From an optimization exercise on the open Yosys and OpenROAD flow, aimed at a short achievable clock period; shortcuts taken in it are not production practice. Where RTL was checked, it was by simulation tests only, not by an equivalence proof against the original. The series may have gaps, and a smaller design here may also do less where the tests do not look. No functional check of the RTL was part of runs 3 to 13. Power figures rest on the tool's default switching activity, not on a simulated workload.

Figure 1. Routed metal, one color a layer (run 1).
Drawn at 4 px/µm. Two of the layers only.
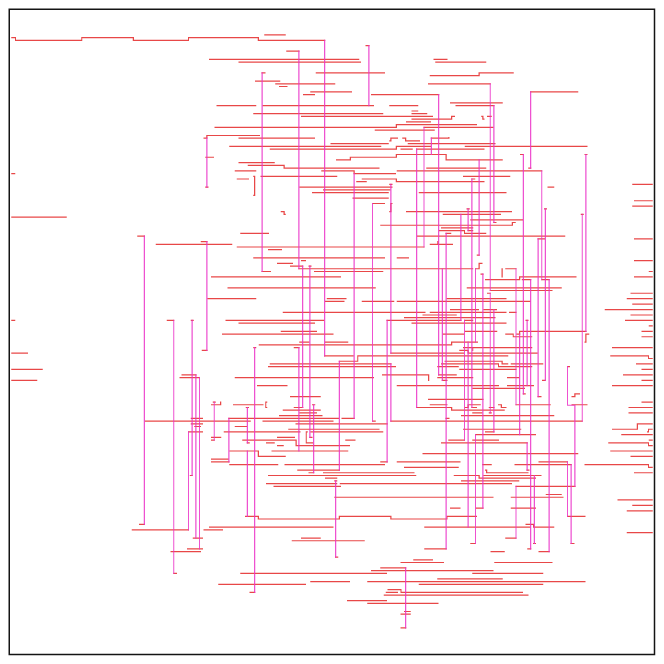
Figure 2. I/O nets highlighted (run 1).
Drawn at 2 px/µm.
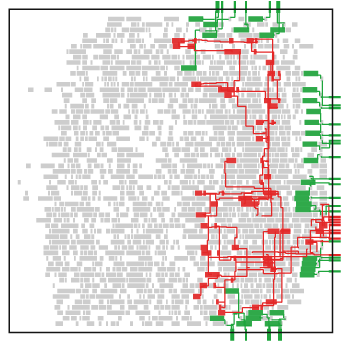
Figure 3. Cells colored by class (run 1).
Drawn at 3 px/µm.
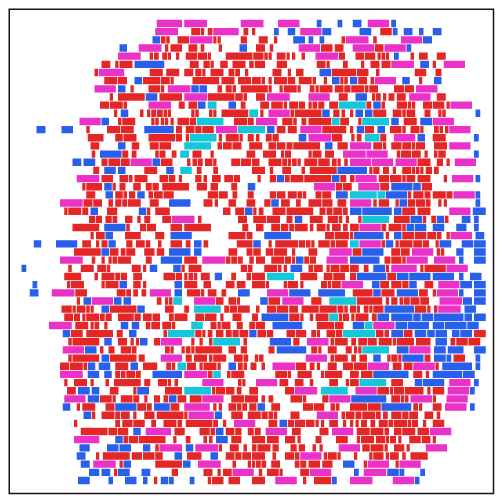
## flow/constraint.sdc

```tcl
create_clock -name core_clock -period 3.2 [get_ports {clk}]
set_input_delay 0.6400 -clock core_clock [delete_from_list [all_inputs] [get_ports {clk}]]
set_output_delay 0.6400 -clock core_clock [all_outputs]
set_load 0.01 [all_outputs]
```

## flow/config.mk

```make
export PLATFORM = sky130hd
export DESIGN_NAME = new_component
export DESIGN_NICKNAME = new_component
export VERILOG_FILES = /design/flow/design.v
export SDC_FILE = /design/flow/constraint.sdc
export NUM_CORES = 4
export LEC_CHECK = 0
export ABC_CLOCK_PERIOD_IN_PS = 1000
export CAP_MARGIN = 20
export CORE_MARGIN = 2
export CORE_UTILIZATION = 40
export SETUP_SLACK_MARGIN = 2.2
export SLEW_MARGIN = 20
```

## flow/design.v

```verilog
`timescale 1 ps / 1 ps
module new_component (
		input  wire [7:0]  	s0_address,     
		input  wire        	s0_read,        
		output reg  [31:0] 	s0_readdata,    
		input  wire        	s0_write,       
		input  wire [31:0] 	s0_writedata,   
		input  wire        	clk,          	 
		input  wire        	reset,			 
		output wire	[7:0]		led				 
	);
	reg [31:0] count;
	reg [31:0] duty;
	reg [31:0] period;
	reg        wrap;	 
	reg        le;		 
	wire [31:0] wd  = s0_writedata;
	wire        wr0 = s0_write && s0_address == 8'h00;
	wire        wr1 = s0_write && s0_address == 8'h01;
	wire        wr2 = s0_write && s0_address == 8'h02;
	function inc_eq;
		input [31:0] a;
		input [31:0] b;
		reg   [32:0] d;
		reg          ok;
		integer      i;
		begin
			d  = {1'b0, a ^ b};
			ok = d[0];
			for (i = 0; i < 32; i = i + 1)
				ok = ok & (~d[i+1] | d[i]) & (~d[i] | (a[i] == d[i+1]));
			inc_eq = ok;
		end
	endfunction
	wire wd_ge_p  = wd >= period;
	wire wd_le_d  = wd <= duty;
	wire c_ge_wd  = count >= wd;
	wire wd_zero  = wd == 32'd0;
	wire c1_eq_wd = inc_eq(count, wd);
	wire c1_eq_p  = inc_eq(count, period);
	wire p_zero   = period == 32'd0;
	wire c_ne_d   = count != duty;
	always @(posedge clk)
	begin
		case(s0_address)
			8'h00   : s0_readdata <= period;
			8'h01   : s0_readdata <= duty;
			8'h02   : s0_readdata <= count;
			default : s0_readdata <= 0;
		endcase
	end
	always @(posedge clk)
	begin
		if(reset)
		begin
			duty   <= 0;
			period <= 0;
		end
		else
		begin
			if(wr0) period <= wd;
			if(wr1) duty   <= wd;
		end
	end
	always @(posedge clk)
	begin
		if(reset)
		begin
			count <= 0;
			wrap  <= 1'b1;
			le    <= 1'b1;
		end
		else
		begin
			if(wr2)
				count <= wd;
			else if(wrap)
				count <= 0;
			else
				count <= count + 32'd1;
			if(wr2)
				wrap <= wd_ge_p;
			else if(wr0)
				wrap <= wrap ? wd_zero : (c_ge_wd | c1_eq_wd);
			else
				wrap <= wrap ? p_zero : c1_eq_p;
			if(wr2)
				le <= wd_le_d;
			else if(wr1)
				le <= wrap | ~c_ge_wd;
			else
				le <= wrap | (le & c_ne_d);
		end
	end
	assign led = {8{le}};
endmodule
```

## flow/run.sh

```bash
#!/bin/bash
# synth_recipe.tcl (not shown) runs the flow's synth.tcl, then flattens the netlist and writes it again
# the make line also repeats each setting of config.mk as NAME=value (left out here)
make -C /OpenROAD-flow-scripts/flow DESIGN_CONFIG=/design/flow/config.mk WORK_HOME=/design/flow/orfs CLKGATE_MAP_FILE= SYNTH_SCRIPT=/design/flow/synth_recipe.tcl finish
```

==> flow_summary_export.csv, run 1 <==
group,metric,value,unit
run_status,outcome,"complete, no violations",
final_layout,mostFrequentLayoutCell,"nand2_1",
timing,hold_viol,0,
die,die_h,161,µm
power,clkPwrFrac,47.1,%
timing,skew,0.00859,ns
synthesis,ys.warnings.count,1,
power,p_int,0.00302,W
global_routing,grtUsageMet3,5.11,%
timing,period_needed,2.40,ns
placed_design,dp_hpwl,27300,µm
synthesis,synthSimpleGateAreaFrac,22.7,%
final_layout,multi_input_gates,985,
power,p_seq,0.00162,W
setup_path,cp_top_family,"compound AO/OA/AOI/OAI gates",
global_routing,grt_pass1_vias,10300,
final_layout,buf_share,19.2,%
synthesis,syn_nets,1448,
final_layout,clockNetworkAreaShare,3.92,%
synthesis,synth_edf_count,0,
setup_path,worst-r2r-cell-count,7,
final_layout,final-instance-count-excl-fill,1842,
timing,max_freq,416,MHz
timing,rsz0062_at_grt,"yes",
timing,fin_tns_setup,0,ns
placed_design,preCtsSetupSlack,-0.0603,ns
drt,viasPerCell,5.90,
cts,clk_path_buf_depth,2,
drt,top_layer,"met4",
setup_path,r2r_slack,0.83,ns
synthesis,synth_ff_type,"dfxtp_1",
final_layout,multi_input_area,7970,µm²
min_path,min_from,"duty[17]",
synthesis,syn_avg_cell_area,7.54,µm²
cts,ctsHtreeMaxLevel,4,
setup_path,worstPathMaxFanout,5,
final_layout,multi_input_area_share,53.6,%
final_layout,fill_cells,2032,
timing,fin_crit_sh,75.0,%
final_layout,nets,1647,
synthesis,yosys-top-cells-count,"184 x nand2_1, 138 x a21oi_1, 130 x dfxtp_1, 114 x nor2_1, 102 x inv_1",
flow_run,drv_cap,0,
setup_path,r2r-end,"wrap",
setup_path,arrival,2.72,ns
setup_path,cp_cell_sequence,"clkdlybuf4s15_1, buf_6, ha_1, a21oi_2, nor2_1, a211oi_1, o21ai_0, a21o_1, a31o_2, a311oi_2, o21ai_1",
drt,post-route-drc-count,0,
cts,cts_tree,"yes",
synthesis,synth_top_family_by_area,"simple AND/OR/NAND/NOR gates",
die,die_area,25900,µm²
final_layout,drive_gt1_share,40.2,%
drt,dr.first_iter.drc_count,1061,
final_layout,antenna_cells,0,
placed_design,dpl_cell_area,11800,µm²
drt,route.met3.wl,4090,µm
power,power_leader,"clock",
global_routing,grtUsageMet2,50.7,%
global_routing,busiest_layer,"met2",
setup_path,slowest_delay,0.33,ns
die,die_x,161,µm
cts,cts_setup_buffers,42,
setup_path,crit_path_start_kind,"input pin",
cts,clk_latency,0.44,ns
power,power.total,0.00428,W
timing,report.final.slew_viol_count,0,
drt,met1Wirelength,17200,µm
synthesis,synth_mux_area_share,3.58,%
setup_path,required,3.52,ns
power,combPwrFrac,15.0,%
synthesis,synth_cells,1306,
cts,cts_made_buffers,17,
power,clk-power,0.00202,W
drt,postRouteAntennaNets,0,
power,power_switching,0.00126,W
power,seqPwrFrac,37.9,%
timing,slew_headroom,61.1,%
die,initial_core_util,40.6,%
cts,cts_resized,464,
placed_design,dp_cells,1719,
final_layout,area_growth,51.1,%
power,switching_share,29.5,%
global_routing,gr-usage-met1,41.7,%
synthesis,ys_seq_elements,130,
min_path,min_to,"duty[17]",
synthesis,ys_seq_area_share,26.4,%
setup_path,path_class,"in -> reg",
global_routing,grt_max_degree,75,
synthesis,post-synth-top-area-cell,"dfxtp_1",
setup_path,cp-end-kind,"register",
setup_path,setup.worst_path.start,"s0_writedata[9]",
setup_path,crit_cells,11,
drt,dr_wl_met2,19700,µm
timing,setup_viol,0,
power,leakage,5.81,nW
synthesis,yosysMostFrequentCell,"nand2_1",
power,powerComb,0.000642,W
placed_design,gp_congestion,0.970,
final_layout,n_clock_buffer,18,
setup_path,cpMaxStageDelayCell,"ha_1",
synthesis,synthAdderAreaFrac,12.5,%
synthesis,synthArstFlopShare,0,%
synthesis,syn-cell-area,9850,µm²
die,well_tap_count,324,
synthesis,synthXorXnorAreaFrac,8.72,%
final_layout,buffers,269,
setup_path,path_buf_inv,2,
cts,cts_num_sinks,130,
final_layout,seq_cells,130,
synthesis,yosys-top-cells-area,"dfxtp_1 26%, ha_1 12%, a21oi_1 7.0%",
About Figure 1:
[metal 4] magenta | wire length: 2,320 µm
[metal 3] red | wire length: 4,090 µm
via count: 10,900
final WL: 43,300 µm
wire per inst: 23.5 µm
gr usage total: 31.4%

About Figure 2:
[s0_address] red | bits: 8 | direction: input | edge: east | end cells: 72 | wire: 1,390 µm
[s0_readdata] green | bits: 32 | direction: output | edge: 17 east, 8 north, 7 south | end cells: 32 | wire: 417 µm
Port Buffers: 82
boundary pin count: 84

About Figure 3:
[clock drivers and dummy loads] cyan | cells: 32 | share of their area: 4.0%
[combinational and other logic] red | cells: 1,087 | share of their area: 58%
[remaining buffers and delay cells] blue | cells: 269 | share of their area: 20%
[sequential cells] magenta | cells: 130 | share of their area: 18%
FP Rows: 57
sequential share of cell area: 18.0%
Finished Cell Area: 14,900 µm²
post-layout util: 61.4%

==> run 2, diff against run 1 <==
--- a/flow/config.mk
+++ b/flow/config.mk
@@ -5,9 +5,7 @@
 export SDC_FILE = /design/flow/constraint.sdc
 export NUM_CORES = 4
 export LEC_CHECK = 0
-export ABC_CLOCK_PERIOD_IN_PS = 1000
 export CAP_MARGIN = 20
 export CORE_MARGIN = 2
 export CORE_UTILIZATION = 40
-export SETUP_SLACK_MARGIN = 2.2
 export SLEW_MARGIN = 20
==> run 2 against run 1 <==
Compared with the run above: maximum frequency decreased by 19%; global-route usage down 3.7 points; synthesized area stayed put; synthesized cell count stayed put; setup slack worse by 0.57 ns; highest routed layer unchanged; via count decreased by 8.4%; design area shrank 19%; clock power hardly changed; total power down 4.0%; still clean on timing, DRC and antenna; combinational power fell by 24%; first-iteration DRC count is 18% lower.
==> flow_summary_export.csv, run 2 <==
group,metric,value,unit
drt,top_layer,"met4",
power,clkPwrFrac,48.6,%
final_layout,final-instance-count-excl-fill,1770,
global_routing,grt_pass1_vias,9392,
synthesis,synthArstFlopShare,0,%
power,p_int,0.00294,W
final_layout,multi_input_gates,985,
setup_path,r2r_slack,0.57,ns
die,well_tap_count,324,
setup_path,path_buf_inv,3,
timing,report.final.slew_viol_count,0,
final_layout,nets,1575,
setup_path,crit_cells,12,
synthesis,synth_edf_count,0,
die,die_x,161,µm
power,seqPwrFrac,39.5,%
final_layout,multi_input_area_share,53.0,%
power,clk-power,0.00200,W
die,fp-row-count,57,
synthesis,syn-cell-area,9850,µm²
cts,cts_setup_buffers,0,
synthesis,synth_ff_type,"dfxtp_1",
synthesis,synth_cells,1306,
setup_path,setup.worst_path.start,"s0_writedata[2]",
synthesis,ys_seq_elements,130,
cts,clk_path_buf_depth,2,
drt,viasPerCell,5.62,
drt,postRouteAntennaNets,0,
setup_path,r2r-end,"le",
setup_path,cp-end-kind,"register",
run_status,outcome,"complete, no violations",
synthesis,synthSimpleGateAreaFrac,22.7,%
flow_run,drv_cap,0,
final_layout,multi_input_area,6370,µm²
placed_design,dpl_cell_area,11400,µm²
drt,dr.first_iter.drc_count,872,
global_routing,grtUsageMet2,43.3,%
placed_design,gp_congestion,0.991,
drt,route.met3.wl,2640,µm
synthesis,ys.warnings.count,1,
timing,slew_headroom,57.1,%
cts,clk_latency,0.43,ns
global_routing,gr-usage-met1,38.3,%
synthesis,yosysMostFrequentCell,"nand2_1",
synthesis,syn_avg_cell_area,7.54,µm²
final_layout,buf_share,14.0,%
Figure 4. Routed metal, one color a layer (run 2).
Drawn at 4 px/µm. Two of the layers only.
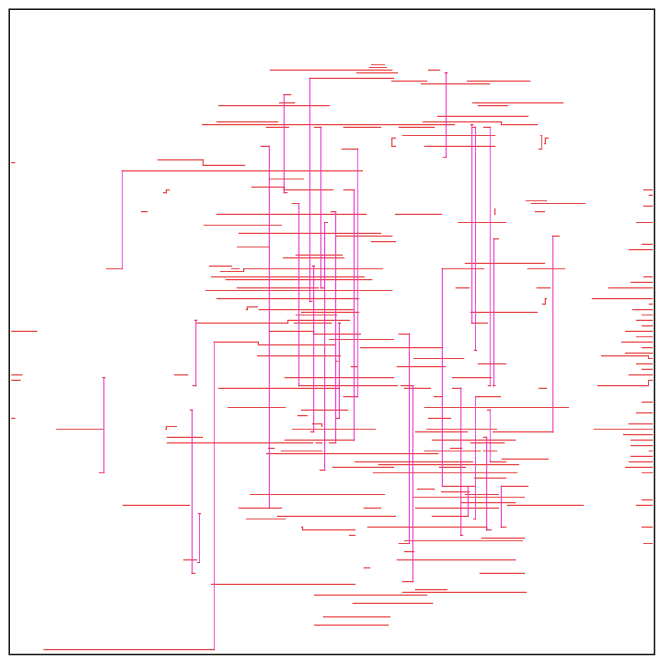
[metal 4] magenta | wire length: 1,310 µm
[metal 3] red | wire length: 2,640 µm
wire per inst: 20.1 µm
via count: 9,944
final WL: 35,600 µm
gr usage total: 27.7%

Figure 5. Final layout (run 2).
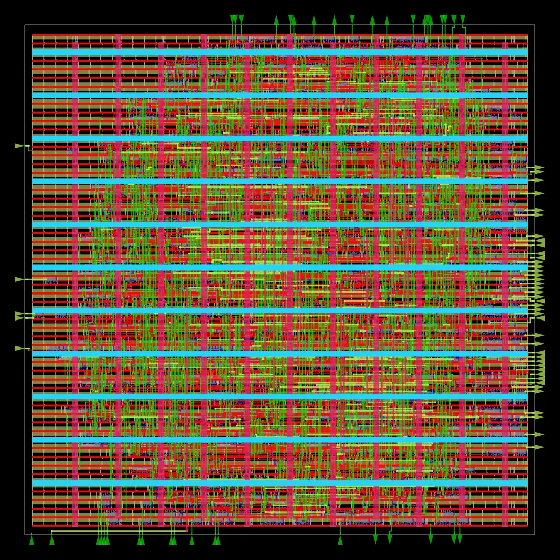
post-layout util: 49.6%
die area: 25,900 µm²

Figure 6. I/O nets highlighted (run 2).
Drawn at 2 px/µm.
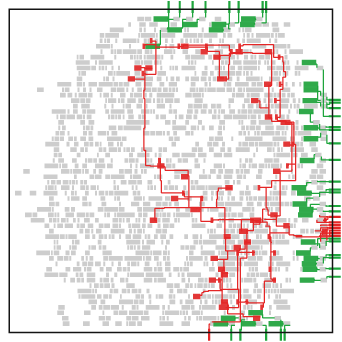
[s0_address] red | bits: 8 | direction: input | edge: 7 east, 1 south | end cells: 72 | wire: 1,150 µm
[s0_readdata] green | bits: 32 | direction: output | edge: 19 east, 8 north, 5 south | end cells: 32 | wire: 312 µm

Figure 7. Cells colored by class (run 2).
Drawn at 3 px/µm.
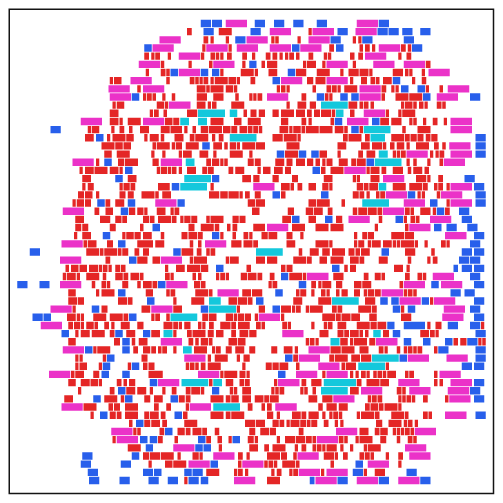
placeable core area: 24,200 µm²
Finished Cell Area: 12,000 µm²
sequential share of cell area: 21.6%

==> run 3, diff against run 2 <==
--- a/flow/design.v
+++ b/flow/design.v
@@ -32,9 +32,28 @@
 			inc_eq = ok;
 		end
 	endfunction
-	wire wd_ge_p  = wd >= period;
-	wire wd_le_d  = wd <= duty;
-	wire c_ge_wd  = count >= wd;
+	function ge;
+		input [31:0] a;
+		input [31:0] b;
+		reg   [31:0] g;
+		reg   [31:0] e;
+		integer      w;
+		integer      i;
+		begin
+			g = a & ~b;
+			e = ~(g | (~a & b));
+			for (w = 16; w >= 1; w = w / 2)
+				for (i = 0; i < w; i = i + 1)
+				begin
+					g[i] = g[2*i+1] | (e[2*i+1] & g[2*i]);
+					e[i] = e[2*i+1] & e[2*i];
+				end
+			ge = g[0] | e[0];
+		end
+	endfunction
+	wire wd_ge_p  = ge(wd, period);
+	wire wd_le_d  = ge(duty, wd);
+	wire c_ge_wd  = ge(count, wd);
 	wire wd_zero  = wd == 32'd0;
 	wire c1_eq_wd = inc_eq(count, wd);
 	wire c1_eq_p  = inc_eq(count, period);
--- a/flow/config.mk
+++ b/flow/config.mk
@@ -5,7 +5,9 @@
 export SDC_FILE = /design/flow/constraint.sdc
 export NUM_CORES = 4
 export LEC_CHECK = 0
+export ABC_CLOCK_PERIOD_IN_PS = 1000
 export CAP_MARGIN = 20
 export CORE_MARGIN = 2
 export CORE_UTILIZATION = 40
+export SETUP_SLACK_MARGIN = 2.2
 export SLEW_MARGIN = 20
==> run 3 against run 2 <==
Compared with the run above: sequential power is essentially flat; clock power is 9% lower; routed wire length rose by 18%; design area increased by 26%; critical endpoint is now wrap; largest power group unchanged.
==> flow_summary_export.csv, run 3 <==
group,metric,value,unit
global_routing,busiest_layer,"met2",
synthesis,yosys-top-cells-count,"217 x nor2_1, 130 x dfxtp_1, 116 x a21oi_1, 98 x ha_1, 79 x inv_1",
setup_path,arrival,2.85,ns
timing,hold_viol,0,
setup_path,r2r-end,"wrap",
final_layout,fill_cells,1935,
timing,fin_crit_sh,77.7,%
final_layout,multi_input_area_share,53.9,%
final_layout,area_growth,57.0,%
final_layout,buf_share,20.2,%
global_routing,gr-usage-met1,38.5,%
setup_path,crit_cells,13,
global_routing,grt_max_degree,36,
power,power_switching,0.00115,W
final_layout,seq_cells,130,
die,well_tap_count,319,
setup_path,cp_cell_sequence,"buf_6, buf_6, buf_4, buf_4, ha_4, nand2_2, a2111oi_4, o41ai_2, o211a_1, o41ai_2, buf_4, a21oi_4, o221ai_2",
timing,max_freq,402,MHz
placed_design,preCtsSetupSlack,-0.0653,ns
power,power.total,0.00405,W
power,clkPwrFrac,45.2,%
global_routing,grtUsageMet2,50.2,%
cts,cts_resized,419,
setup_path,path_buf_inv,5,
synthesis,ys.warnings.count,1,
drt,via_count,10400,
setup_path,r2r_slack,0.72,ns
synthesis,yosys-top-cells-area,"dfxtp_1 27%, ha_1 13%, nor2_1 8.4%",
setup_path,path_class,"in -> reg",
synthesis,syn-cell-area,9660,µm²
synthesis,synthArstFlopShare,0,%
cts,cts_setup_buffers,30,
power,clk-power,0.00183,W
synthesis,synthAdderAreaFrac,12.7,%
cts,cts_num_sinks,130,
drt,dr_wl_met2,19500,µm
final_layout,nets,1605,
final_layout,buffers,286,
timing,report.final.slew_viol_count,0,
placed_design,gp_congestion,0.954,
setup_path,cp_top_family,"compound AO/OA/AOI/OAI gates",
drt,met1Wirelength,17100,µm
final_layout,multi_input_gates,949,
synthesis,yosysMostFrequentCell,"nor2_1",
flow_run,drv_cap,0,
synthesis,synth_mux_area_share,6.71,%
synthesis,syn_avg_cell_area,7.78,µm²
setup_path,required,3.57,ns
final_layout,multi_input_area,8170,µm²
drt,postRouteAntennaNets,0,
final_layout,postLayoutCoreUtil,64.2,%
power,power_leader,"clock",
timing,fin_tns_setup,0,ns
placed_design,dp_cells,1663,
setup_path,crit_path_start_kind,"input pin",
final_layout,antenna_cells,0,
synthesis,synthXorXnorAreaFrac,9.34,%
drt,viasPerCell,5.80,
power,leakage,6.04,nW
placed_design,dp_hpwl,26400,µm
timing,slew_headroom,56.2,%
timing,period_needed,2.49,ns
cts,clk_latency,0.44,ns
run_status,outcome,"complete, no violations",
Figure 8. Final layout (run 3).
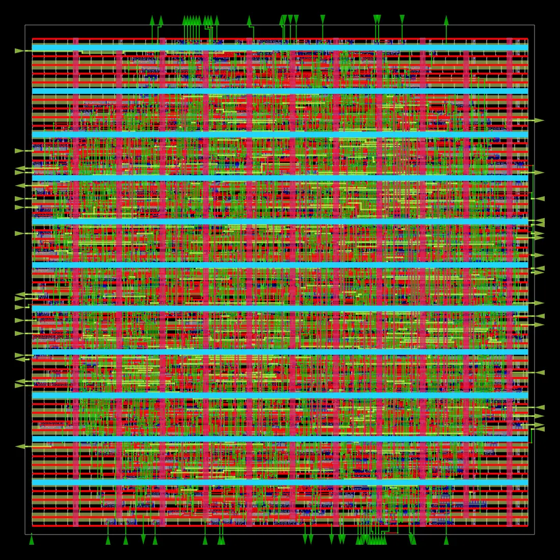
die width: 159 µm
FP Rows: 56

Figure 9. I/O nets highlighted (run 3).
Drawn at 2 px/µm.
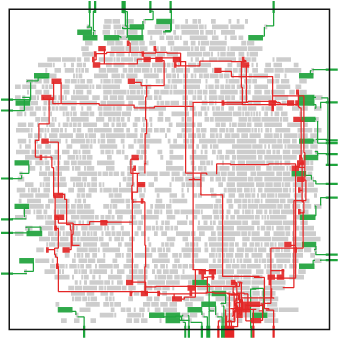

Figure 10. Routed metal, one color a layer (run 3).
Drawn at 4 px/µm. Two of the layers only.
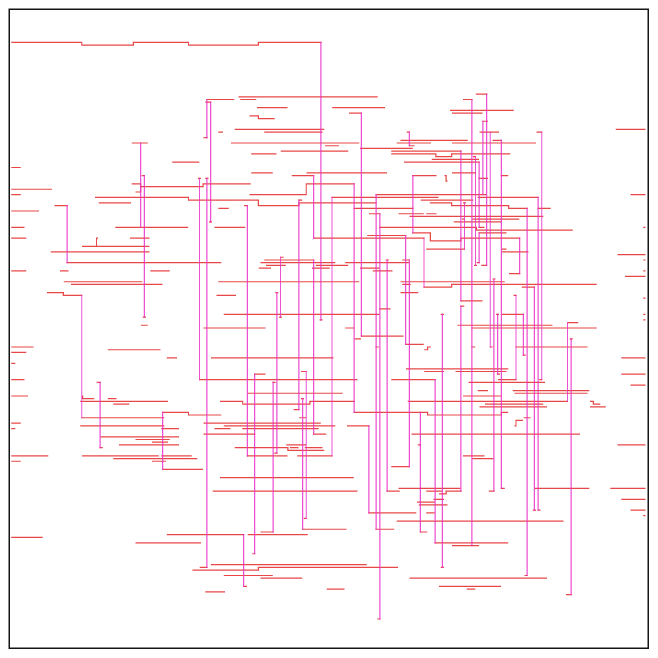
[metal 3] red | wire length: 2,890 µm
[metal 4] magenta | wire length: 2,410 µm

Figure 11. Layout detail (run 3).
Window x 67 to 92, y 67 to 92 µm. Cells in gray, sequential cells in the stronger gray; small squares are vias.
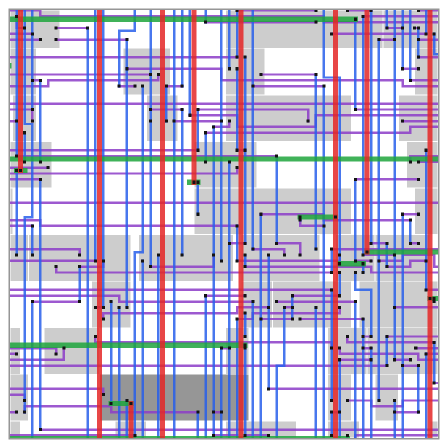
[metal 4] red
[metal 2] blue
[metal 3] green
[metal 1] purple
cells with their middle in the window: 28
sequential cells in the window: 1
most frequent: nand4_1 (4), nand2_1 (3)
netlist names of flops here include: le (1)

==> run 4, diff against run 3 <==
--- a/flow/config.mk
+++ b/flow/config.mk
@@ -9,5 +9,7 @@
 export CAP_MARGIN = 20
 export CORE_MARGIN = 2
 export CORE_UTILIZATION = 40
+export CTS_CLUSTER_DIAMETER = 300
+export CTS_CLUSTER_SIZE = 60
 export SETUP_SLACK_MARGIN = 2.2
 export SLEW_MARGIN = 20
==> run 4 against run 3 <==
Compared with the run above: highest routed layer unchanged; critical endpoint unchanged; hold slack did not move; clock-buffer cell count did not move; die area did not move; global-route usage did not move.
==> flow_summary_export.csv, run 4 <==
group,metric,value,unit
cts,clk_latency,0.44,ns
cts,cts_made_buffers,17,
global_routing,gr-usage-met1,38.5,%
global_routing,track_usage,30.3,%
global_routing,grt_pass1_vias,9900,
synthesis,post-synth-top-area-cell,"dfxtp_1",
setup_path,crit_cells,13,
cts,cts_num_sinks,130,
die,die_area,25400,µm²
power,combPwrFrac,15.0,%
final_layout,clockNetworkAreaShare,3.47,%
die,fp-row-count,56,
synthesis,yosys-top-cells-area,"dfxtp_1 27%, ha_1 13%, nor2_1 8.4%",
run_status,outcome,"complete, no violations",
timing,slew_headroom,56.2,%
setup_path,r2r-end,"wrap",
global_routing,busiest_layer,"met2",
power,power.total,0.00405,W
synthesis,synth_cells,1241,
power,powerComb,0.000608,W
final_layout,nets,1605,
final_layout,drive_gt1_share,42.9,%
cts,cts_resized,419,
final_layout,final-instance-count-excl-fill,1795,
synthesis,syn-cell-area,9660,µm²
setup_path,worstPathMaxFanout,2,
timing,rsz0062_at_grt,"yes",
synthesis,synth_edf_count,0,
timing,fin_crit_sh,77.7,%
power,power_switching,0.00115,W
power,clk-power,0.00183,W
timing,setup_viol,0,
synthesis,synthArstFlopShare,0,%
setup_path,crit_path_start_kind,"input pin",
power,p_int,0.00290,W
synthesis,synthXorXnorAreaFrac,9.34,%
setup_path,cp-end-kind,"register",
drt,dr.first_iter.drc_count,894,
drt,via_count,10400,
drt,post-route-drc-count,0,
setup_path,path_class,"in -> reg",
final_layout,multi_input_area_share,53.9,%
cts,cts_tree,"yes",
placed_design,dp_cells,1663,
Figure 12. Cells colored by class (run 4).
Drawn at 3 px/µm.
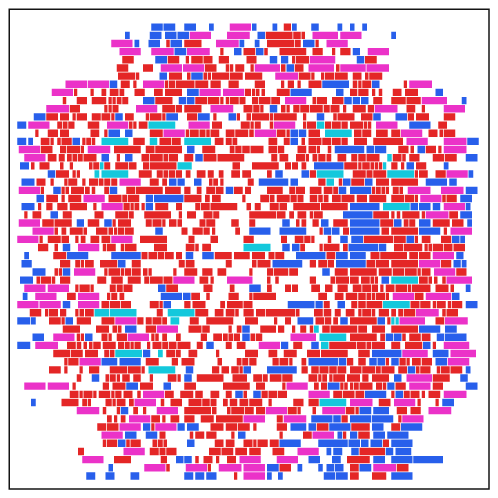
post-layout util: 64.2%
Finished Cell Area: 15,200 µm²
placeable core area: 23,600 µm²
sequential share of cell area: 17.8%

==> run 5, diff against run 4 <==
==> flow/design.v (replaced) <==
`timescale 1 ps / 1 ps
module new_component (
		input  wire [7:0]  	s0_address,     
		input  wire        	s0_read,        
		output reg  [31:0] 	s0_readdata,    
		input  wire        	s0_write,       
		input  wire [31:0] 	s0_writedata,   
		input  wire        	clk,          	 
		input  wire        	reset,			 
		output wire	[7:0]		led				 
	);
	reg [31:0] count;
	reg [31:0] duty;
	reg [31:0] period;
	always @(posedge clk)
	begin
		case(s0_address)
			8'h00   : s0_readdata <= period;
			8'h01   : s0_readdata <= duty;
			8'h02   : s0_readdata <= count;
			default : s0_readdata <= 0;
		endcase
	end
	always @(posedge clk)
	begin
		if(reset)
		begin
			duty  <= 0;
			period <= 0;
		end
		else if(s0_write)
		begin
			case(s0_address)
				8'h00   : period <= s0_writedata;
				8'h01   : duty   <= s0_writedata;
			endcase
		end
	end
	always @(posedge clk)
	begin
		if(reset)
			count <= 0;
		else if(s0_write && s0_address==8'h02)
			count <= s0_writedata;
		else if(count>=period)
			count <= 0;
		else
			count <= count+1;
	end
	assign led = (count<=duty) ? 8'hff : 8'h00;
endmodule
==> flow/config.mk (replaced) <==
export PLATFORM = sky130hd
export DESIGN_NAME = new_component
export DESIGN_NICKNAME = new_component
export VERILOG_FILES = /design/flow/design.v
export SDC_FILE = /design/flow/constraint.sdc
export NUM_CORES = 4
export LEC_CHECK = 0
export CAP_MARGIN = 20
export CORE_MARGIN = 2
export CORE_UTILIZATION = 40
export SLEW_MARGIN = 20
==> run 5 against run 4 <==
Compared with the run above: still clean; setup slack worse by 0.62 ns; clock skew down 0.0012 ns; sequential cell count fell by 2; hold slack improved by 0.0065 ns; highest routed layer unchanged; register-to-register slack got worse by 0.11 ns; routed wire length fell by 56%; synthesized cell count down 32%; critical path depth decreased by 3; maximum frequency fell by 20%; global-route usage fell by 9.4 points; via count fell by 42%; sequential power is essentially flat.
==> flow_summary_export.csv, run 5 <==
group,metric,value,unit
synthesis,synth_ff_type,"dfxtp_1",
cts,clk_latency,0.43,ns
global_routing,busiest_layer,"met2",
timing,setup_viol,0,
setup_path,cpMaxStageDelayCell,"dfxtp_1",
global_routing,grt_pass1_vias,5749,
cts,cts_tree,"yes",
synthesis,yosysMostFrequentCell,"dfxtp_1",
setup_path,path_buf_inv,4,
synthesis,synth_top_family_by_area,"simple AND/OR/NAND/NOR gates",
timing,report.final.slew_viol_count,0,
min_path,min_from,"duty[31]",
final_layout,multi_input_area_share,45.2,%
final_layout,antenna_cells,0,
synthesis,ys_seq_elements,128,
setup_path,path_class,"reg -> out",
timing,max_freq,322,MHz
final_layout,multi_input_gates,609,
global_routing,grtUsageMet3,3.52,%
final_layout,multi_input_area,4000,µm²
final_layout,area_growth,27.8,%
setup_path,crit_cells,10,
synthesis,ys.warnings.count,1,
power,p_int,0.00283,W
run_status,outcome,"complete, no violations",
die,die_h,136,µm
synthesis,syn_avg_cell_area,8.17,µm²
synthesis,syn-cell-area,6930,µm²
drt,top_layer,"met4",
die,io_pins,84,
final_layout,fin_area,8850,µm²
die,die_area,18400,µm²
die,die_x,136,µm
setup_path,r2r-end,"count[23]",
synthesis,yosys-top-cells-count,"128 x dfxtp_1, 120 x nor2_1, 119 x nand2_1, 78 x a21oi_1",
drt,via_count,6058,
timing,fin_crit_sh,97.2,%
global_routing,gr-usage-met1,29.2,%
cts,cts_resized,47,
drt,dr.first_iter.drc_count,297,
power,power_switching,0.000807,W
power,seqPwrFrac,44.0,%
cts,clk_path_buf_depth,2,
drt,route.met3.wl,779,µm
final_layout,drive_gt1_share,12.5,%
synthesis,synthXorXnorAreaFrac,3.79,%
placed_design,dpl_cell_area,8160,µm²
min_path,min_to,"duty[31]",
final_layout,clockNetworkAreaShare,6.26,%
synthesis,synth_mux_area_share,9.25,%
die,core_area,17100,µm²
global_routing,track_usage,20.9,%
final_layout,final-instance-count-excl-fill,1187,
timing,fin_tns_setup,0,ns
Figure 13. Layout detail (run 5).
Window x 55 to 80, y 55 to 80 µm. Cells in gray, sequential cells in the stronger gray; small squares are vias.
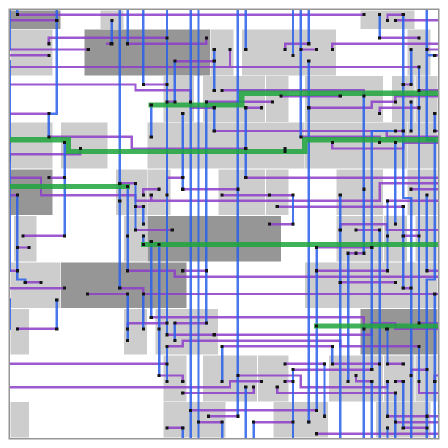
[metal 1] purple
[metal 3] green
[metal 2] blue
sequential cells in the window: 4
most frequent: nand2_1 (6), mux2i_1 (4)
cells with their middle in the window: 41
netlist names of flops here include: period (2)

Figure 14. Routed metal, one color a layer (run 5).
Drawn at 4 px/µm. Two of the layers only.
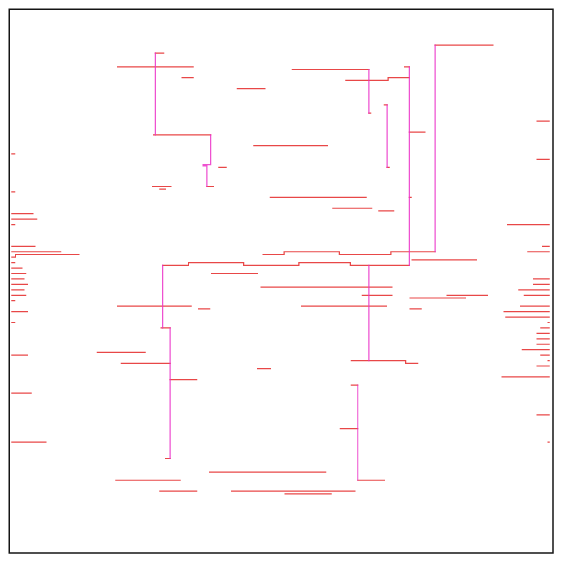
[metal 4] magenta | wire length: 260 µm
[metal 3] red | wire length: 780 µm

Figure 15. Cells colored by class (run 5).
Drawn at 3 px/µm.
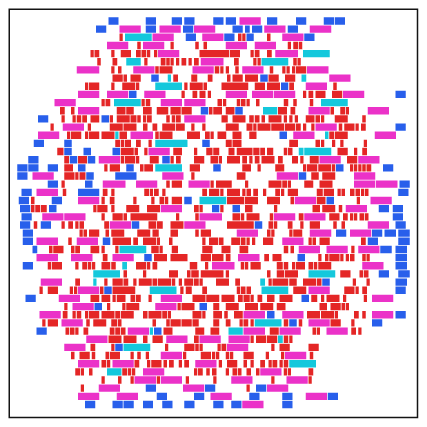
post-layout util: 51.7%
sequential share of cell area: 29.1%

Figure 16. I/O nets highlighted (run 5).
Drawn at 3 px/µm.
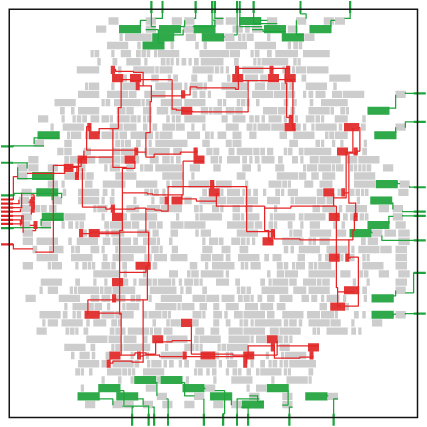

==> run 6, diff against run 5 <==
--- a/flow/design.v
+++ b/flow/design.v
@@ -12,6 +12,50 @@
 	reg [31:0] count;
 	reg [31:0] duty;
 	reg [31:0] period;
+	reg        wrap;	 
+	reg        le;		 
+	wire [31:0] wd  = s0_writedata;
+	wire        hi0 = s0_address[7:2] == 6'd0;
+	wire        wr0 = s0_write && hi0 && s0_address[1:0] == 2'd0;
+	wire        wr1 = s0_write && hi0 && s0_address[1:0] == 2'd1;
+	wire        wr2 = s0_write && hi0 && s0_address[1:0] == 2'd2;
+	function [2:0] cmp;
+		input [31:0] a;
+		input [31:0] b;
+		reg   [31:0] g;
+		reg   [31:0] l;
+		reg   [31:0] m;
+		reg   [31:0] o;
+		integer      w;
+		integer      i;
+		begin
+			g = a & ~b;
+			l = ~a & b;
+			m = l;
+			o = g;
+			for (w = 16; w >= 1; w = w / 2)
+				for (i = 0; i < w; i = i + 1)
+				begin
+					m[i] = (~g[2*i+1] & ~l[2*i+1] & m[2*i]) | (m[2*i+1] & o[2*i]);
+					o[i] = o[2*i+1] & o[2*i];
+					g[i] = g[2*i+1] | (~l[2*i+1] & g[2*i]);
+					l[i] = l[2*i+1] | (~g[2*i+1] & l[2*i]);
+				end
+			cmp = {g[0], l[0], m[0]};
+		end
+	endfunction
+	wire [2:0] c_wp = cmp(wd, period);
+	wire [2:0] c_dw = cmp(duty, wd);
+	wire [2:0] c_cw = cmp(count, wd);
+	wire [2:0] c_cp = cmp(count, period);
+	wire wd_lt_p  = c_wp[1];	 
+	wire d_lt_wd  = c_dw[1];	 
+	wire c_lt_wd  = c_cw[1];	 
+	wire c1_eq_wd = c_cw[0];	 
+	wire c1_eq_p  = c_cp[0];	 
+	wire wd_zero  = wd == 32'd0;
+	wire p_zero   = period == 32'd0;
+	wire c_ne_d   = count != duty;
 	always @(posedge clk)
 	begin
 		case(s0_address)
@@ -25,27 +69,44 @@
 	begin
 		if(reset)
 		begin
-			duty  <= 0;
+			duty   <= 0;
 			period <= 0;
 		end
-		else if(s0_write)
+		else
 		begin
-			case(s0_address)
-				8'h00   : period <= s0_writedata;
-				8'h01   : duty   <= s0_writedata;
-			endcase
+			if(wr0) period <= wd;
+			if(wr1) duty   <= wd;
 		end
 	end
 	always @(posedge clk)
 	begin
 		if(reset)
+		begin
 			count <= 0;
-		else if(s0_write && s0_address==8'h02)
-			count <= s0_writedata;
-		else if(count>=period)
-			count <= 0;
+			wrap  <= 1'b1;
+			le    <= 1'b1;
+		end
 		else
-			count <= count+1;
+		begin
+			if(wr2)
+				count <= wd;
+			else if(wrap)
+				count <= 0;
+			else
+				count <= count + 32'd1;
+			if(wr2)
+				wrap <= ~wd_lt_p;
+			else if(wr0)
+				wrap <= wrap ? wd_zero : (~c_lt_wd | c1_eq_wd);
+			else
+				wrap <= wrap ? p_zero : c1_eq_p;
+			if(wr2)
+				le <= ~d_lt_wd;
+			else if(wr1)
+				le <= wrap | c_lt_wd;
+			else
+				le <= wrap | (le & c_ne_d);
+		end
 	end
-	assign led = (count<=duty) ? 8'hff : 8'h00;
+	assign led = {8{le}};
 endmodule
--- a/flow/config.mk
+++ b/flow/config.mk
@@ -5,7 +5,9 @@
 export SDC_FILE = /design/flow/constraint.sdc
 export NUM_CORES = 4
 export LEC_CHECK = 0
+export ABC_CLOCK_PERIOD_IN_PS = 1000
 export CAP_MARGIN = 20
 export CORE_MARGIN = 2
 export CORE_UTILIZATION = 40
+export SETUP_SLACK_MARGIN = 2.2
 export SLEW_MARGIN = 20
==> run 6 against run 5 <==
Compared with the run above: still clean; via count is 95% higher; register-to-register slack barely moved; setup slack improved by 0.52 ns; total power increased by 27%; combinational power increased to 4.5 times the previous value; highest routed layer unchanged.
==> flow_summary_export.csv, run 6 <==
group,metric,value,unit
synthesis,syn_avg_cell_area,7.36,µm²
cts,cts_resized,488,
run_status,outcome,"complete, no violations",
timing,fin_crit_sh,81.0,%
timing,fin_tns_setup,0,ns
synthesis,ys.warnings.count,1,
setup_path,r2r_slack,0.61,ns
cts,cts_setup_buffers,44,
drt,post-route-drc-count,0,
drt,route.met3.wl,3990,µm
final_layout,nets,1747,
final_layout,buffers,320,
timing,setup_viol,0,
timing,skew,0.0145,ns
die,core_area,25300,µm²
power,power_leader,"clock",
final_layout,buf_share,21.0,%
power,power_switching,0.00131,W
setup_path,crit_cells,11,
setup_path,cp-end-kind,"register",
synthesis,yosys-top-cells-count,"175 x nand2_1, 145 x nor2_1, 142 x a21oi_1, 130 x dfxtp_1",
final_layout,multi_input_gates,1088,
die,initial_core_util,41.0,%
final_layout,area_growth,53.9,%
flow_run,drv_cap,0,
die,well_tap_count,330,
synthesis,synthSimpleGateAreaFrac,27.3,%
power,clkPwrFrac,46.7,%
timing,period_needed,2.59,ns
synthesis,post-synth-top-area-cell,"dfxtp_1",
setup_path,r2r-end,"wrap",
timing,rsz0062_at_grt,"yes",
global_routing,grt_pass1_vias,11100,
die,io_pins,84,
placed_design,dp_cells,1839,
power,switching_share,28.3,%
cts,cts_made_buffers,17,
global_routing,gr-usage-met1,41.1,%
synthesis,syn_nets,1515,
final_layout,final-instance-count-excl-fill,1980,
power,p_seq,0.00164,W
power,seqPwrFrac,35.4,%
final_layout,n_clock_buffer,21,
placed_design,preCtsSetupSlack,-0.166,ns
global_routing,busiest_layer,"met2",
placed_design,dpl_cell_area,12400,µm²
power,p_int,0.00332,W
cts,cts_tree,"yes",
synthesis,yosysMostFrequentCell,"nand2_1",
min_path,min_to,"duty[5]",
drt,postRouteAntennaNets,0,
drt,dr.first_iter.drc_count,1124,
min_path,min_from,"duty[5]",
setup_path,setup.worst_path.start,"count[7]",
power,leakage,5.99,nW
synthesis,ys_seq_elements,130,
power,powerComb,0.000828,W
setup_path,path_class,"reg -> reg",
final_layout,multi_input_area_share,53.5,%
synthesis,syn-cell-area,10300,µm²
final_layout,multi_input_area,8520,µm²
synthesis,synth_ff_type,"dfxtp_1",
setup_path,path_buf_inv,3,
die,die_x,165,µm
die,die_h,165,µm
setup_path,cp_cell_sequence,"inv_1, ha_2, buf_4, nor4_1, nand3_1, o22ai_1, o21ai_1, buf_4, a31oi_1, o31ai_1, nand4b_1",
final_layout,seq_cells,130,
synthesis,ys_seq_area_share,25.2,%
timing,slew_headroom,29.4,%
setup_path,slowest_delay,0.52,ns
power,clk-power,0.00216,W
global_routing,grt_max_degree,74,
Figure 17. Routed metal, one color a layer (run 6).
Drawn at 3 px/µm. Two of the layers only.
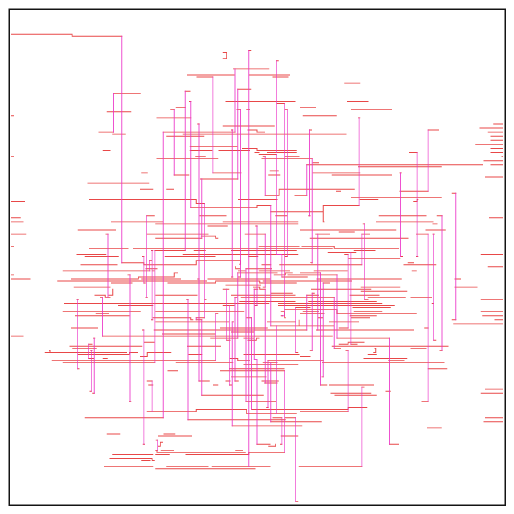
[metal 3] red | wire length: 3,990 µm
[metal 4] magenta | wire length: 2,560 µm
via count: 11,800
gr usage total: 31.3%
wire per inst: 22.9 µm
final WL: 45,300 µm

Figure 18. I/O nets highlighted (run 6).
Drawn at 2 px/µm.
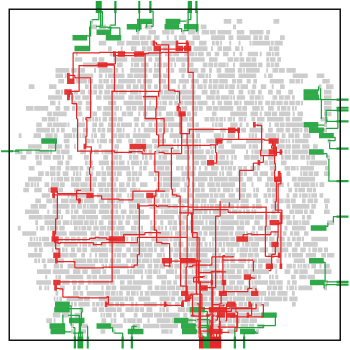
[s0_readdata] green | bits: 32 | direction: output | edge: 13 south, 9 north, 9 east, 1 west | end cells: 32 | wire: 529 µm
[s0_address] red | bits: 8 | direction: input | edge: south | end cells: 74 | wire: 2,590 µm

Figure 19. Cells colored by class (run 6).
Drawn at 3 px/µm.
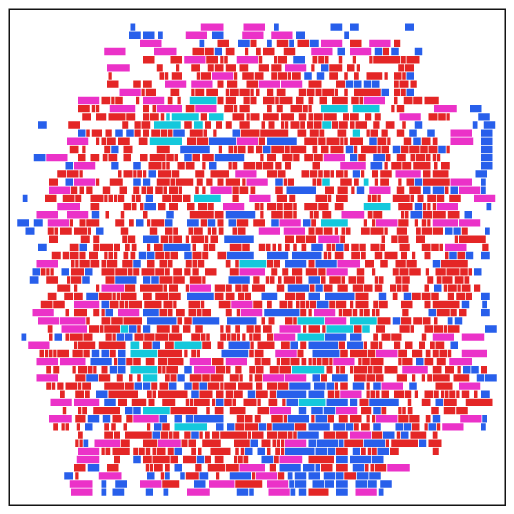
[remaining buffers and delay cells] blue | cells: 320 | share of their area: 22%
[clock drivers and dummy loads] cyan | cells: 32 | share of their area: 4.1%
[sequential cells] magenta | cells: 130 | share of their area: 17%
[combinational and other logic] red | cells: 1,168 | share of their area: 57%
sequential share of cell area: 16.9%
post-layout util: 63.0%
Finished Cell Area: 15,900 µm²

Figure 20. Layout detail (run 6).
Window x 70 to 95, y 70 to 95 µm. Cells in gray, sequential cells in the stronger gray; small squares are vias.
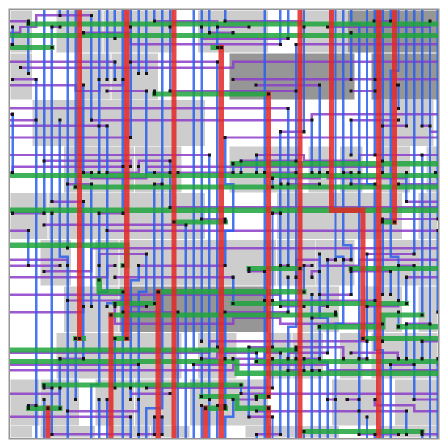
[metal 1] purple
[metal 3] green
[metal 2] blue
[metal 4] red
cells with their middle in the window: 44
sequential cells in the window: 4
most frequent: nand2_1 (5), nand4_1 (5)
netlist names of flops here include: duty (2)

==> run 7, diff against run 6 <==
--- a/flow/design.v
+++ b/flow/design.v
@@ -13,7 +13,7 @@
 	reg [31:0] duty;
 	reg [31:0] period;
 	reg        wrap;	 
-	reg        le;		 
+	reg  [7:0] le;		 
 	wire [31:0] wd  = s0_writedata;
 	wire        hi0 = s0_address[7:2] == 6'd0;
 	wire        wr0 = s0_write && hi0 && s0_address[1:0] == 2'd0;
@@ -84,7 +84,7 @@
 		begin
 			count <= 0;
 			wrap  <= 1'b1;
-			le    <= 1'b1;
+			le    <= 8'hff;
 		end
 		else
 		begin
@@ -101,12 +101,12 @@
 			else
 				wrap <= wrap ? p_zero : c1_eq_p;
 			if(wr2)
-				le <= ~d_lt_wd;
+				le <= {8{~d_lt_wd}};
 			else if(wr1)
-				le <= wrap | c_lt_wd;
+				le <= {8{wrap | c_lt_wd}};
 			else
-				le <= wrap | (le & c_ne_d);
+				le <= {8{wrap}} | (le & {8{c_ne_d}});
 		end
 	end
-	assign led = {8{le}};
+	assign led = le;
 endmodule
--- a/flow/config.mk
+++ b/flow/config.mk
@@ -5,9 +5,9 @@
 export SDC_FILE = /design/flow/constraint.sdc
 export NUM_CORES = 4
 export LEC_CHECK = 0
-export ABC_CLOCK_PERIOD_IN_PS = 1000
 export CAP_MARGIN = 20
 export CORE_MARGIN = 2
 export CORE_UTILIZATION = 40
-export SETUP_SLACK_MARGIN = 2.2
+export SETUP_SLACK_MARGIN = 1.6
 export SLEW_MARGIN = 20
+export TNS_END_PERCENT = 10
==> run 7 against run 6 <==
Compared with the run above: still clean on timing, DRC and antenna; register-to-register slack improved by 0.02 ns; first-iteration DRC count down 15%; die area down 0.45%; global-route usage fell by 2.8 points; synthesized cell count rose by 1.0%; clock skew is 0.0043 ns lower; hold slack worse by 0.011 ns; combinational power decreased by 42%; sequential cell count is 7 higher; total power decreased by 3.1%; maximum frequency up 0.75%.
==> flow_summary_export.csv, run 7 <==
group,metric,value,unit
run_status,outcome,"complete, no violations",
die,die_h,164,µm
synthesis,syn_avg_cell_area,7.26,µm²
final_layout,buf_share,16.3,%
final_layout,antenna_cells,1,
min_path,min_from,"duty[1]",
synthesis,syn_nets,1529,
placed_design,gp_congestion,0.917,
power,combPwrFrac,10.7,%
timing,report.final.slew_viol_count,0,
placed_design,dp_hpwl,27200,µm
final_layout,seq_area_share,20.1,%
power,switching_share,24.7,%
setup_path,slowest_delay,0.53,ns
cts,clk_latency,0.44,ns
timing,slew_headroom,59.5,%
setup_path,cp_top_family,"compound AO/OA/AOI/OAI gates",
power,clk-power,0.00230,W
timing,rsz0062_at_grt,"yes",
synthesis,ys_seq_area_share,26.6,%
synthesis,ys.warnings.count,1,
synthesis,synth_top_family_by_area,"simple AND/OR/NAND/NOR gates",
cts,cts_setup_buffers,29,
synthesis,syn-cell-area,10300,µm²
final_layout,final-instance-count-excl-fill,1950,
synthesis,synthArstFlopShare,0,%
final_layout,mostFrequentLayoutCell,"nand2_1",
timing,fin_crit_sh,80.4,%
cts,cts_num_sinks,137,
timing,fin_tns_setup,0,ns
final_layout,fill_cells,2371,
cts,cts_made_buffers,17,
setup_path,setup.worst_path.start,"count[5]",
final_layout,multi_input_area_share,53.4,%
setup_path,worstPathMaxFanout,8,
timing,skew,0.0102,ns
final_layout,area_growth,35.7,%
global_routing,grtUsageMet3,5.22,%
setup_path,cpMaxStageDelayCell,"or4_4",
drt,top_layer,"met4",
setup_path,crit_path_start_kind,"register",
global_routing,busiest_layer,"met2",
final_layout,buffers,264,
setup_path,path_class,"reg -> reg",
die,initial_core_util,40.8,%
setup_path,path_buf_inv,1,
global_routing,grt_pass1_vias,10800,
drt,route.met3.wl,3100,µm
setup_path,arrival,2.95,ns
placed_design,dpl_cell_area,12300,µm²
drt,dr_wl_met2,17900,µm
setup_path,cp-end-kind,"register",
drt,postRouteAntennaNets,0,
Figure 21. Cells colored by class (run 7).
Drawn at 3 px/µm.
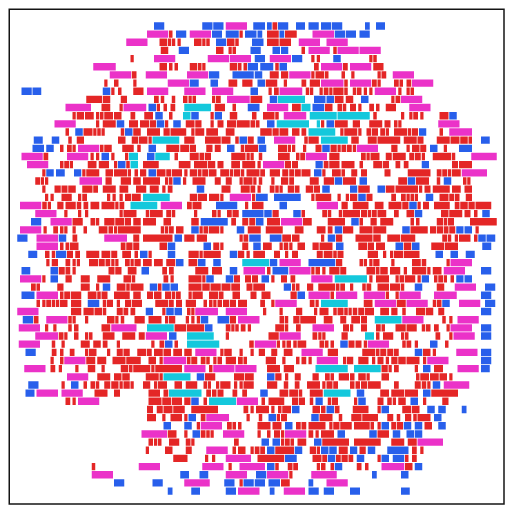
[combinational and other logic] red | cells: 1,188 | share of their area: 58%
[clock drivers and dummy loads] cyan | cells: 30 | share of their area: 4.9%
[sequential cells] magenta | cells: 137 | share of their area: 21%
[remaining buffers and delay cells] blue | cells: 264 | share of their area: 17%

Figure 22. I/O nets highlighted (run 7).
Drawn at 2 px/µm.
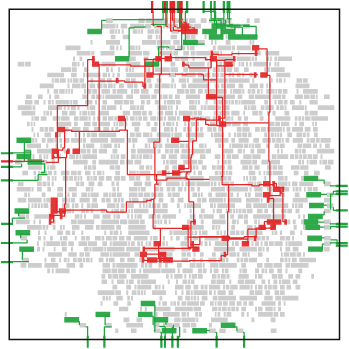

Figure 23. Routed metal, one color a layer (run 7).
Drawn at 3 px/µm. Two of the layers only.
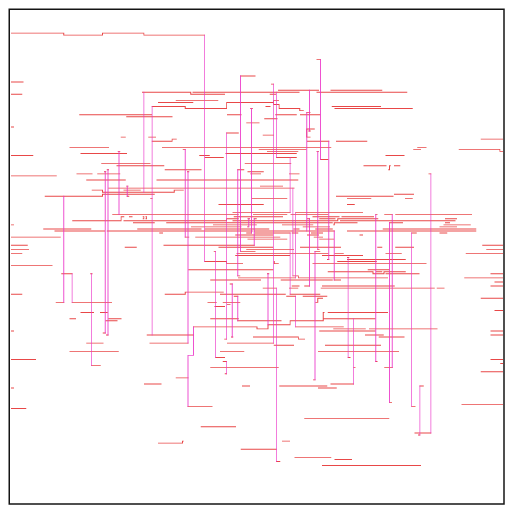
[metal 4] magenta | wire length: 1,690 µm
[metal 3] red | wire length: 3,100 µm

Figure 24. Final layout (run 7).
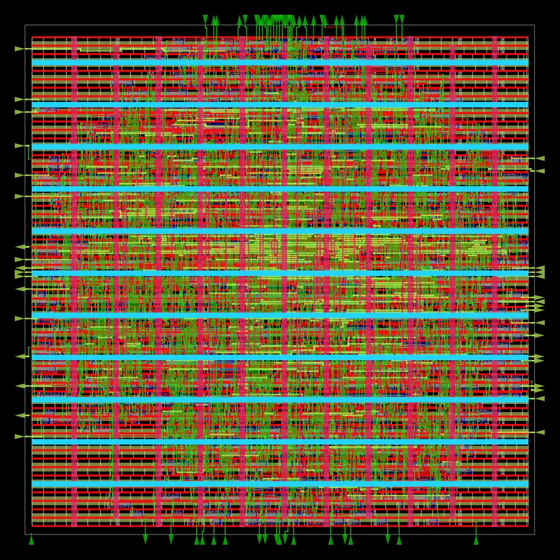
FP Rows: 58
post-layout util: 55.3%

==> run 8, diff against run 7 <==
==> flow/flow/run.sh (new file) <==
#!/bin/bash
# Own flow: the standard layout (standard.sh), with the synthesis script swapped for
# flow/my_synth.tcl (standard synthesis with a different ABC mapping script).
set -euo pipefail
W=$PWD
export FLOW_SYNTH_TCL=$W/synth_recipe.tcl
export ABC_SCRIPT_OVERRIDE=$W/flow/abc.script
sed "s|SYNTH_SCRIPT=[^ ]*|SYNTH_SCRIPT=$W/flow/my_synth.tcl|" standard.sh > my_standard.sh
grep -q "SYNTH_SCRIPT=$W/flow/my_synth.tcl" my_standard.sh
bash my_standard.sh finish > $W/make_finish.log 2>&1
==> flow/flow/abc.script (new file) <==
strash
dch
map
buffer -c
topo
stime -c
upsize -c
dnsize -c
==> flow/flow/my_synth.tcl (new file) <==
# The standard synthesis (synth_recipe.tcl), with two changes to the mapping of the logic
# between the registers: Yosys's adder extraction is skipped, so ABC sees every gate, and the
# final ABC run uses the script in ABC_SCRIPT_OVERRIDE. Registers are mapped as in the
# standard synthesis.
proc extract_fa {args} { puts "extract_fa skipped" }
proc abc {args} {
  set i [lsearch -exact $args -script]
  if { $i >= 0 } { lset args [expr { $i + 1 }] $::env(ABC_SCRIPT_OVERRIDE) }
  yosys abc {*}$args
}
source $::env(FLOW_SYNTH_TCL)
==> flow/standard.sh (new file) <==
#!/bin/bash
# synth_recipe.tcl (not shown) runs the flow's synth.tcl, then flattens the netlist and writes it again
# the make line also repeats each setting of config.mk as NAME=value (left out here)
make -C /OpenROAD-flow-scripts/flow DESIGN_CONFIG=/design/flow/config.mk WORK_HOME=/design/flow/orfs CLKGATE_MAP_FILE= SYNTH_SCRIPT=/design/flow/synth_recipe.tcl "${@:-finish}"
--- a/flow/config.mk
+++ b/flow/config.mk
@@ -5,9 +5,9 @@
 export SDC_FILE = /design/flow/constraint.sdc
 export NUM_CORES = 4
 export LEC_CHECK = 0
+export ABC_CLOCK_PERIOD_IN_PS = 1000
 export CAP_MARGIN = 20
 export CORE_MARGIN = 2
 export CORE_UTILIZATION = 40
-export SETUP_SLACK_MARGIN = 1.6
+export SETUP_SLACK_MARGIN = 2.2
 export SLEW_MARGIN = 20
-export TNS_END_PERCENT = 10
removed: flow/run.sh
==> run 8 against run 7 <==
Compared with the run above: critical path depth rose by 2; sequential cell count unchanged; design area rose by 6.6%; register-to-register slack better by 0.09 ns; final cell count increased by 6.5%; critical path type is now in -> reg; setup slack lost 0.032 ns; via count rose by 16%; total power decreased by 3.3%; sequential power about the same; die area fell by 7.5%; largest power group unchanged; combinational power increased by 6.9%; global-route usage is 7.4 points higher; largest cell class unchanged.
==> flow_summary_export.csv, run 8 <==
group,metric,value,unit
run_status,outcome,"complete, no violations",
power,powerComb,0.000514,W
setup_path,r2r_slack,0.72,ns
synthesis,syn-cell-area,9510,µm²
power,power_switching,0.00120,W
die,io_pins,84,
timing,fin_crit_sh,81.4,%
setup_path,r2r-end,"wrap",
cts,clk_latency,0.44,ns
final_layout,drive_gt1_share,37.9,%
power,clk-power,0.00211,W
synthesis,synthAdderAreaFrac,0,%
synthesis,synth_ff_type,"dfxtp_1",
drt,dr_wl_met2,20600,µm
final_layout,n_clock_buffer,19,
final_layout,final-instance-count-excl-fill,2076,
cts,cts_resized,590,
global_routing,grtUsageMet2,56.5,%
power,leakage,5.97,nW
drt,met1Wirelength,17600,µm
power,combPwrFrac,11.8,%
placed_design,dp_cells,1905,
synthesis,ys_seq_area_share,28.8,%
final_layout,mostFrequentLayoutCells,"275 x nand2_1, 126 x buf_4, 110 x a21oi_1",
placed_design,io_buffers,82,
drt,top_layer,"met4",
cts,cts_num_sinks,137,
setup_path,path_class,"in -> reg",
global_routing,grtUsageMet3,7.23,%
global_routing,busiest_layer,"met2",
setup_path,worst-r2r-cell-count,10,
drt,postRouteAntennaNets,0,
timing,max_freq,384,MHz
synthesis,syn_avg_cell_area,6.35,µm²
final_layout,seq_area_share,19.0,%
cts,cts_setup_buffers,83,
power,clkPwrFrac,48.7,%
timing,report.final.slew_viol_count,0,
synthesis,synthXorXnorAreaFrac,1.93,%
placed_design,gp_congestion,0.960,
power,switching_share,27.7,%
synthesis,yosys-top-cells-count,"327 x nand2_1, 158 x o21ai_0, 150 x a21oi_1, 139 x inv_1, 137 x dfxtp_1",
final_layout,clockNetworkAreaShare,4.04,%
setup_path,setup.worst_path.start,"s0_writedata[24]",
final_layout,multi_input_gates,1148,
power,p_int,0.00314,W
setup_path,cp_cell_sequence,"dlygate4sd2_1, inv_1, nand2_1, nor2_1, nand3_1, a21oi_1, o2111ai_1, a21oi_2, o21bai_1, a41oi_2, a21oi_1, nand2_1",
die,core_area,23400,µm²
die,die_x,158,µm
synthesis,synthSimpleGateAreaFrac,30.6,%
timing,hold_viol,0,
cts,cts_tree,"yes",
power,p_seq,0.00171,W
synthesis,ys_seq_elements,137,
power,power.total,0.00434,W
die,well_tap_count,319,
setup_path,slowest_delay,0.46,ns
synthesis,syn_nets,1541,
drt,route.met3.wl,5080,µm
global_routing,grt_pass1_vias,11800,
synthesis,synth_top_family_by_area,"simple AND/OR/NAND/NOR gates",
final_layout,buffers,290,
final_layout,antenna_cells,1,
final_layout,seq_cells,137,
synthesis,synthArstFlopShare,0,%
min_path,min_from,"period[8]",
synthesis,post-synth-top-area-cell,"dfxtp_1",
drt,viasPerCell,6.26,
setup_path,path_buf_inv,2,
setup_path,cp-end-kind,"register",
timing,setup_viol,0,
global_routing,gr-usage-met1,45.3,%
synthesis,ys.warnings.count,1,
timing,fin_tns_setup,0,ns
setup_path,worstPathMaxFanout,4,
final_layout,mostFrequentLayoutCell,"nand2_1",
die,initial_core_util,40.6,%
final_layout,nets,1787,
timing,period_needed,2.61,ns
drt,post-route-drc-count,0,
timing,slew_headroom,40.4,%
synthesis,synth_mux_area_share,0,%
setup_path,crit_cells,12,
min_path,min_to,"s0_readdata[8]",
synthesis,yosysMostFrequentCell,"nand2_1",
global_routing,grt_max_degree,34,
synthesis,yosys-top-cells-area,"dfxtp_1 29%, nand2_1 13%, o21ai_0 8.3%",
die,fp-row-count,56,
cts,clk_path_buf_depth,2,
final_layout,multi_input_area,7400,µm²
final_layout,area_growth,56.6,%
placed_design,dpl_cell_area,11300,µm²
final_layout,fill_cells,1977,
setup_path,cpMaxStageDelayCell,"o2111ai_1",
Figure 25. Routed metal, one color a layer (run 8).
Drawn at 4 px/µm. Two of the layers only.
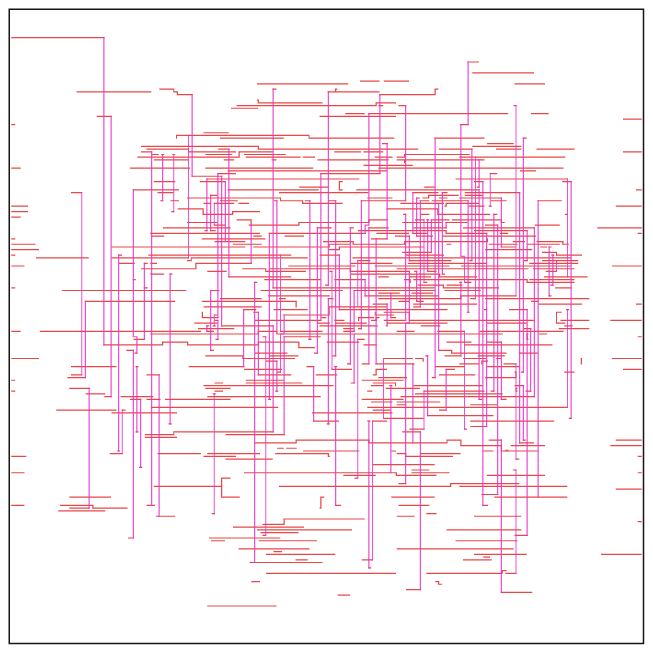
via count: 13,000
gr usage total: 36.0%
wire per inst: 22.5 µm
final WL: 46,800 µm

Figure 26. I/O nets highlighted (run 8).
Drawn at 2 px/µm.
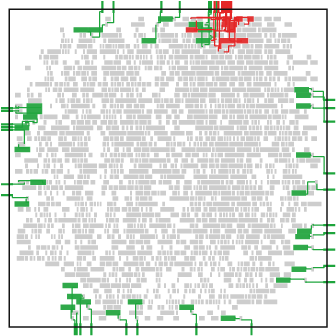
[s0_address] red | bits: 8 | direction: input | edge: north | end cells: 10 | wire: 237 µm
[s0_readdata] green | bits: 32 | direction: output | edge: 10 east, 8 south, 7 north, 7 west | end cells: 32 | wire: 475 µm

Figure 27. Final layout (run 8).
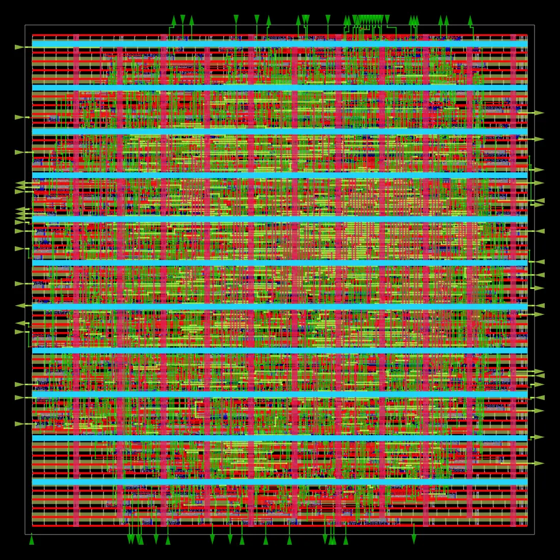
die area: 25,000 µm²
Finished Cell Area: 14,900 µm²
post-layout util: 63.6%
die height: 158 µm

Figure 28. Cells colored by class (run 8).
Drawn at 3 px/µm.
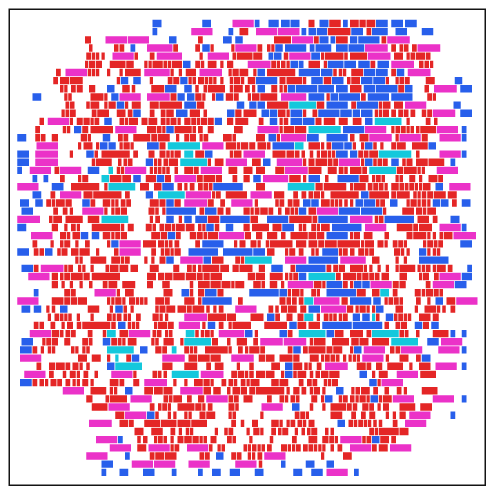
[remaining buffers and delay cells] blue | cells: 290 | share of their area: 21%
[combinational and other logic] red | cells: 1,297 | share of their area: 56%
[sequential cells] magenta | cells: 137 | share of their area: 20%
[clock drivers and dummy loads] cyan | cells: 32 | share of their area: 4.2%

==> run 9, diff against run 8 <==
--- a/flow/config.mk
+++ b/flow/config.mk
@@ -5,9 +5,9 @@
 export SDC_FILE = /design/flow/constraint.sdc
 export NUM_CORES = 4
 export LEC_CHECK = 0
-export ABC_CLOCK_PERIOD_IN_PS = 1000
 export CAP_MARGIN = 20
 export CORE_MARGIN = 2
 export CORE_UTILIZATION = 40
-export SETUP_SLACK_MARGIN = 2.2
+export SETUP_SLACK_MARGIN = 1.6
 export SLEW_MARGIN = 20
+export TNS_END_PERCENT = 10
==> run 9 against run 8 <==
Compared with the run above: design area fell by 11%; final cell count is 2.7% lower; hold slack gained 0.012 ns; synthesized cell count unchanged; setup slack better by 0.42 ns; register-to-register slack improved by 0.30 ns; sequential cell count did not move; non-clock buffer count decreased by 52; first-iteration DRC count decreased by 19%; total power grew 0.75%; critical path depth down 1.
==> flow_summary_export.csv, run 9 <==
group,metric,value,unit
synthesis,synthArstFlopShare,0,%
global_routing,grt_pass1_vias,10800,
timing,fin_tns_setup,0,ns
synthesis,syn_nets,1541,
setup_path,slowest_delay,0.40,ns
setup_path,cp_top_family,"simple AND/OR/NAND/NOR gates",
drt,route.met3.wl,2910,µm
flow_run,drv_cap,0,
timing,skew,0.00877,ns
final_layout,fill_cells,2318,
timing,slew_headroom,54.6,%
final_layout,seq_cells,137,
placed_design,dpl_cell_area,11100,µm²
final_layout,mostFrequentLayoutCell,"nand2_1",
drt,via_count,11900,
setup_path,cpMaxStageDelayCell,"dfxtp_4",
final_layout,multi_input_gates,1148,
die,well_tap_count,319,
final_layout,n_clock_buffer,18,
power,combPwrFrac,10.2,%
drt,met1Wirelength,16900,µm
synthesis,synthAdderAreaFrac,0,%
die,io_pins,84,
timing,period_needed,2.18,ns
synthesis,ys.warnings.count,1,
drt,wl_per_cell,19.7,µm
drt,top_layer,"met4",
power,p_int,0.00327,W
final_layout,area_growth,38.8,%
run_status,outcome,"complete, no violations",
timing,max_freq,458,MHz
synthesis,syn-cell-area,9510,µm²
setup_path,crit_path_start_kind,"register",
power,clkPwrFrac,50.6,%
drt,postRouteAntennaNets,0,
global_routing,grt_max_degree,42,
setup_path,r2r-end,"count[30]",
power,power_switching,0.00110,W
placed_design,dp_hpwl,28300,µm
final_layout,drive_gt1_share,25.3,%
synthesis,yosys-top-cells-count,"327 x nand2_1, 158 x o21ai_0, 150 x a21oi_1, 139 x inv_1, 137 x dfxtp_1",
drt,viasPerCell,5.87,
synthesis,ys_seq_elements,137,
power,leakage,5.04,nW
placed_design,preCtsSetupSlack,0.0848,ns
final_layout,buffers,238,
die,die_h,158,µm
timing,fin_crit_sh,68.2,%
final_layout,mostFrequentLayoutCells,"308 x nand2_1, 130 x a21oi_1, 129 x buf_4",
placed_design,dp_cells,1915,
setup_path,r2r_slack,1.02,ns
cts,cts_setup_buffers,34,
synthesis,synth_edf_count,0,
power,powerComb,0.000445,W
final_layout,clockNetworkAreaShare,4.85,%
cts,cts_tree,"yes",
drt,drt_wl_total,39800,µm
setup_path,worstPathMaxFanout,5,
synthesis,syn_avg_cell_area,6.35,µm²
final_layout,buf_share,15.7,%
cts,cts_made_buffers,17,
synthesis,synth_top_family_by_area,"simple AND/OR/NAND/NOR gates",
Figure 29. Routed metal, one color a layer (run 9).
Drawn at 4 px/µm. Two of the layers only.
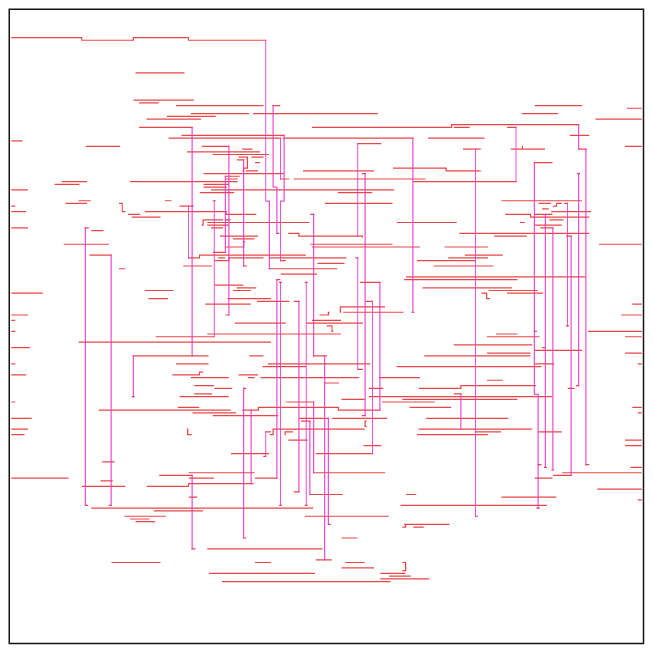
[metal 4] magenta | wire length: 1,680 µm
[metal 3] red | wire length: 2,910 µm

Figure 30. Cells colored by class (run 9).
Drawn at 3 px/µm.
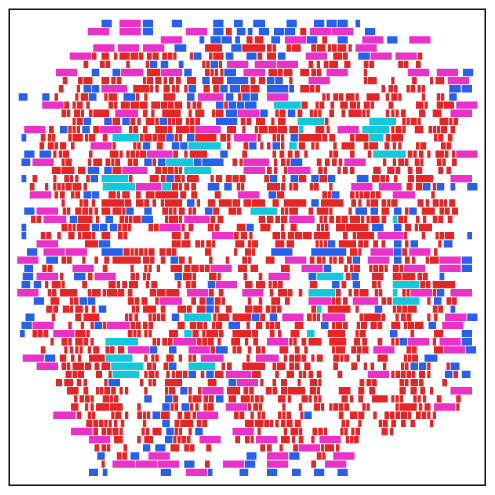
[combinational and other logic] red | cells: 1,294 | share of their area: 57%
[clock drivers and dummy loads] cyan | cells: 31 | share of their area: 5.0%
[sequential cells] magenta | cells: 137 | share of their area: 22%
[remaining buffers and delay cells] blue | cells: 238 | share of their area: 16%
post-layout util: 56.4%
placeable core area: 23,400 µm²

Figure 31. I/O nets highlighted (run 9).
Drawn at 2 px/µm.
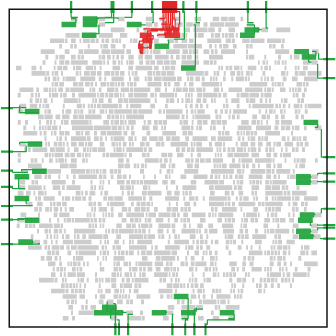
[s0_address] red | bits: 8 | direction: input | edge: north | end cells: 10 | wire: 182 µm
[s0_readdata] green | bits: 32 | direction: output | edge: 9 north, 9 east, 7 west, 7 south | end cells: 32 | wire: 459 µm

Figure 32. Final layout (run 9).
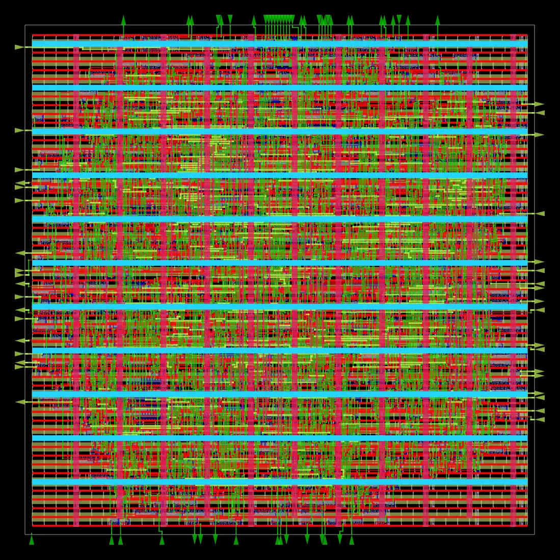
FP Rows: 56
Cell Count, Final, Fillers Out: 2,019
Finished Cell Area: 13,200 µm²

==> run 10, diff against run 9 <==
--- a/flow/design.v
+++ b/flow/design.v
@@ -13,6 +13,9 @@
 	reg [31:0] duty;
 	reg [31:0] period;
 	reg        wrap;	 
+	reg [31:0] pm1;		 
+	reg        pz;		 
+	reg  [2:0] ones;	 
 	reg  [7:0] le;		 
 	wire [31:0] wd  = s0_writedata;
 	wire        hi0 = s0_address[7:2] == 6'd0;
@@ -47,15 +50,26 @@
 	wire [2:0] c_wp = cmp(wd, period);
 	wire [2:0] c_dw = cmp(duty, wd);
 	wire [2:0] c_cw = cmp(count, wd);
-	wire [2:0] c_cp = cmp(count, period);
 	wire wd_lt_p  = c_wp[1];	 
 	wire d_lt_wd  = c_dw[1];	 
 	wire c_lt_wd  = c_cw[1];	 
 	wire c1_eq_wd = c_cw[0];	 
-	wire c1_eq_p  = c_cp[0];	 
+	wire c1_eq_p  = count == pm1;	 
 	wire wd_zero  = wd == 32'd0;
-	wire p_zero   = period == 32'd0;
+	wire p_zero   = pz;
 	wire c_ne_d   = count != duty;
+	wire [3:0]  cin = {&ones[2:0], &ones[1:0], ones[0], 1'b1};
+	reg  [31:0] inc;
+	reg  [3:0]  inc_ones;	 
+	integer     k;
+	always @*
+	begin
+		for (k = 0; k < 4; k = k + 1)
+		begin
+			inc[8*k +: 8] = count[8*k +: 8] + {7'd0, cin[k]};
+			inc_ones[k]   = cin[k] ? (count[8*k +: 8] == 8'hfe) : (count[8*k +: 8] == 8'hff);
+		end
+	end
 	always @(posedge clk)
 	begin
 		case(s0_address)
@@ -71,10 +85,17 @@
 		begin
 			duty   <= 0;
 			period <= 0;
+			pm1    <= 32'hffffffff;
+			pz     <= 1'b1;
 		end
 		else
 		begin
-			if(wr0) period <= wd;
+			if(wr0)
+			begin
+				period <= wd;
+				pm1    <= wd - 32'd1;
+				pz     <= wd_zero;
+			end
 			if(wr1) duty   <= wd;
 		end
 	end
@@ -83,17 +104,27 @@
 		if(reset)
 		begin
 			count <= 0;
+			ones  <= 3'b000;
 			wrap  <= 1'b1;
 			le    <= 8'hff;
 		end
 		else
 		begin
 			if(wr2)
+			begin
 				count <= wd;
+				ones  <= {wd[23:16] == 8'hff, wd[15:8] == 8'hff, wd[7:0] == 8'hff};
+			end
 			else if(wrap)
+			begin
 				count <= 0;
+				ones  <= 3'b000;
+			end
 			else
-				count <= count + 32'd1;
+			begin
+				count <= inc;
+				ones  <= inc_ones[2:0];
+			end
 			if(wr2)
 				wrap <= ~wd_lt_p;
 			else if(wr0)
==> flow/flow/run.sh (replaced) <==
#!/bin/bash
# Own flow: the standard layout (standard.sh), with
#  - the synthesis script swapped for flow/my_synth.tcl (standard synthesis, but no adder
#    extraction and a delay-oriented ABC mapping script, flow/abc.script);
#  - ports buffered with buf_4 instead of the smallest buffer, and repair allowed to change a
#    cell's footprint when it resizes.
set -euo pipefail
W=$PWD
export FLOW_SYNTH_TCL=$W/synth_recipe.tcl
export ABC_SCRIPT_OVERRIDE=$W/flow/abc.script
sed "s|SYNTH_SCRIPT=[^ ]*|SYNTH_SCRIPT=$W/flow/my_synth.tcl|" standard.sh > my_standard.sh
grep -q "SYNTH_SCRIPT=$W/flow/my_synth.tcl" my_standard.sh
bash my_standard.sh "BUFFER_PORTS_ARGS=-buffer_cell sky130_fd_sc_hd__buf_4" MATCH_CELL_FOOTPRINT=0 finish > $W/make_finish.log 2>&1
==> run 10 against run 9 <==
Compared with the run above: maximum frequency rose by 1.9%; combinational power fell by 2%; still clean on timing, DRC and antenna; total power rose by 6.6%; sequential power rose by 25%; clock skew rose by 0.00069 ns; register-to-register slack improved by 0.11 ns; clock-buffer cell count rose by 1; sequential share of layout area rose by 4.6 points; global-route usage fell by 1.6 points; sequential cell count rose by 36; routed wire length rose by 6.9%.
==> flow_summary_export.csv, run 10 <==
group,metric,value,unit
global_routing,gr-usage-met1,41.9,%
synthesis,ys_seq_area_share,32.5,%
die,die_x,167,µm
placed_design,dp_cells,1938,
cts,cts_tree,"yes",
power,clk-power,0.00209,W
final_layout,multi_input_area,6980,µm²
placed_design,dp_hpwl,29800,µm
power,power_leader,"registers",
setup_path,crit_cells,8,
setup_path,cp_cell_sequence,"buf_4, inv_1, nor2_1, inv_1, nor2_4, buf_4, inv_1, o221ai_1",
power,switching_share,26.5,%
placed_design,dpl_cell_area,11800,µm²
drt,met1Wirelength,18400,µm
min_path,min_from,"pm1[0]",
setup_path,cpMaxStageDelayCell,"buf_4",
global_routing,busiest_layer,"met2",
synthesis,synthSimpleGateAreaFrac,28.1,%
drt,dr_wl_met2,18700,µm
setup_path,path_buf_inv,5,
cts,ctsHtreeMaxLevel,4,
cts,cts_resized,182,
power,leakage,4.97,nW
setup_path,required,3.52,ns
synthesis,synth_top_family_by_area,"simple AND/OR/NAND/NOR gates",
run_status,outcome,"complete, no violations",
placed_design,io_buffers,82,
cts,cts_setup_buffers,54,
synthesis,synthXorXnorAreaFrac,3.28,%
final_layout,n_clock_buffer,19,
global_routing,grt_pass1_vias,11200,
synthesis,synth_edf_count,0,
final_layout,antenna_cells,1,
timing,skew,0.00946,ns
die,initial_core_util,40.8,%
final_layout,area_growth,29.2,%
timing,hold_viol,0,
flow_run,drv_cap,0,
timing,setup_viol,0,
die,well_tap_count,335,
synthesis,yosys-top-cells-count,"260 x nand2_1, 173 x dfxtp_1, 169 x nor2_1, 142 x inv_1, 131 x o21ai_0",
timing,fin_tns_setup,0,ns
min_path,min_to,"pm1[0]",
synthesis,syn-cell-area,10700,µm²
setup_path,slowest_delay,0.42,ns
synthesis,synth_cells,1587,
synthesis,syn_nets,1631,
final_layout,fill_cells,2663,
placed_design,gp_congestion,0.990,
power,powerComb,0.000436,W
cts,cts_num_sinks,173,
power,power.total,0.00466,W
drt,dr.first_iter.drc_count,1466,
power,seqPwrFrac,45.9,%
power,power_switching,0.00123,W
global_routing,track_usage,29.9,%
setup_path,arrival,2.46,ns
global_routing,grtUsageMet3,5.72,%
synthesis,synth_mux_area_share,0,%
final_layout,multi_input_area_share,50.6,%
setup_path,crit_path_start_kind,"input pin",
setup_path,cp-end-kind,"register",
placed_design,preCtsSetupSlack,0.367,ns
power,p_int,0.00343,W
drt,via_count,12200,
final_layout,multi_input_gates,1168,
setup_path,worst-r2r-cell-count,10,
synthesis,ys_seq_elements,173,
timing,slew_headroom,35.8,%
setup_path,r2r-end,"wrap",
setup_path,setup.worst_path.start,"s0_address[1]",
final_layout,mostFrequentLayoutCells,"227 x nand2_1, 173 x buf_4, 156 x nor2_1",
setup_path,cp_top_family,"buffers and inverters",
cts,clk_path_buf_depth,2,
power,combPwrFrac,9.4,%
synthesis,ys.warnings.count,1,
cts,clk_latency,0.44,ns
drt,viasPerCell,5.97,
synthesis,syn_avg_cell_area,6.72,µm²
timing,report.final.slew_viol_count,0,
drt,top_layer,"met4",
synthesis,synthArstFlopShare,0,%
drt,route.met3.wl,4170,µm
Figure 33. I/O nets highlighted (run 10).
Drawn at 2 px/µm.
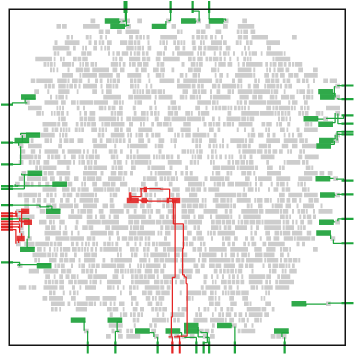

Figure 34. Layout detail (run 10).
Window x 71 to 96, y 71 to 96 µm. Cells in gray, sequential cells in the stronger gray; small squares are vias.
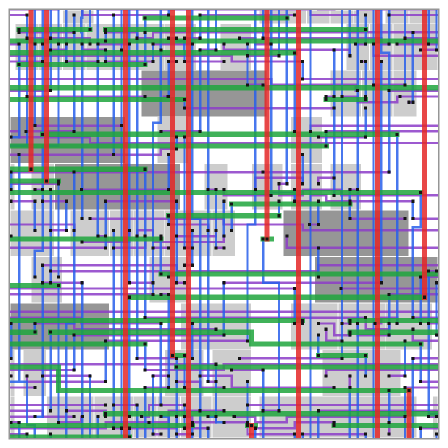
[metal 4] red
[metal 2] blue
[metal 1] purple
[metal 3] green
cells with their middle in the window: 48
sequential cells in the window: 6
netlist names of flops here include: pm1 (4)
most frequent: nand4_1 (6), dfxtp_1 (6)

Figure 35. Cells colored by class (run 10).
Drawn at 3 px/µm.
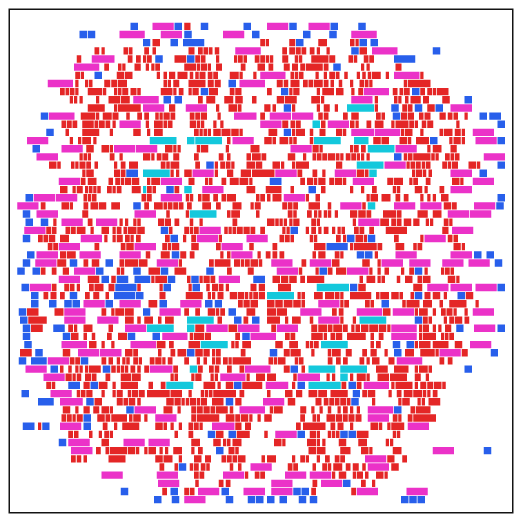
placeable core area: 26,100 µm²
FP Rows: 59
post-layout util: 52.7%

Figure 36. Final layout (run 10).
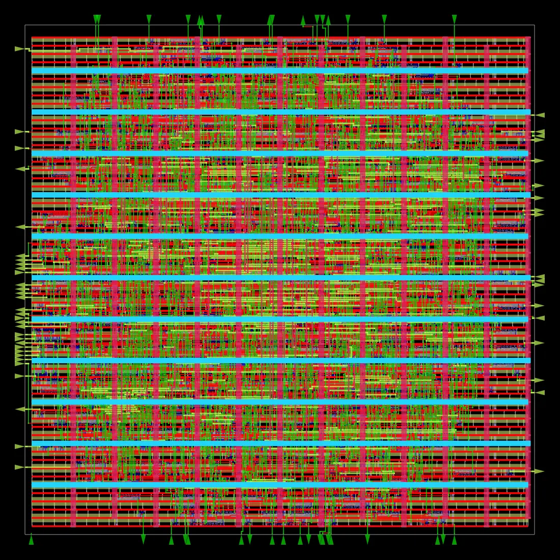
Cell Count, Final, Fillers Out: 2,050
die height: 167 µm
Finished Cell Area: 13,800 µm²
final WL: 42,600 µm
die area: 28,000 µm²

==> run 11, diff against run 10 <==
--- a/flow/design.v
+++ b/flow/design.v
@@ -17,6 +17,9 @@
 	reg        pz;		 
 	reg  [2:0] ones;	 
 	reg  [7:0] le;		 
+	reg        ceq;		 
+	reg [31:0] dm1;		 
+	reg        dz;		 
 	wire [31:0] wd  = s0_writedata;
 	wire        hi0 = s0_address[7:2] == 6'd0;
 	wire        wr0 = s0_write && hi0 && s0_address[1:0] == 2'd0;
@@ -57,7 +60,8 @@
 	wire c1_eq_p  = count == pm1;	 
 	wire wd_zero  = wd == 32'd0;
 	wire p_zero   = pz;
-	wire c_ne_d   = count != duty;
+	wire wd_eq_d  = ~c_dw[2] & ~c_dw[1];	 
+	wire c1_eq_d  = count == dm1;	 
 	wire [3:0]  cin = {&ones[2:0], &ones[1:0], ones[0], 1'b1};
 	reg  [31:0] inc;
 	reg  [3:0]  inc_ones;	 
@@ -87,6 +91,8 @@
 			period <= 0;
 			pm1    <= 32'hffffffff;
 			pz     <= 1'b1;
+			dm1    <= 32'hffffffff;
+			dz     <= 1'b1;
 		end
 		else
 		begin
@@ -96,7 +102,12 @@
 				pm1    <= wd - 32'd1;
 				pz     <= wd_zero;
 			end
-			if(wr1) duty   <= wd;
+			if(wr1)
+			begin
+				duty   <= wd;
+				dm1    <= wd - 32'd1;
+				dz     <= wd_zero;
+			end
 		end
 	end
 	always @(posedge clk)
@@ -107,6 +118,7 @@
 			ones  <= 3'b000;
 			wrap  <= 1'b1;
 			le    <= 8'hff;
+			ceq   <= 1'b1;
 		end
 		else
 		begin
@@ -136,7 +148,13 @@
 			else if(wr1)
 				le <= {8{wrap | c_lt_wd}};
 			else
-				le <= {8{wrap}} | (le & {8{c_ne_d}});
+				le <= {8{wrap}} | (le & {8{~ceq}});
+			if(wr2)
+				ceq <= wd_eq_d;
+			else if(wr1)
+				ceq <= wrap ? wd_zero : c1_eq_wd;
+			else
+				ceq <= wrap ? dz : c1_eq_d;
 		end
 	end
 	assign led = le;
==> run 11 against run 10 <==
Compared with the run above: clock-buffer cell count grew 14; die area grew 11%; sequential cell count grew 34; largest cell class unchanged; via count grew 5.2%; critical path depth grew 2; routed wire length shrank 0.27%; synthesized area grew 11%; sequential power grew 21%; maximum frequency grew 2.1%; total power grew 23%; synthesized cell count grew 9.8%; first-iteration DRC count shrank 26%.
==> flow_summary_export.csv, run 11 <==
group,metric,value,unit
run_status,outcome,"complete, no violations",
power,clk-power,0.00269,W
synthesis,ys_seq_area_share,34.9,%
timing,rsz0062_at_grt,"yes",
final_layout,n_clock_buffer,33,
synthesis,post-synth-top-area-cell,"dfxtp_1",
drt,dr_wl_met2,19300,µm
synthesis,ys_seq_elements,207,
drt,drt_wl_total,42500,µm
final_layout,mostFrequentLayoutCell,"nand2_1",
setup_path,path_buf_inv,1,
power,seqPwrFrac,45.0,%
setup_path,cpMaxStageDelayCell,"dfxtp_4",
global_routing,grt_max_degree,87,
global_routing,gr-usage-met1,36.3,%
setup_path,arrival,2.54,ns
die,die_area,31100,µm²
final_layout,seq_cells,207,
global_routing,grtUsageMet3,3.98,%
setup_path,cp-end-kind,"register",
die,initial_core_util,40.3,%
drt,route.met3.wl,2770,µm
drt,postRouteAntennaNets,0,
placed_design,dpl_cell_area,12800,µm²
drt,dr.first_iter.drc_count,1089,
cts,cts_num_sinks,207,
final_layout,buf_share,10.7,%
die,core_area,29500,µm²
drt,top_layer,"met4",
final_layout,seq_area_share,27.9,%
timing,slew_headroom,36.7,%
final_layout,multi_input_gates,1253,
synthesis,synthSimpleGateAreaFrac,23.7,%
power,p_int,0.00427,W
power,p_seq,0.00258,W
global_routing,busiest_layer,"met2",
drt,viasPerCell,5.72,
setup_path,crit_path_start_kind,"register",
timing,setup_viol,0,
setup_path,r2r-end,"ceq",
synthesis,yosys-top-cells-count,"337 x nand2_1, 210 x a21oi_1, 207 x dfxtp_1, 186 x o21ai_0, 158 x inv_1",
final_layout,final-instance-count-excl-fill,2252,
setup_path,path_class,"reg -> reg",
synthesis,syn_nets,1786,
final_layout,antenna_cells,0,
final_layout,mostFrequentLayoutCells,"314 x nand2_1, 190 x a21oi_1, 173 x dfxtp_1",
die,die_x,176,µm
setup_path,required,3.64,ns
power,clkPwrFrac,47.0,%
cts,cts_setup_buffers,63,
flow_run,drv_cap,0,
Figure 37. I/O nets highlighted (run 11).
Drawn at 2 px/µm.
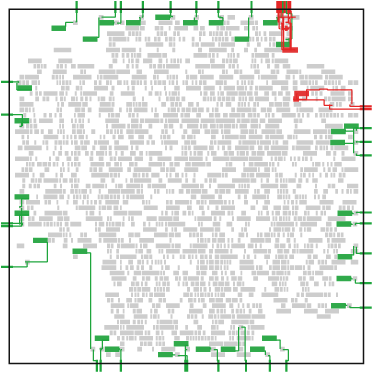
[s0_address] red | bits: 8 | direction: input | edge: 6 north, 2 east | end cells: 6 | wire: 217 µm
[s0_readdata] green | bits: 32 | direction: output | edge: 10 north, 9 south, 8 east, 5 west | end cells: 32 | wire: 456 µm

Figure 38. Final layout (run 11).
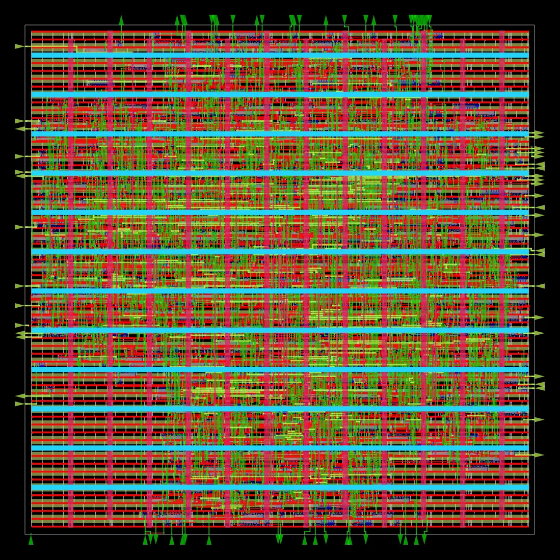
Finished Cell Area: 15,100 µm²
FP Rows: 63

Figure 39. Routed metal, one color a layer (run 11).
Drawn at 3 px/µm. Two of the layers only.
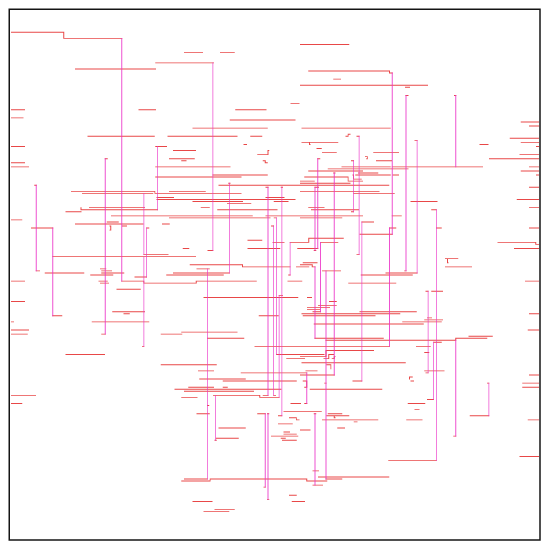
via count: 12,900
gr usage total: 26.9%

Figure 40. Layout detail (run 11).
Window x 76 to 101, y 76 to 101 µm. Cells in gray, sequential cells in the stronger gray; small squares are vias.
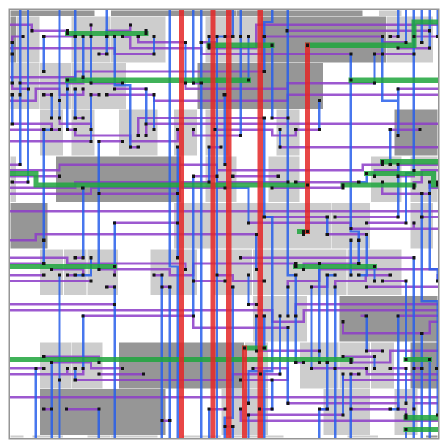
[metal 2] blue
[metal 4] red
[metal 1] purple
[metal 3] green
most frequent: a21oi_1 (6), dfxtp_1 (6), a221oi_1 (5)
netlist names of flops here include: dm1 (4), pm1 (2)
sequential cells in the window: 6
cells with their middle in the window: 44

==> run 12, diff against run 11 <==
==> flow/flow/abc.script (replaced) <==
strash
&get -n
&st
&syn2
&if -g -K 6
&synch2
&put
dch
map
buffer -c
topo
stime -c
upsize -c
dnsize -c
==> run 12 against run 11 <==
Compared with the run above: combinational power up 6.5%; register-to-register slack about the same; sequential cell count unchanged; clock-buffer cell count up 3; design area down 1.1%; global-route usage up 0.67 points; final cell count down 2.6%; largest power group unchanged; synthesized cell count down 4.8%.
==> flow_summary_export.csv, run 12 <==
group,metric,value,unit
synthesis,synthArstFlopShare,0,%
power,p_seq,0.00257,W
final_layout,n_clock_buffer,36,
setup_path,path_class,"in -> reg",
cts,cts_setup_buffers,58,
power,power.total,0.00591,W
power,p_int,0.00444,W
die,io_pins,84,
synthesis,ys.warnings.count,1,
placed_design,preCtsSetupSlack,0.245,ns
die,core_area,27900,µm²
synthesis,synth_ff_type,"dfxtp_1",
die,fp-row-count,61,
synthesis,syn_nets,1703,
power,power_leader,"clock",
timing,rsz0062_at_grt,"yes",
power,switching_share,24.9,%
drt,dr.first_iter.drc_count,1181,
cts,cts_num_sinks,207,
drt,top_layer,"met4",
global_routing,grt_max_degree,70,
global_routing,gr-usage-met1,35.9,%
final_layout,antenna_cells,0,
setup_path,cpMaxStageDelayCell,"nor4_4",
timing,setup_viol,0,
final_layout,buf_share,11.6,%
power,clk-power,0.00285,W
setup_path,path_buf_inv,3,
final_layout,area_growth,30.8,%
setup_path,cp-end-kind,"register",
timing,hold_viol,0,
setup_path,cp_top_family,"simple AND/OR/NAND/NOR gates",
placed_design,dp_cells,2060,
drt,route.met3.wl,2760,µm
final_layout,multi_input_area,7070,µm²
drt,wl_per_cell,19.6,µm
power,seqPwrFrac,43.5,%
placed_design,gp_congestion,0.960,
final_layout,postLayoutCoreUtil,53.5,%
timing,fin_crit_sh,66.9,%
die,initial_core_util,40.9,%
setup_path,worst-r2r-cell-count,9,
final_layout,buffers,207,
setup_path,cp_cell_sequence,"buf_4, inv_8, nand2_4, nor4_4, nand4_4, nor2_4, nand2_4, nor3_4, buf_4, nand4_1, nor2_2, a21oi_2, o21ai_1",
synthesis,synth_edf_count,0,
synthesis,synth_mux_area_share,0,%
final_layout,multi_input_area_share,47.3,%
global_routing,track_usage,27.6,%
die,well_tap_count,378,
global_routing,grt_pass1_vias,11800,
synthesis,synth_cells,1659,
final_layout,fill_cells,2776,
timing,fin_tns_setup,0,ns
drt,drt_wl_total,43000,µm
power,powerComb,0.000490,W
flow_run,drv_cap,0,
setup_path,r2r_slack,1.11,ns
placed_design,dp_hpwl,29900,µm
setup_path,crit_path_start_kind,"input pin",
power,combPwrFrac,8.3,%
synthesis,syn-cell-area,11400,µm²
cts,clk_path_buf_depth,3,
die,die_area,29900,µm²
final_layout,nets,1841,
synthesis,syn_avg_cell_area,6.89,µm²
global_routing,grtUsageMet3,4.18,%
final_layout,fin_area,14900,µm²
setup_path,r2r-end,"count[21]",
final_layout,drive_gt1_share,26.4,%
setup_path,setup.worst_path.start,"s0_writedata[2]",
setup_path,required,3.66,ns
drt,via_count,12700,
setup_path,worstPathMaxFanout,8,
min_path,min_to,"count[31]",
final_layout,seq_cells,207,
global_routing,grtUsageMet2,46.1,%
synthesis,yosys-top-cells-count,"263 x nand2_1, 249 x a21oi_1, 207 x dfxtp_1, 191 x o21ai_0, 145 x nor2_1",
run_status,outcome,"complete, no violations",
drt,met1Wirelength,18000,µm
synthesis,synthXorXnorAreaFrac,3.76,%
drt,viasPerCell,5.79,
final_layout,clockNetworkAreaShare,5.42,%
synthesis,yosys-top-cells-area,"dfxtp_1 36%, a21oi_1 11%, nand2_1 8.6%",
min_path,min_from,"reset",
synthesis,yosysMostFrequentCell,"nand2_1",
timing,max_freq,467,MHz
synthesis,post-synth-top-area-cell,"dfxtp_1",
synthesis,ys_seq_area_share,36.3,%
placed_design,dpl_cell_area,12500,µm²
cts,ctsHtreeMaxLevel,1,
synthesis,synth_top_family_by_area,"compound AO/OA/AOI/OAI gates",
cts,cts_tree,"yes",
synthesis,synthAdderAreaFrac,0,%
power,clkPwrFrac,48.2,%
drt,post-route-drc-count,0,
power,leakage,5.67,nW
drt,dr_wl_met2,20700,µm
Figure 41. Layout detail (run 12).
Window x 74 to 99, y 74 to 99 µm. Cells in gray, sequential cells in the stronger gray; small squares are vias.
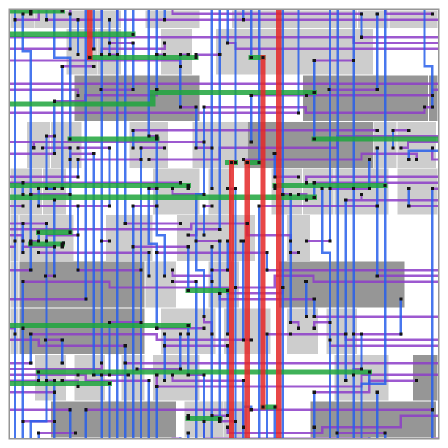

Figure 42. Routed metal, one color a layer (run 12).
Drawn at 3 px/µm. Two of the layers only.
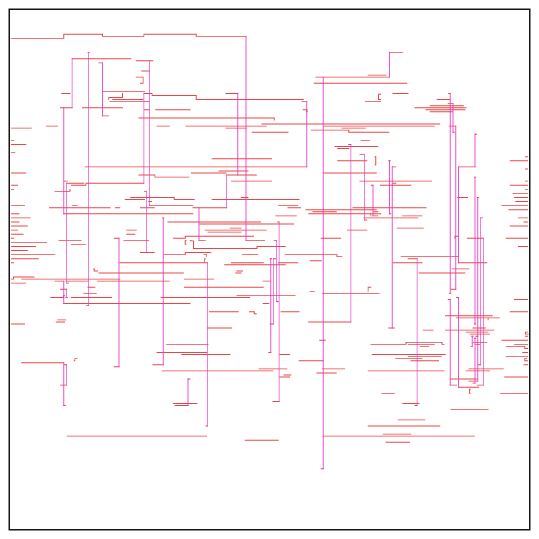
[metal 4] magenta | wire length: 1,550 µm
[metal 3] red | wire length: 2,760 µm

Figure 43. Final layout (run 12).
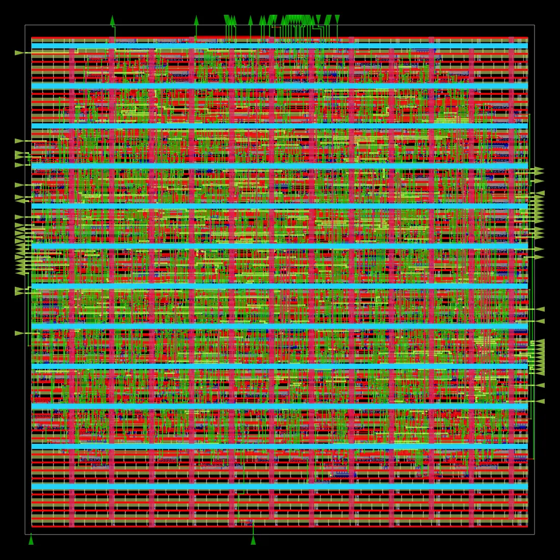
die width: 173 µm
Cell Count, Final, Fillers Out: 2,193

Figure 44. I/O nets highlighted (run 12).
Drawn at 2 px/µm.
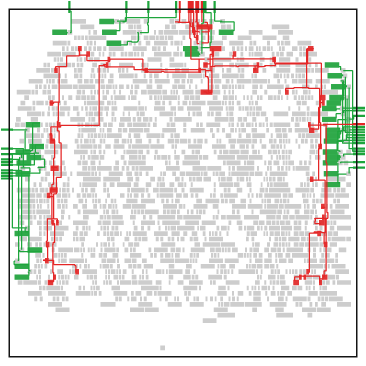
[s0_address] red | bits: 8 | direction: input | edge: 7 north, 1 east | end cells: 54 | wire: 1,110 µm
[s0_readdata] green | bits: 32 | direction: output | edge: 15 east, 10 west, 7 north | end cells: 32 | wire: 848 µm

==> run 13: a larger rewrite; changed files in full <==
==> flow/design.v <==
`timescale 1 ps / 1 ps
module new_component (
		input  wire [7:0]  	s0_address,     
		input  wire        	s0_read,        
		output reg  [31:0] 	s0_readdata,    
		input  wire        	s0_write,       
		input  wire [31:0] 	s0_writedata,   
		input  wire        	clk,          	 
		input  wire        	reset,			 
		output wire	[7:0]		led				 
	);
	reg [31:0] count;
	reg [31:0] duty;
	reg [31:0] period;
	reg        wrap;	 
	reg        ceq;		 
	reg  [7:0] lx;		 
	reg        ly;
	reg        lz;
	reg  [2:0] ones;	 
	reg        pz;		 
	reg        dz;		 
	reg [31:0] pm1;		 
	reg [31:0] dm1;		 
	reg        fp;		 
	reg        fd;		 
	reg        nx;		 
	wire [31:0] wd  = s0_writedata;
	wire        hi0 = s0_address[7:2] == 6'd0;
	wire        wr0 = s0_write && hi0 && s0_address[1:0] == 2'd0;
	wire        wr1 = s0_write && hi0 && s0_address[1:0] == 2'd1;
	wire        wr2 = s0_write && hi0 && s0_address[1:0] == 2'd2;
	function [1:0] cmp16;
		input [15:0] a;
		input [15:0] b;
		reg   [15:0] g;
		reg   [15:0] l;
		integer      w;
		integer      i;
		begin
			g = a & ~b;
			l = ~a & b;
			for (w = 8; w >= 1; w = w / 2)
				for (i = 0; i < w; i = i + 1)
				begin
					g[i] = g[2*i+1] | (~l[2*i+1] & g[2*i]);
					l[i] = l[2*i+1] | (~g[2*i+1] & l[2*i]);
				end
			cmp16 = {g[0], l[0]};
		end
	endfunction
	function inc_eq;
		input [31:0] a;
		input [31:0] b;
		reg   [31:0] e;
		reg   [31:0] m;
		reg   [31:0] o;
		integer      w;
		integer      i;
		begin
			e = ~(a ^ b);
			m = ~a & b;
			o = a & ~b;
			for (w = 16; w >= 1; w = w / 2)
				for (i = 0; i < w; i = i + 1)
				begin
					m[i] = (e[2*i+1] & m[2*i]) | (m[2*i+1] & o[2*i]);
					o[i] = o[2*i+1] & o[2*i];
					e[i] = e[2*i+1] & e[2*i];
				end
			inc_eq = m[0];
		end
	endfunction
	wire [1:0] wp_h = cmp16(wd[31:16], period[31:16]);
	wire [1:0] wp_l = cmp16(wd[15:0],  period[15:0]);
	wire [1:0] wd_h = cmp16(wd[31:16], duty[31:16]);
	wire [1:0] wd_l = cmp16(wd[15:0],  duty[15:0]);
	wire [1:0] cw_h = cmp16(count[31:16], wd[31:16]);
	wire [1:0] cw_l = cmp16(count[15:0],  wd[15:0]);
	wire wd_lt_p  = wp_h[0] | (~wp_h[1] & wp_l[0]);	 
	wire c_lt_wd  = cw_h[0] | (~cw_h[1] & cw_l[0]);	 
	wire wd_eq_d  = ~wd_h[1] & ~wd_h[0] & ~wd_l[1] & ~wd_l[0];
	wire c1_eq_wd = inc_eq(count, wd);			 
	wire c2_eq_wd = (count[0] == wd[0]) & inc_eq({1'b0, count[31:1]}, {1'b0, wd[31:1]});	 
	wire wd_zero  = wd == 32'd0;
	wire wd_one   = wd == 32'd1;
	wire c1_eq_p  = fp ? nx : (count == pm1);
	wire c1_eq_d  = fd ? nx : (count == dm1);
	wire [3:0]  cin = {&ones[2:0], &ones[1:0], ones[0], 1'b1};
	reg  [31:0] inc;
	reg  [3:0]  inc_ones;	 
	integer     k;
	always @*
	begin
		for (k = 0; k < 4; k = k + 1)
		begin
			inc[8*k +: 8] = count[8*k +: 8] + {7'd0, cin[k]};
			inc_ones[k]   = cin[k] ? (count[8*k +: 8] == 8'hfe) : (count[8*k +: 8] == 8'hff);
		end
	end
	wire [7:0] le = ~(lx | {8{ly & lz}});	 
	always @(posedge clk)
	begin
		case(s0_address)
			8'h00   : s0_readdata <= period;
			8'h01   : s0_readdata <= duty;
			8'h02   : s0_readdata <= count;
			default : s0_readdata <= 0;
		endcase
	end
	always @(posedge clk)
	begin
		pm1 <= period - 32'd1;
		dm1 <= duty - 32'd1;
		nx  <= wrap ? wd_one : c2_eq_wd;
	end
	always @(posedge clk)
	begin
		if(reset)
		begin
			duty   <= 0;
			period <= 0;
			pz     <= 1'b1;
			dz     <= 1'b1;
			fp     <= 1'b1;
			fd     <= 1'b1;
		end
		else
		begin
			if(wr0)
			begin
				period <= wd;
				pz     <= wd_zero;
			end
			if(wr1)
			begin
				duty   <= wd;
				dz     <= wd_zero;
			end
			fp <= wr0;
			fd <= wr1;
		end
	end
	always @(posedge clk)
	begin
		if(reset)
		begin
			count <= 0;
			ones  <= 3'b000;
			wrap  <= 1'b1;
			ceq   <= 1'b1;
			lx    <= 8'h00;
			ly    <= 1'b0;
			lz    <= 1'b0;
		end
		else
		begin
			if(wr2)
			begin
				count <= wd;
				ones  <= {wd[23:16] == 8'hff, wd[15:8] == 8'hff, wd[7:0] == 8'hff};
			end
			else if(wrap)
			begin
				count <= 0;
				ones  <= 3'b000;
			end
			else
			begin
				count <= inc;
				ones  <= inc_ones[2:0];
			end
			if(wr2)
				wrap <= ~wd_lt_p;
			else if(wr0)
				wrap <= wrap ? wd_zero : (~c_lt_wd | c1_eq_wd);
			else
				wrap <= wrap ? pz : c1_eq_p;
			if(wr2)
				ceq <= wd_eq_d;
			else if(wr1)
				ceq <= wrap ? wd_zero : c1_eq_wd;
			else
				ceq <= wrap ? dz : c1_eq_d;
			if(wr2)
			begin
				lx <= {8{wd_h[1]}};
				ly <= ~wd_h[1] & ~wd_h[0];
				lz <= wd_l[1];
			end
			else if(wr1)
			begin
				lx <= {8{~wrap & cw_h[1]}};
				ly <= ~wrap & ~cw_h[1] & ~cw_h[0];
				lz <= ~wrap & ~cw_l[0];
			end
			else
			begin
				lx <= ~({8{wrap}} | (le & {8{~ceq}}));
				ly <= 1'b0;
				lz <= 1'b0;
			end
		end
	end
	assign led = le;
endmodule
==> flow/flow/abc.script <==
strash
dch
map
buffer -c
topo
stime -c
upsize -c
dnsize -c
==> run 13 against run 12 <==
Compared with the run above: sequential cell count is 5 higher; core utilization increased by 0.57 points; routed wire length grew 14%; clock-buffer cell count fell by 1; global-route usage grew 3.3 points; die area increased by 2.7%; setup slack gained 0.081 ns; final cell count up 4.1%; hold slack improved by 0.051 ns; via count up 7.4%.
==> flow_summary_export.csv, run 13 <==
group,metric,value,unit
timing,fin_tns_setup,0,ns
synthesis,synth_mux_area_share,0,%
timing,setup_viol,0,
setup_path,cp_top_family,"simple AND/OR/NAND/NOR gates",
placed_design,dpl_cell_area,12800,µm²
setup_path,slowest_delay,0.38,ns
placed_design,io_buffers,82,
final_layout,n_clock_buffer,35,
final_layout,antenna_cells,0,
drt,route.met3.wl,3710,µm
placed_design,dp_hpwl,34700,µm
cts,clk_path_buf_depth,3,
final_layout,multi_input_area,7430,µm²
cts,cts_resized,227,
setup_path,crit_path_start_kind,"register",
synthesis,ys_seq_elements,212,
final_layout,mostFrequentLayoutCell,"nand2_1",
drt,dr.first_iter.drc_count,1468,
timing,slew_headroom,52.6,%
final_layout,seq_cells,212,
cts,clk_latency,0.54,ns
power,clkPwrFrac,49.2,%
synthesis,syn_avg_cell_area,6.86,µm²
power,power_switching,0.00148,W
run_status,outcome,"complete, no violations",
synthesis,synthArstFlopShare,0,%
power,p_seq,0.00265,W
timing,fin_crit_sh,64.4,%
synthesis,synth_ff_type,"dfxtp_1",
setup_path,worst-r2r-cell-count,8,
drt,met1Wirelength,19900,µm
final_layout,final-instance-count-excl-fill,2282,
setup_path,cpMaxStageDelayCell,"dfxtp_4",
timing,hold_viol,0,
setup_path,cp-end-kind,"register",
min_path,min_to,"count[2]",
setup_path,r2r-end,"ceq",
cts,cts_tree,"yes",
final_layout,seq_area_share,28.0,%
global_routing,grt_max_degree,50,
flow_run,drv_cap,0,
final_layout,fill_cells,2775,
drt,post-route-drc-count,0,
power,leakage,6.18,nW
synthesis,synth_top_family_by_area,"simple AND/OR/NAND/NOR gates",
power,switching_share,24.2,%
cts,cts_num_sinks,212,
cts,ctsHtreeMaxLevel,1,
cts,cts_setup_buffers,58,
die,io_pins,84,
synthesis,synth_edf_count,0,
setup_path,required,3.60,ns
final_layout,multi_input_area_share,47.8,%
final_layout,clockNetworkAreaShare,5.50,%
placed_design,preCtsSetupSlack,0.428,ns
setup_path,setup.worst_path.start,"count[23]",
synthesis,syn-cell-area,11700,µm²
die,well_tap_count,384,
die,initial_core_util,40.8,%
synthesis,post-synth-top-area-cell,"dfxtp_1",
final_layout,buffers,195,
setup_path,crit_cells,8,
final_layout,nets,1927,
timing,report.final.slew_viol_count,0,
placed_design,dp_cells,2143,
synthesis,synthXorXnorAreaFrac,2.09,%
timing,rsz0062_at_grt,"yes",
global_routing,grt_pass1_vias,12900,
global_routing,grtUsageMet2,50.9,%
final_layout,buf_share,10.9,%
setup_path,arrival,2.46,ns
drt,top_layer,"met4",
setup_path,path_buf_inv,1,
drt,postRouteAntennaNets,0,
timing,period_needed,2.06,ns
power,p_int,0.00462,W
power,combPwrFrac,7.3,%
die,fp-row-count,62,
final_layout,postLayoutCoreUtil,54.1,%
setup_path,worstPathMaxFanout,5,
synthesis,syn_nets,1756,
die,core_area,28800,µm²
synthesis,yosysMostFrequentCell,"nand2_1",
synthesis,synth_cells,1712,
power,power_leader,"clock",
synthesis,synthSimpleGateAreaFrac,32.0,%
power,power.total,0.00610,W
Figure 45. I/O nets highlighted (run 13).
Drawn at 2 px/µm.
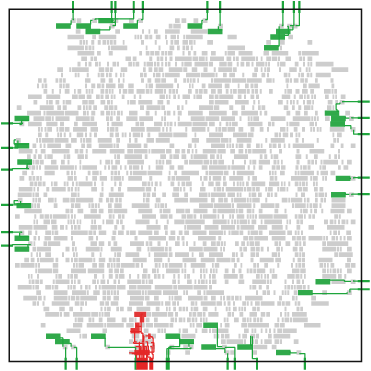

Figure 46. Final layout (run 13).
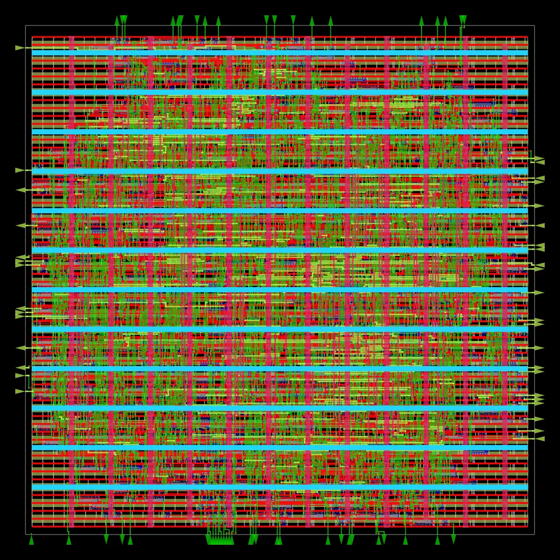
die width: 175 µm
Finished Cell Area: 15,600 µm²

Figure 47. Layout detail (run 13).
Window x 75 to 100, y 75 to 100 µm. Cells in gray, sequential cells in the stronger gray; small squares are vias.
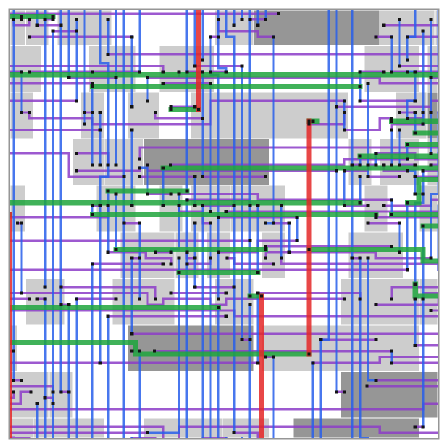
[metal 4] red
[metal 1] purple
[metal 2] blue
[metal 3] green
cells with their middle in the window: 38
sequential cells in the window: 4
most frequent: nand4_1 (6), nor2_1 (5), nand2_1 (5)
netlist names of flops here include: dm1 (2), pm1 (2)

Figure 48. Routed metal, one color a layer (run 13).
Drawn at 3 px/µm. Two of the layers only.
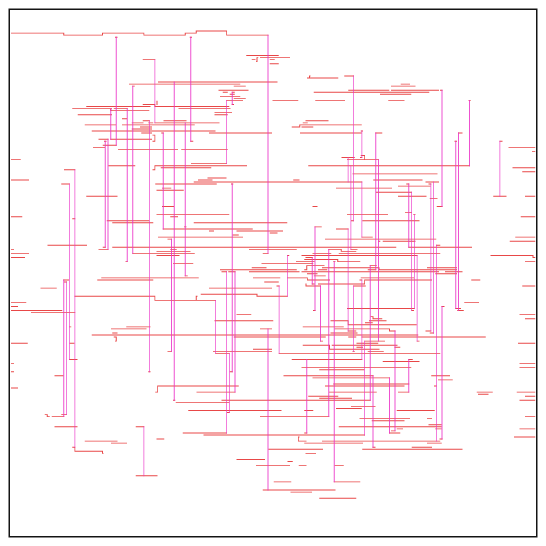
[metal 4] magenta | wire length: 2,420 µm
[metal 3] red | wire length: 3,710 µm
via count: 13,600
final WL: 48,800 µm
gr usage total: 30.8%
wire per inst: 21.4 µm

==> run 14: too many edits to list; what changed since run 13 <==
flow/design.v: 206 -> 236 lines; modules unchanged: 0
  new_component: edited, 205 -> 235 lines
--- a/flow/config.mk
+++ b/flow/config.mk
@@ -8,6 +8,6 @@
 export CAP_MARGIN = 20
 export CORE_MARGIN = 2
-export CORE_UTILIZATION = 40
-export SETUP_SLACK_MARGIN = 1.6
+export CORE_UTILIZATION = 55
+export SETUP_SLACK_MARGIN = 1.5
 export SLEW_MARGIN = 20
-export TNS_END_PERCENT = 10
+export TNS_END_PERCENT = 5
==> run 14 against run 13 <==
Compared with the run above: still clean on timing, DRC and antenna; die area shrank 22%; non-clock buffer count shrank 28; total power grew 3.2%; critical path depth grew 2; critical path type is now in -> reg; largest cell class unchanged.
==> flow_summary_export.csv, run 14 <==
group,metric,value,unit
placed_design,dpl_cell_area,13500,µm²
synthesis,syn_nets,1871,
setup_path,arrival,2.38,ns
final_layout,buffers,167,
final_layout,buf_share,8.73,%
flow_run,drv_cap,0,
power,power.total,0.00630,W
setup_path,worst-r2r-cell-count,6,
timing,rsz0062_at_grt,"yes",
timing,fin_crit_sh,59.2,%
setup_path,cp_cell_sequence,"buf_6, or2_0, or2_4, inv_4, nand4_1, buf_4, clkbuf_16, a21oi_1, o21ai_1, nand2_1",
drt,met1Wirelength,17700,µm
synthesis,post-synth-top-area-cell,"dfxtp_1",
setup_path,r2r_slack,1.33,ns
min_path,min_from,"s0_writedata[11]",
synthesis,ys_seq_elements,230,
drt,route.met3.wl,3690,µm
cts,clk_latency,0.54,ns
synthesis,synth_cells,1827,
final_layout,mostFrequentLayoutCells,"367 x nand2_1, 190 x dfxtp_1, 175 x a21oi_1",
run_status,outcome,"complete, no violations",
global_routing,busiest_layer,"met2",
final_layout,drive_gt1_share,26.2,%
power,switching_share,24.4,%
final_layout,final-instance-count-excl-fill,2242,
synthesis,synthSimpleGateAreaFrac,25.4,%
timing,slew_headroom,51.7,%
cts,cts_tree,"yes",
power,power_switching,0.00154,W
drt,dr.first_iter.drc_count,1408,
drt,dr_wl_met2,21200,µm
synthesis,synth_top_family_by_area,"compound AO/OA/AOI/OAI gates",
final_layout,n_clock_buffer,39,
setup_path,cp_top_family,"simple AND/OR/NAND/NOR gates",
cts,cts_resized,215,
synthesis,synth_ff_type,"dfxtp_1",
setup_path,required,3.69,ns
global_routing,grtUsageMet3,5.68,%
power,power_leader,"clock",
synthesis,syn_avg_cell_area,6.89,µm²
placed_design,dp_cells,2133,
power,combPwrFrac,7.3,%
global_routing,grt_pass1_vias,12800,
drt,viasPerCell,6.23,
final_layout,multi_input_area,8140,µm²
final_layout,multi_input_area_share,50.4,%
final_layout,mostFrequentLayoutCell,"nand2_1",
final_layout,fill_cells,1869,
global_routing,grt_max_degree,59,
synthesis,synthAdderAreaFrac,0,%
timing,period_needed,1.89,ns
setup_path,r2r-end,"cb",
final_layout,seq_cells,230,
Figure 49. Routed metal, one color a layer (run 14).
Drawn at 4 px/µm. Two of the layers only.
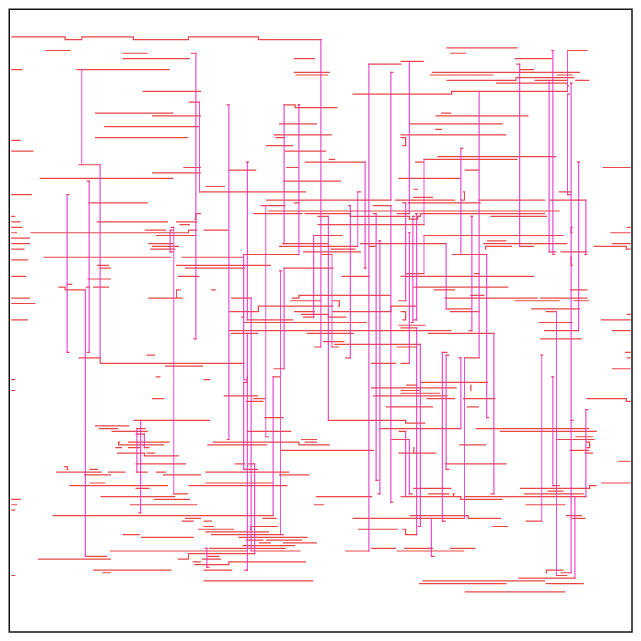
gr usage total: 35.8%
via count: 14,000
final WL: 45,400 µm
wire per inst: 20.3 µm

Figure 50. Cells colored by class (run 14).
Drawn at 3 px/µm.
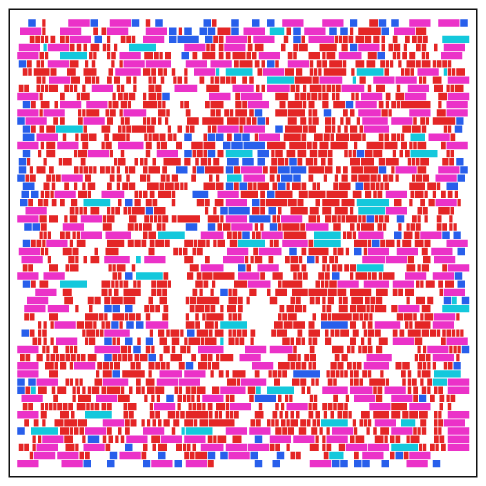
[combinational and other logic] red | cells: 1,516 | share of their area: 56%
[clock drivers and dummy loads] cyan | cells: 44 | share of their area: 5.3%
[remaining buffers and delay cells] blue | cells: 167 | share of their area: 8.9%
[sequential cells] magenta | cells: 230 | share of their area: 30%
sequential share of cell area: 29.1%
post-layout util: 71.6%
placeable core area: 22,600 µm²
FP Rows: 55
Finished Cell Area: 16,200 µm²

Figure 51. Layout detail (run 14).
Window x 65 to 90, y 65 to 90 µm. Cells in gray, sequential cells in the stronger gray; small squares are vias.
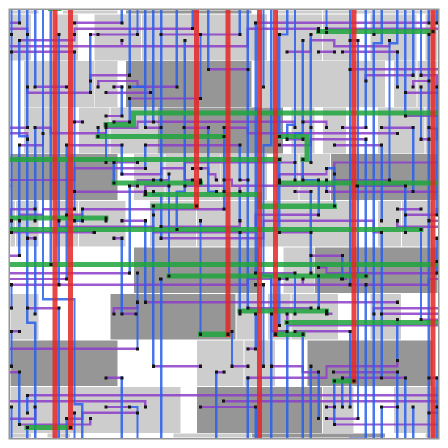
[metal 2] blue
[metal 3] green
[metal 4] red
[metal 1] purple
cells with their middle in the window: 55
netlist names of flops here include: dzb (2)
sequential cells in the window: 10
most frequent: nand2_1 (12), dfxtp_1 (7), buf_4 (6)

Figure 52. I/O nets highlighted (run 14).
Drawn at 2 px/µm.
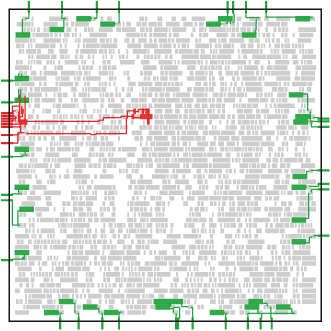
[s0_readdata] green | bits: 32 | direction: output | edge: 11 south, 8 north, 7 east, 6 west | end cells: 32 | wire: 405 µm
[s0_address] red | bits: 8 | direction: input | edge: west | end cells: 9 | wire: 247 µm


==> layout pictures side by side <==
Final layout.
picture 1
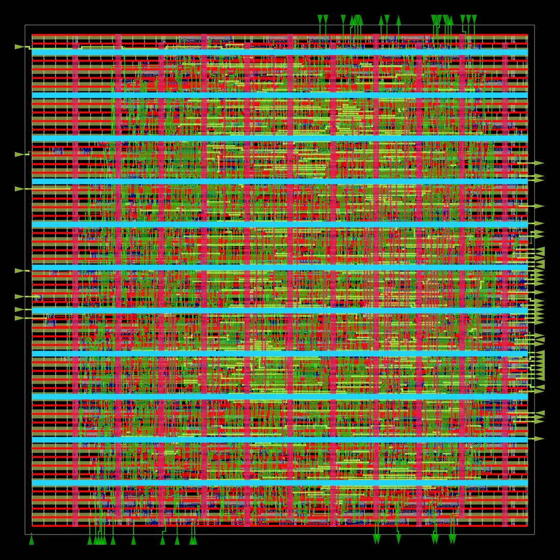
picture 2
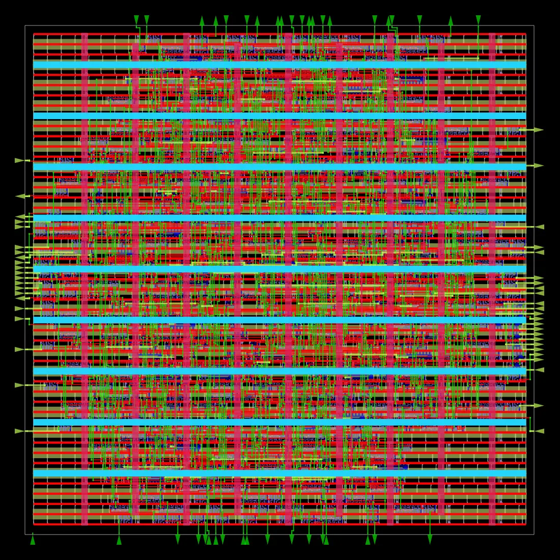
picture 3
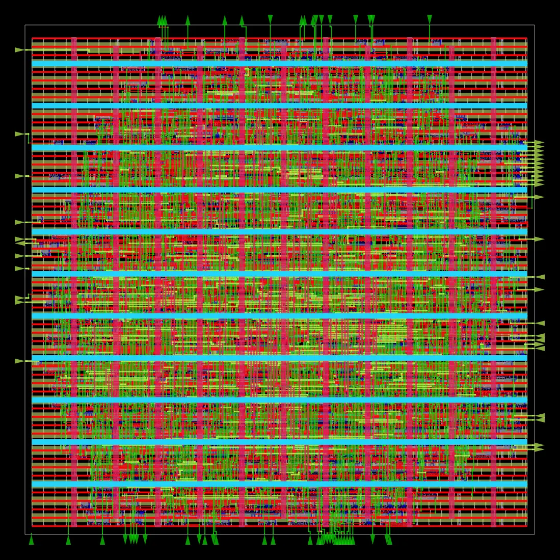
picture 4
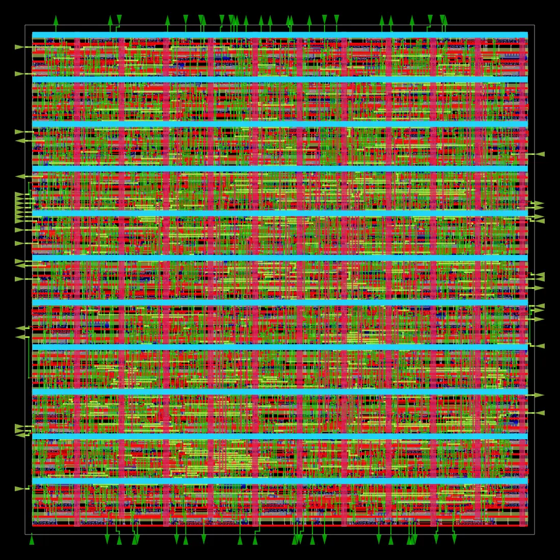
run 5: picture 2
run 6: picture 3
run 1: picture 1
run 14: picture 4
- lowest utilization: picture 2
- least wire: picture 2


==> gallery <==
Layout detail.
panel A
Window x 70 to 95, y 70 to 95 µm. Cells in gray, sequential cells in the stronger gray; small squares are vias.
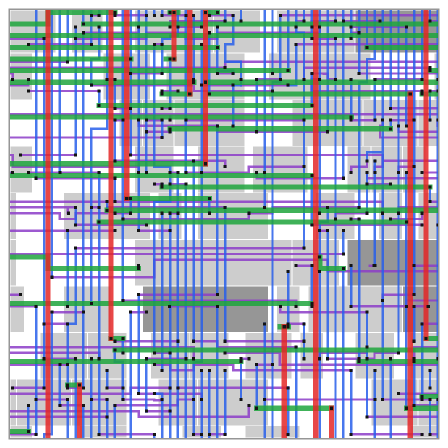
panel B
Window x 68 to 93, y 68 to 93 µm. Cells in gray, sequential cells in the stronger gray; small squares are vias.
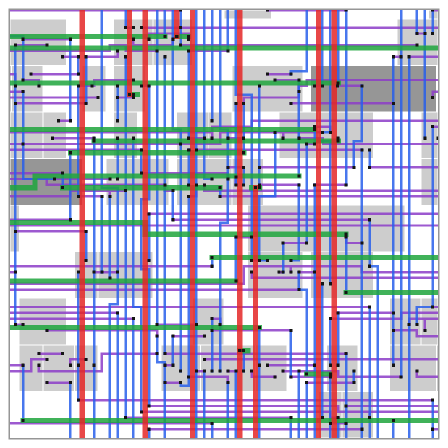
panel C
Window x 67 to 92, y 67 to 92 µm. Cells in gray, sequential cells in the stronger gray; small squares are vias.
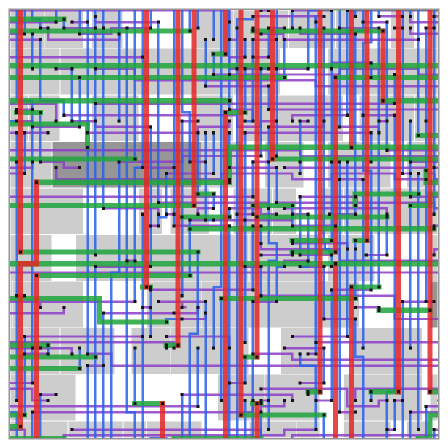
panel D
Window x 68 to 93, y 68 to 93 µm. Cells in gray, sequential cells in the stronger gray; small squares are vias.
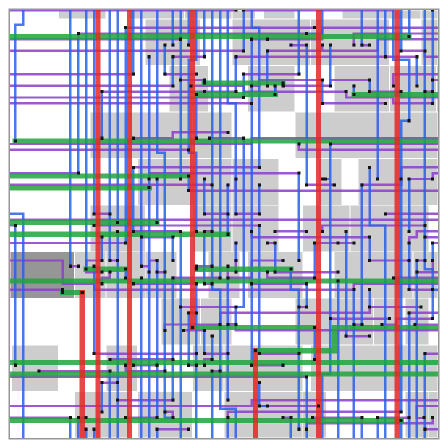
panel E
Window x 67 to 92, y 67 to 92 µm. Cells in gray, sequential cells in the stronger gray; small squares are vias.
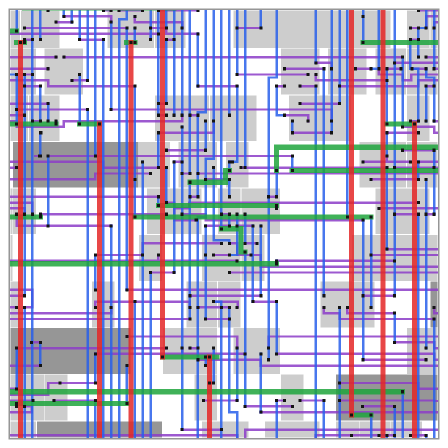
run 2: panel B
run 9: panel E
run 1: panel D
run 8: panel C
run 7: panel A

Key to panel B:
[metal 2] blue
[metal 4] red
[metal 1] purple
[metal 3] green
most frequent: a21oi_1 (6)
netlist names of flops here include: duty (1), wrap (1)
cells with their middle in the window: 38
sequential cells in the window: 2

==> what the ideal ports hide <==
Ports are ideal in the flow. The routed layouts listed here were re-timed in OpenROAD. Step 1 assumes that a clkbuf_16 drives the clock port and a buf_2 every other input. Step 2, shift: input delay + t, output delay - t, t = (earliest + latest rising clock arrival at the registers) / 2. This alone moves slack from input paths to output paths. a / b / c = no drivers / after step 1 / after step 2; a / b = the first two.
| run | t, ns | slack for setup (ns) | worst hold slack (ns) | worst setup path at the end | clock arrival spread, ns |
|---|---|---|---|---|---|
| run 1 | 0.482 | 0.798 / 0.827 / 0.345 | 0.492 / 0.492 / 0.492 | input to register | 0.009 / 0.009 |
| run 2 | 0.480 | 0.226 / 0.252 / -0.228 | 0.499 / 0.499 / 0.499 | input to register | 0.008 / 0.007 |
| run 3 | 0.487 | 0.714 / 0.722 / 0.243 | 0.460 / 0.455 / 0.509 | input to register | 0.011 / 0.011 |
| run 4 | 0.487 | 0.714 / 0.722 / 0.243 | 0.460 / 0.455 / 0.509 | input to register | 0.011 / 0.011 |
| run 5 | 0.468 | 0.090 / 0.048 / 0.352 | 0.466 / 0.466 / 0.466 | input to register | 0.009 / 0.009 |
| run 6 | 0.485 | 0.607 / 0.607 / 0.243 | 0.514 / 0.504 / 0.514 | input to register | 0.015 / 0.015 |
| run 7 | 0.479 | 0.626 / 0.626 / 0.182 | 0.503 / 0.474 / 0.503 | input to register | 0.010 / 0.011 |
| run 8 | 0.485 | 0.594 / 0.620 / 0.134 | 0.497 / 0.497 / 0.497 | input to register | 0.013 / 0.013 |
| run 9 | 0.471 | 1.017 / 1.017 / 0.581 | 0.510 / 0.510 / 0.510 | input to register | 0.009 / 0.010 |
| run 10 | 0.485 | 1.057 / 1.085 / 0.600 | 0.477 / 0.461 / 0.477 | input to register | 0.010 / 0.009 |
| run 11 | 0.585 | 1.102 / 1.102 / 0.593 | 0.392 / 0.375 / 0.478 | input to register | 0.009 / 0.008 |
| run 12 | 0.573 | 1.059 / 1.048 / 0.475 | 0.349 / 0.349 / 0.456 | input to register | 0.016 / 0.015 |
| run 13 | 0.583 | 1.140 / 1.140 / 0.590 | 0.400 / 0.372 / 0.458 | input to register | 0.010 / 0.011 |
| run 14 | 0.589 | 1.307 / 1.327 / 0.739 | 0.409 / 0.382 / 0.452 | input to register | 0.009 / 0.009 |
With both steps, setup timing fails in run 2, where it was met with ideal ports. The setup slack of run 12, which loses most, moves by -0.011 ns with the drivers and by -0.584 ns with both steps.
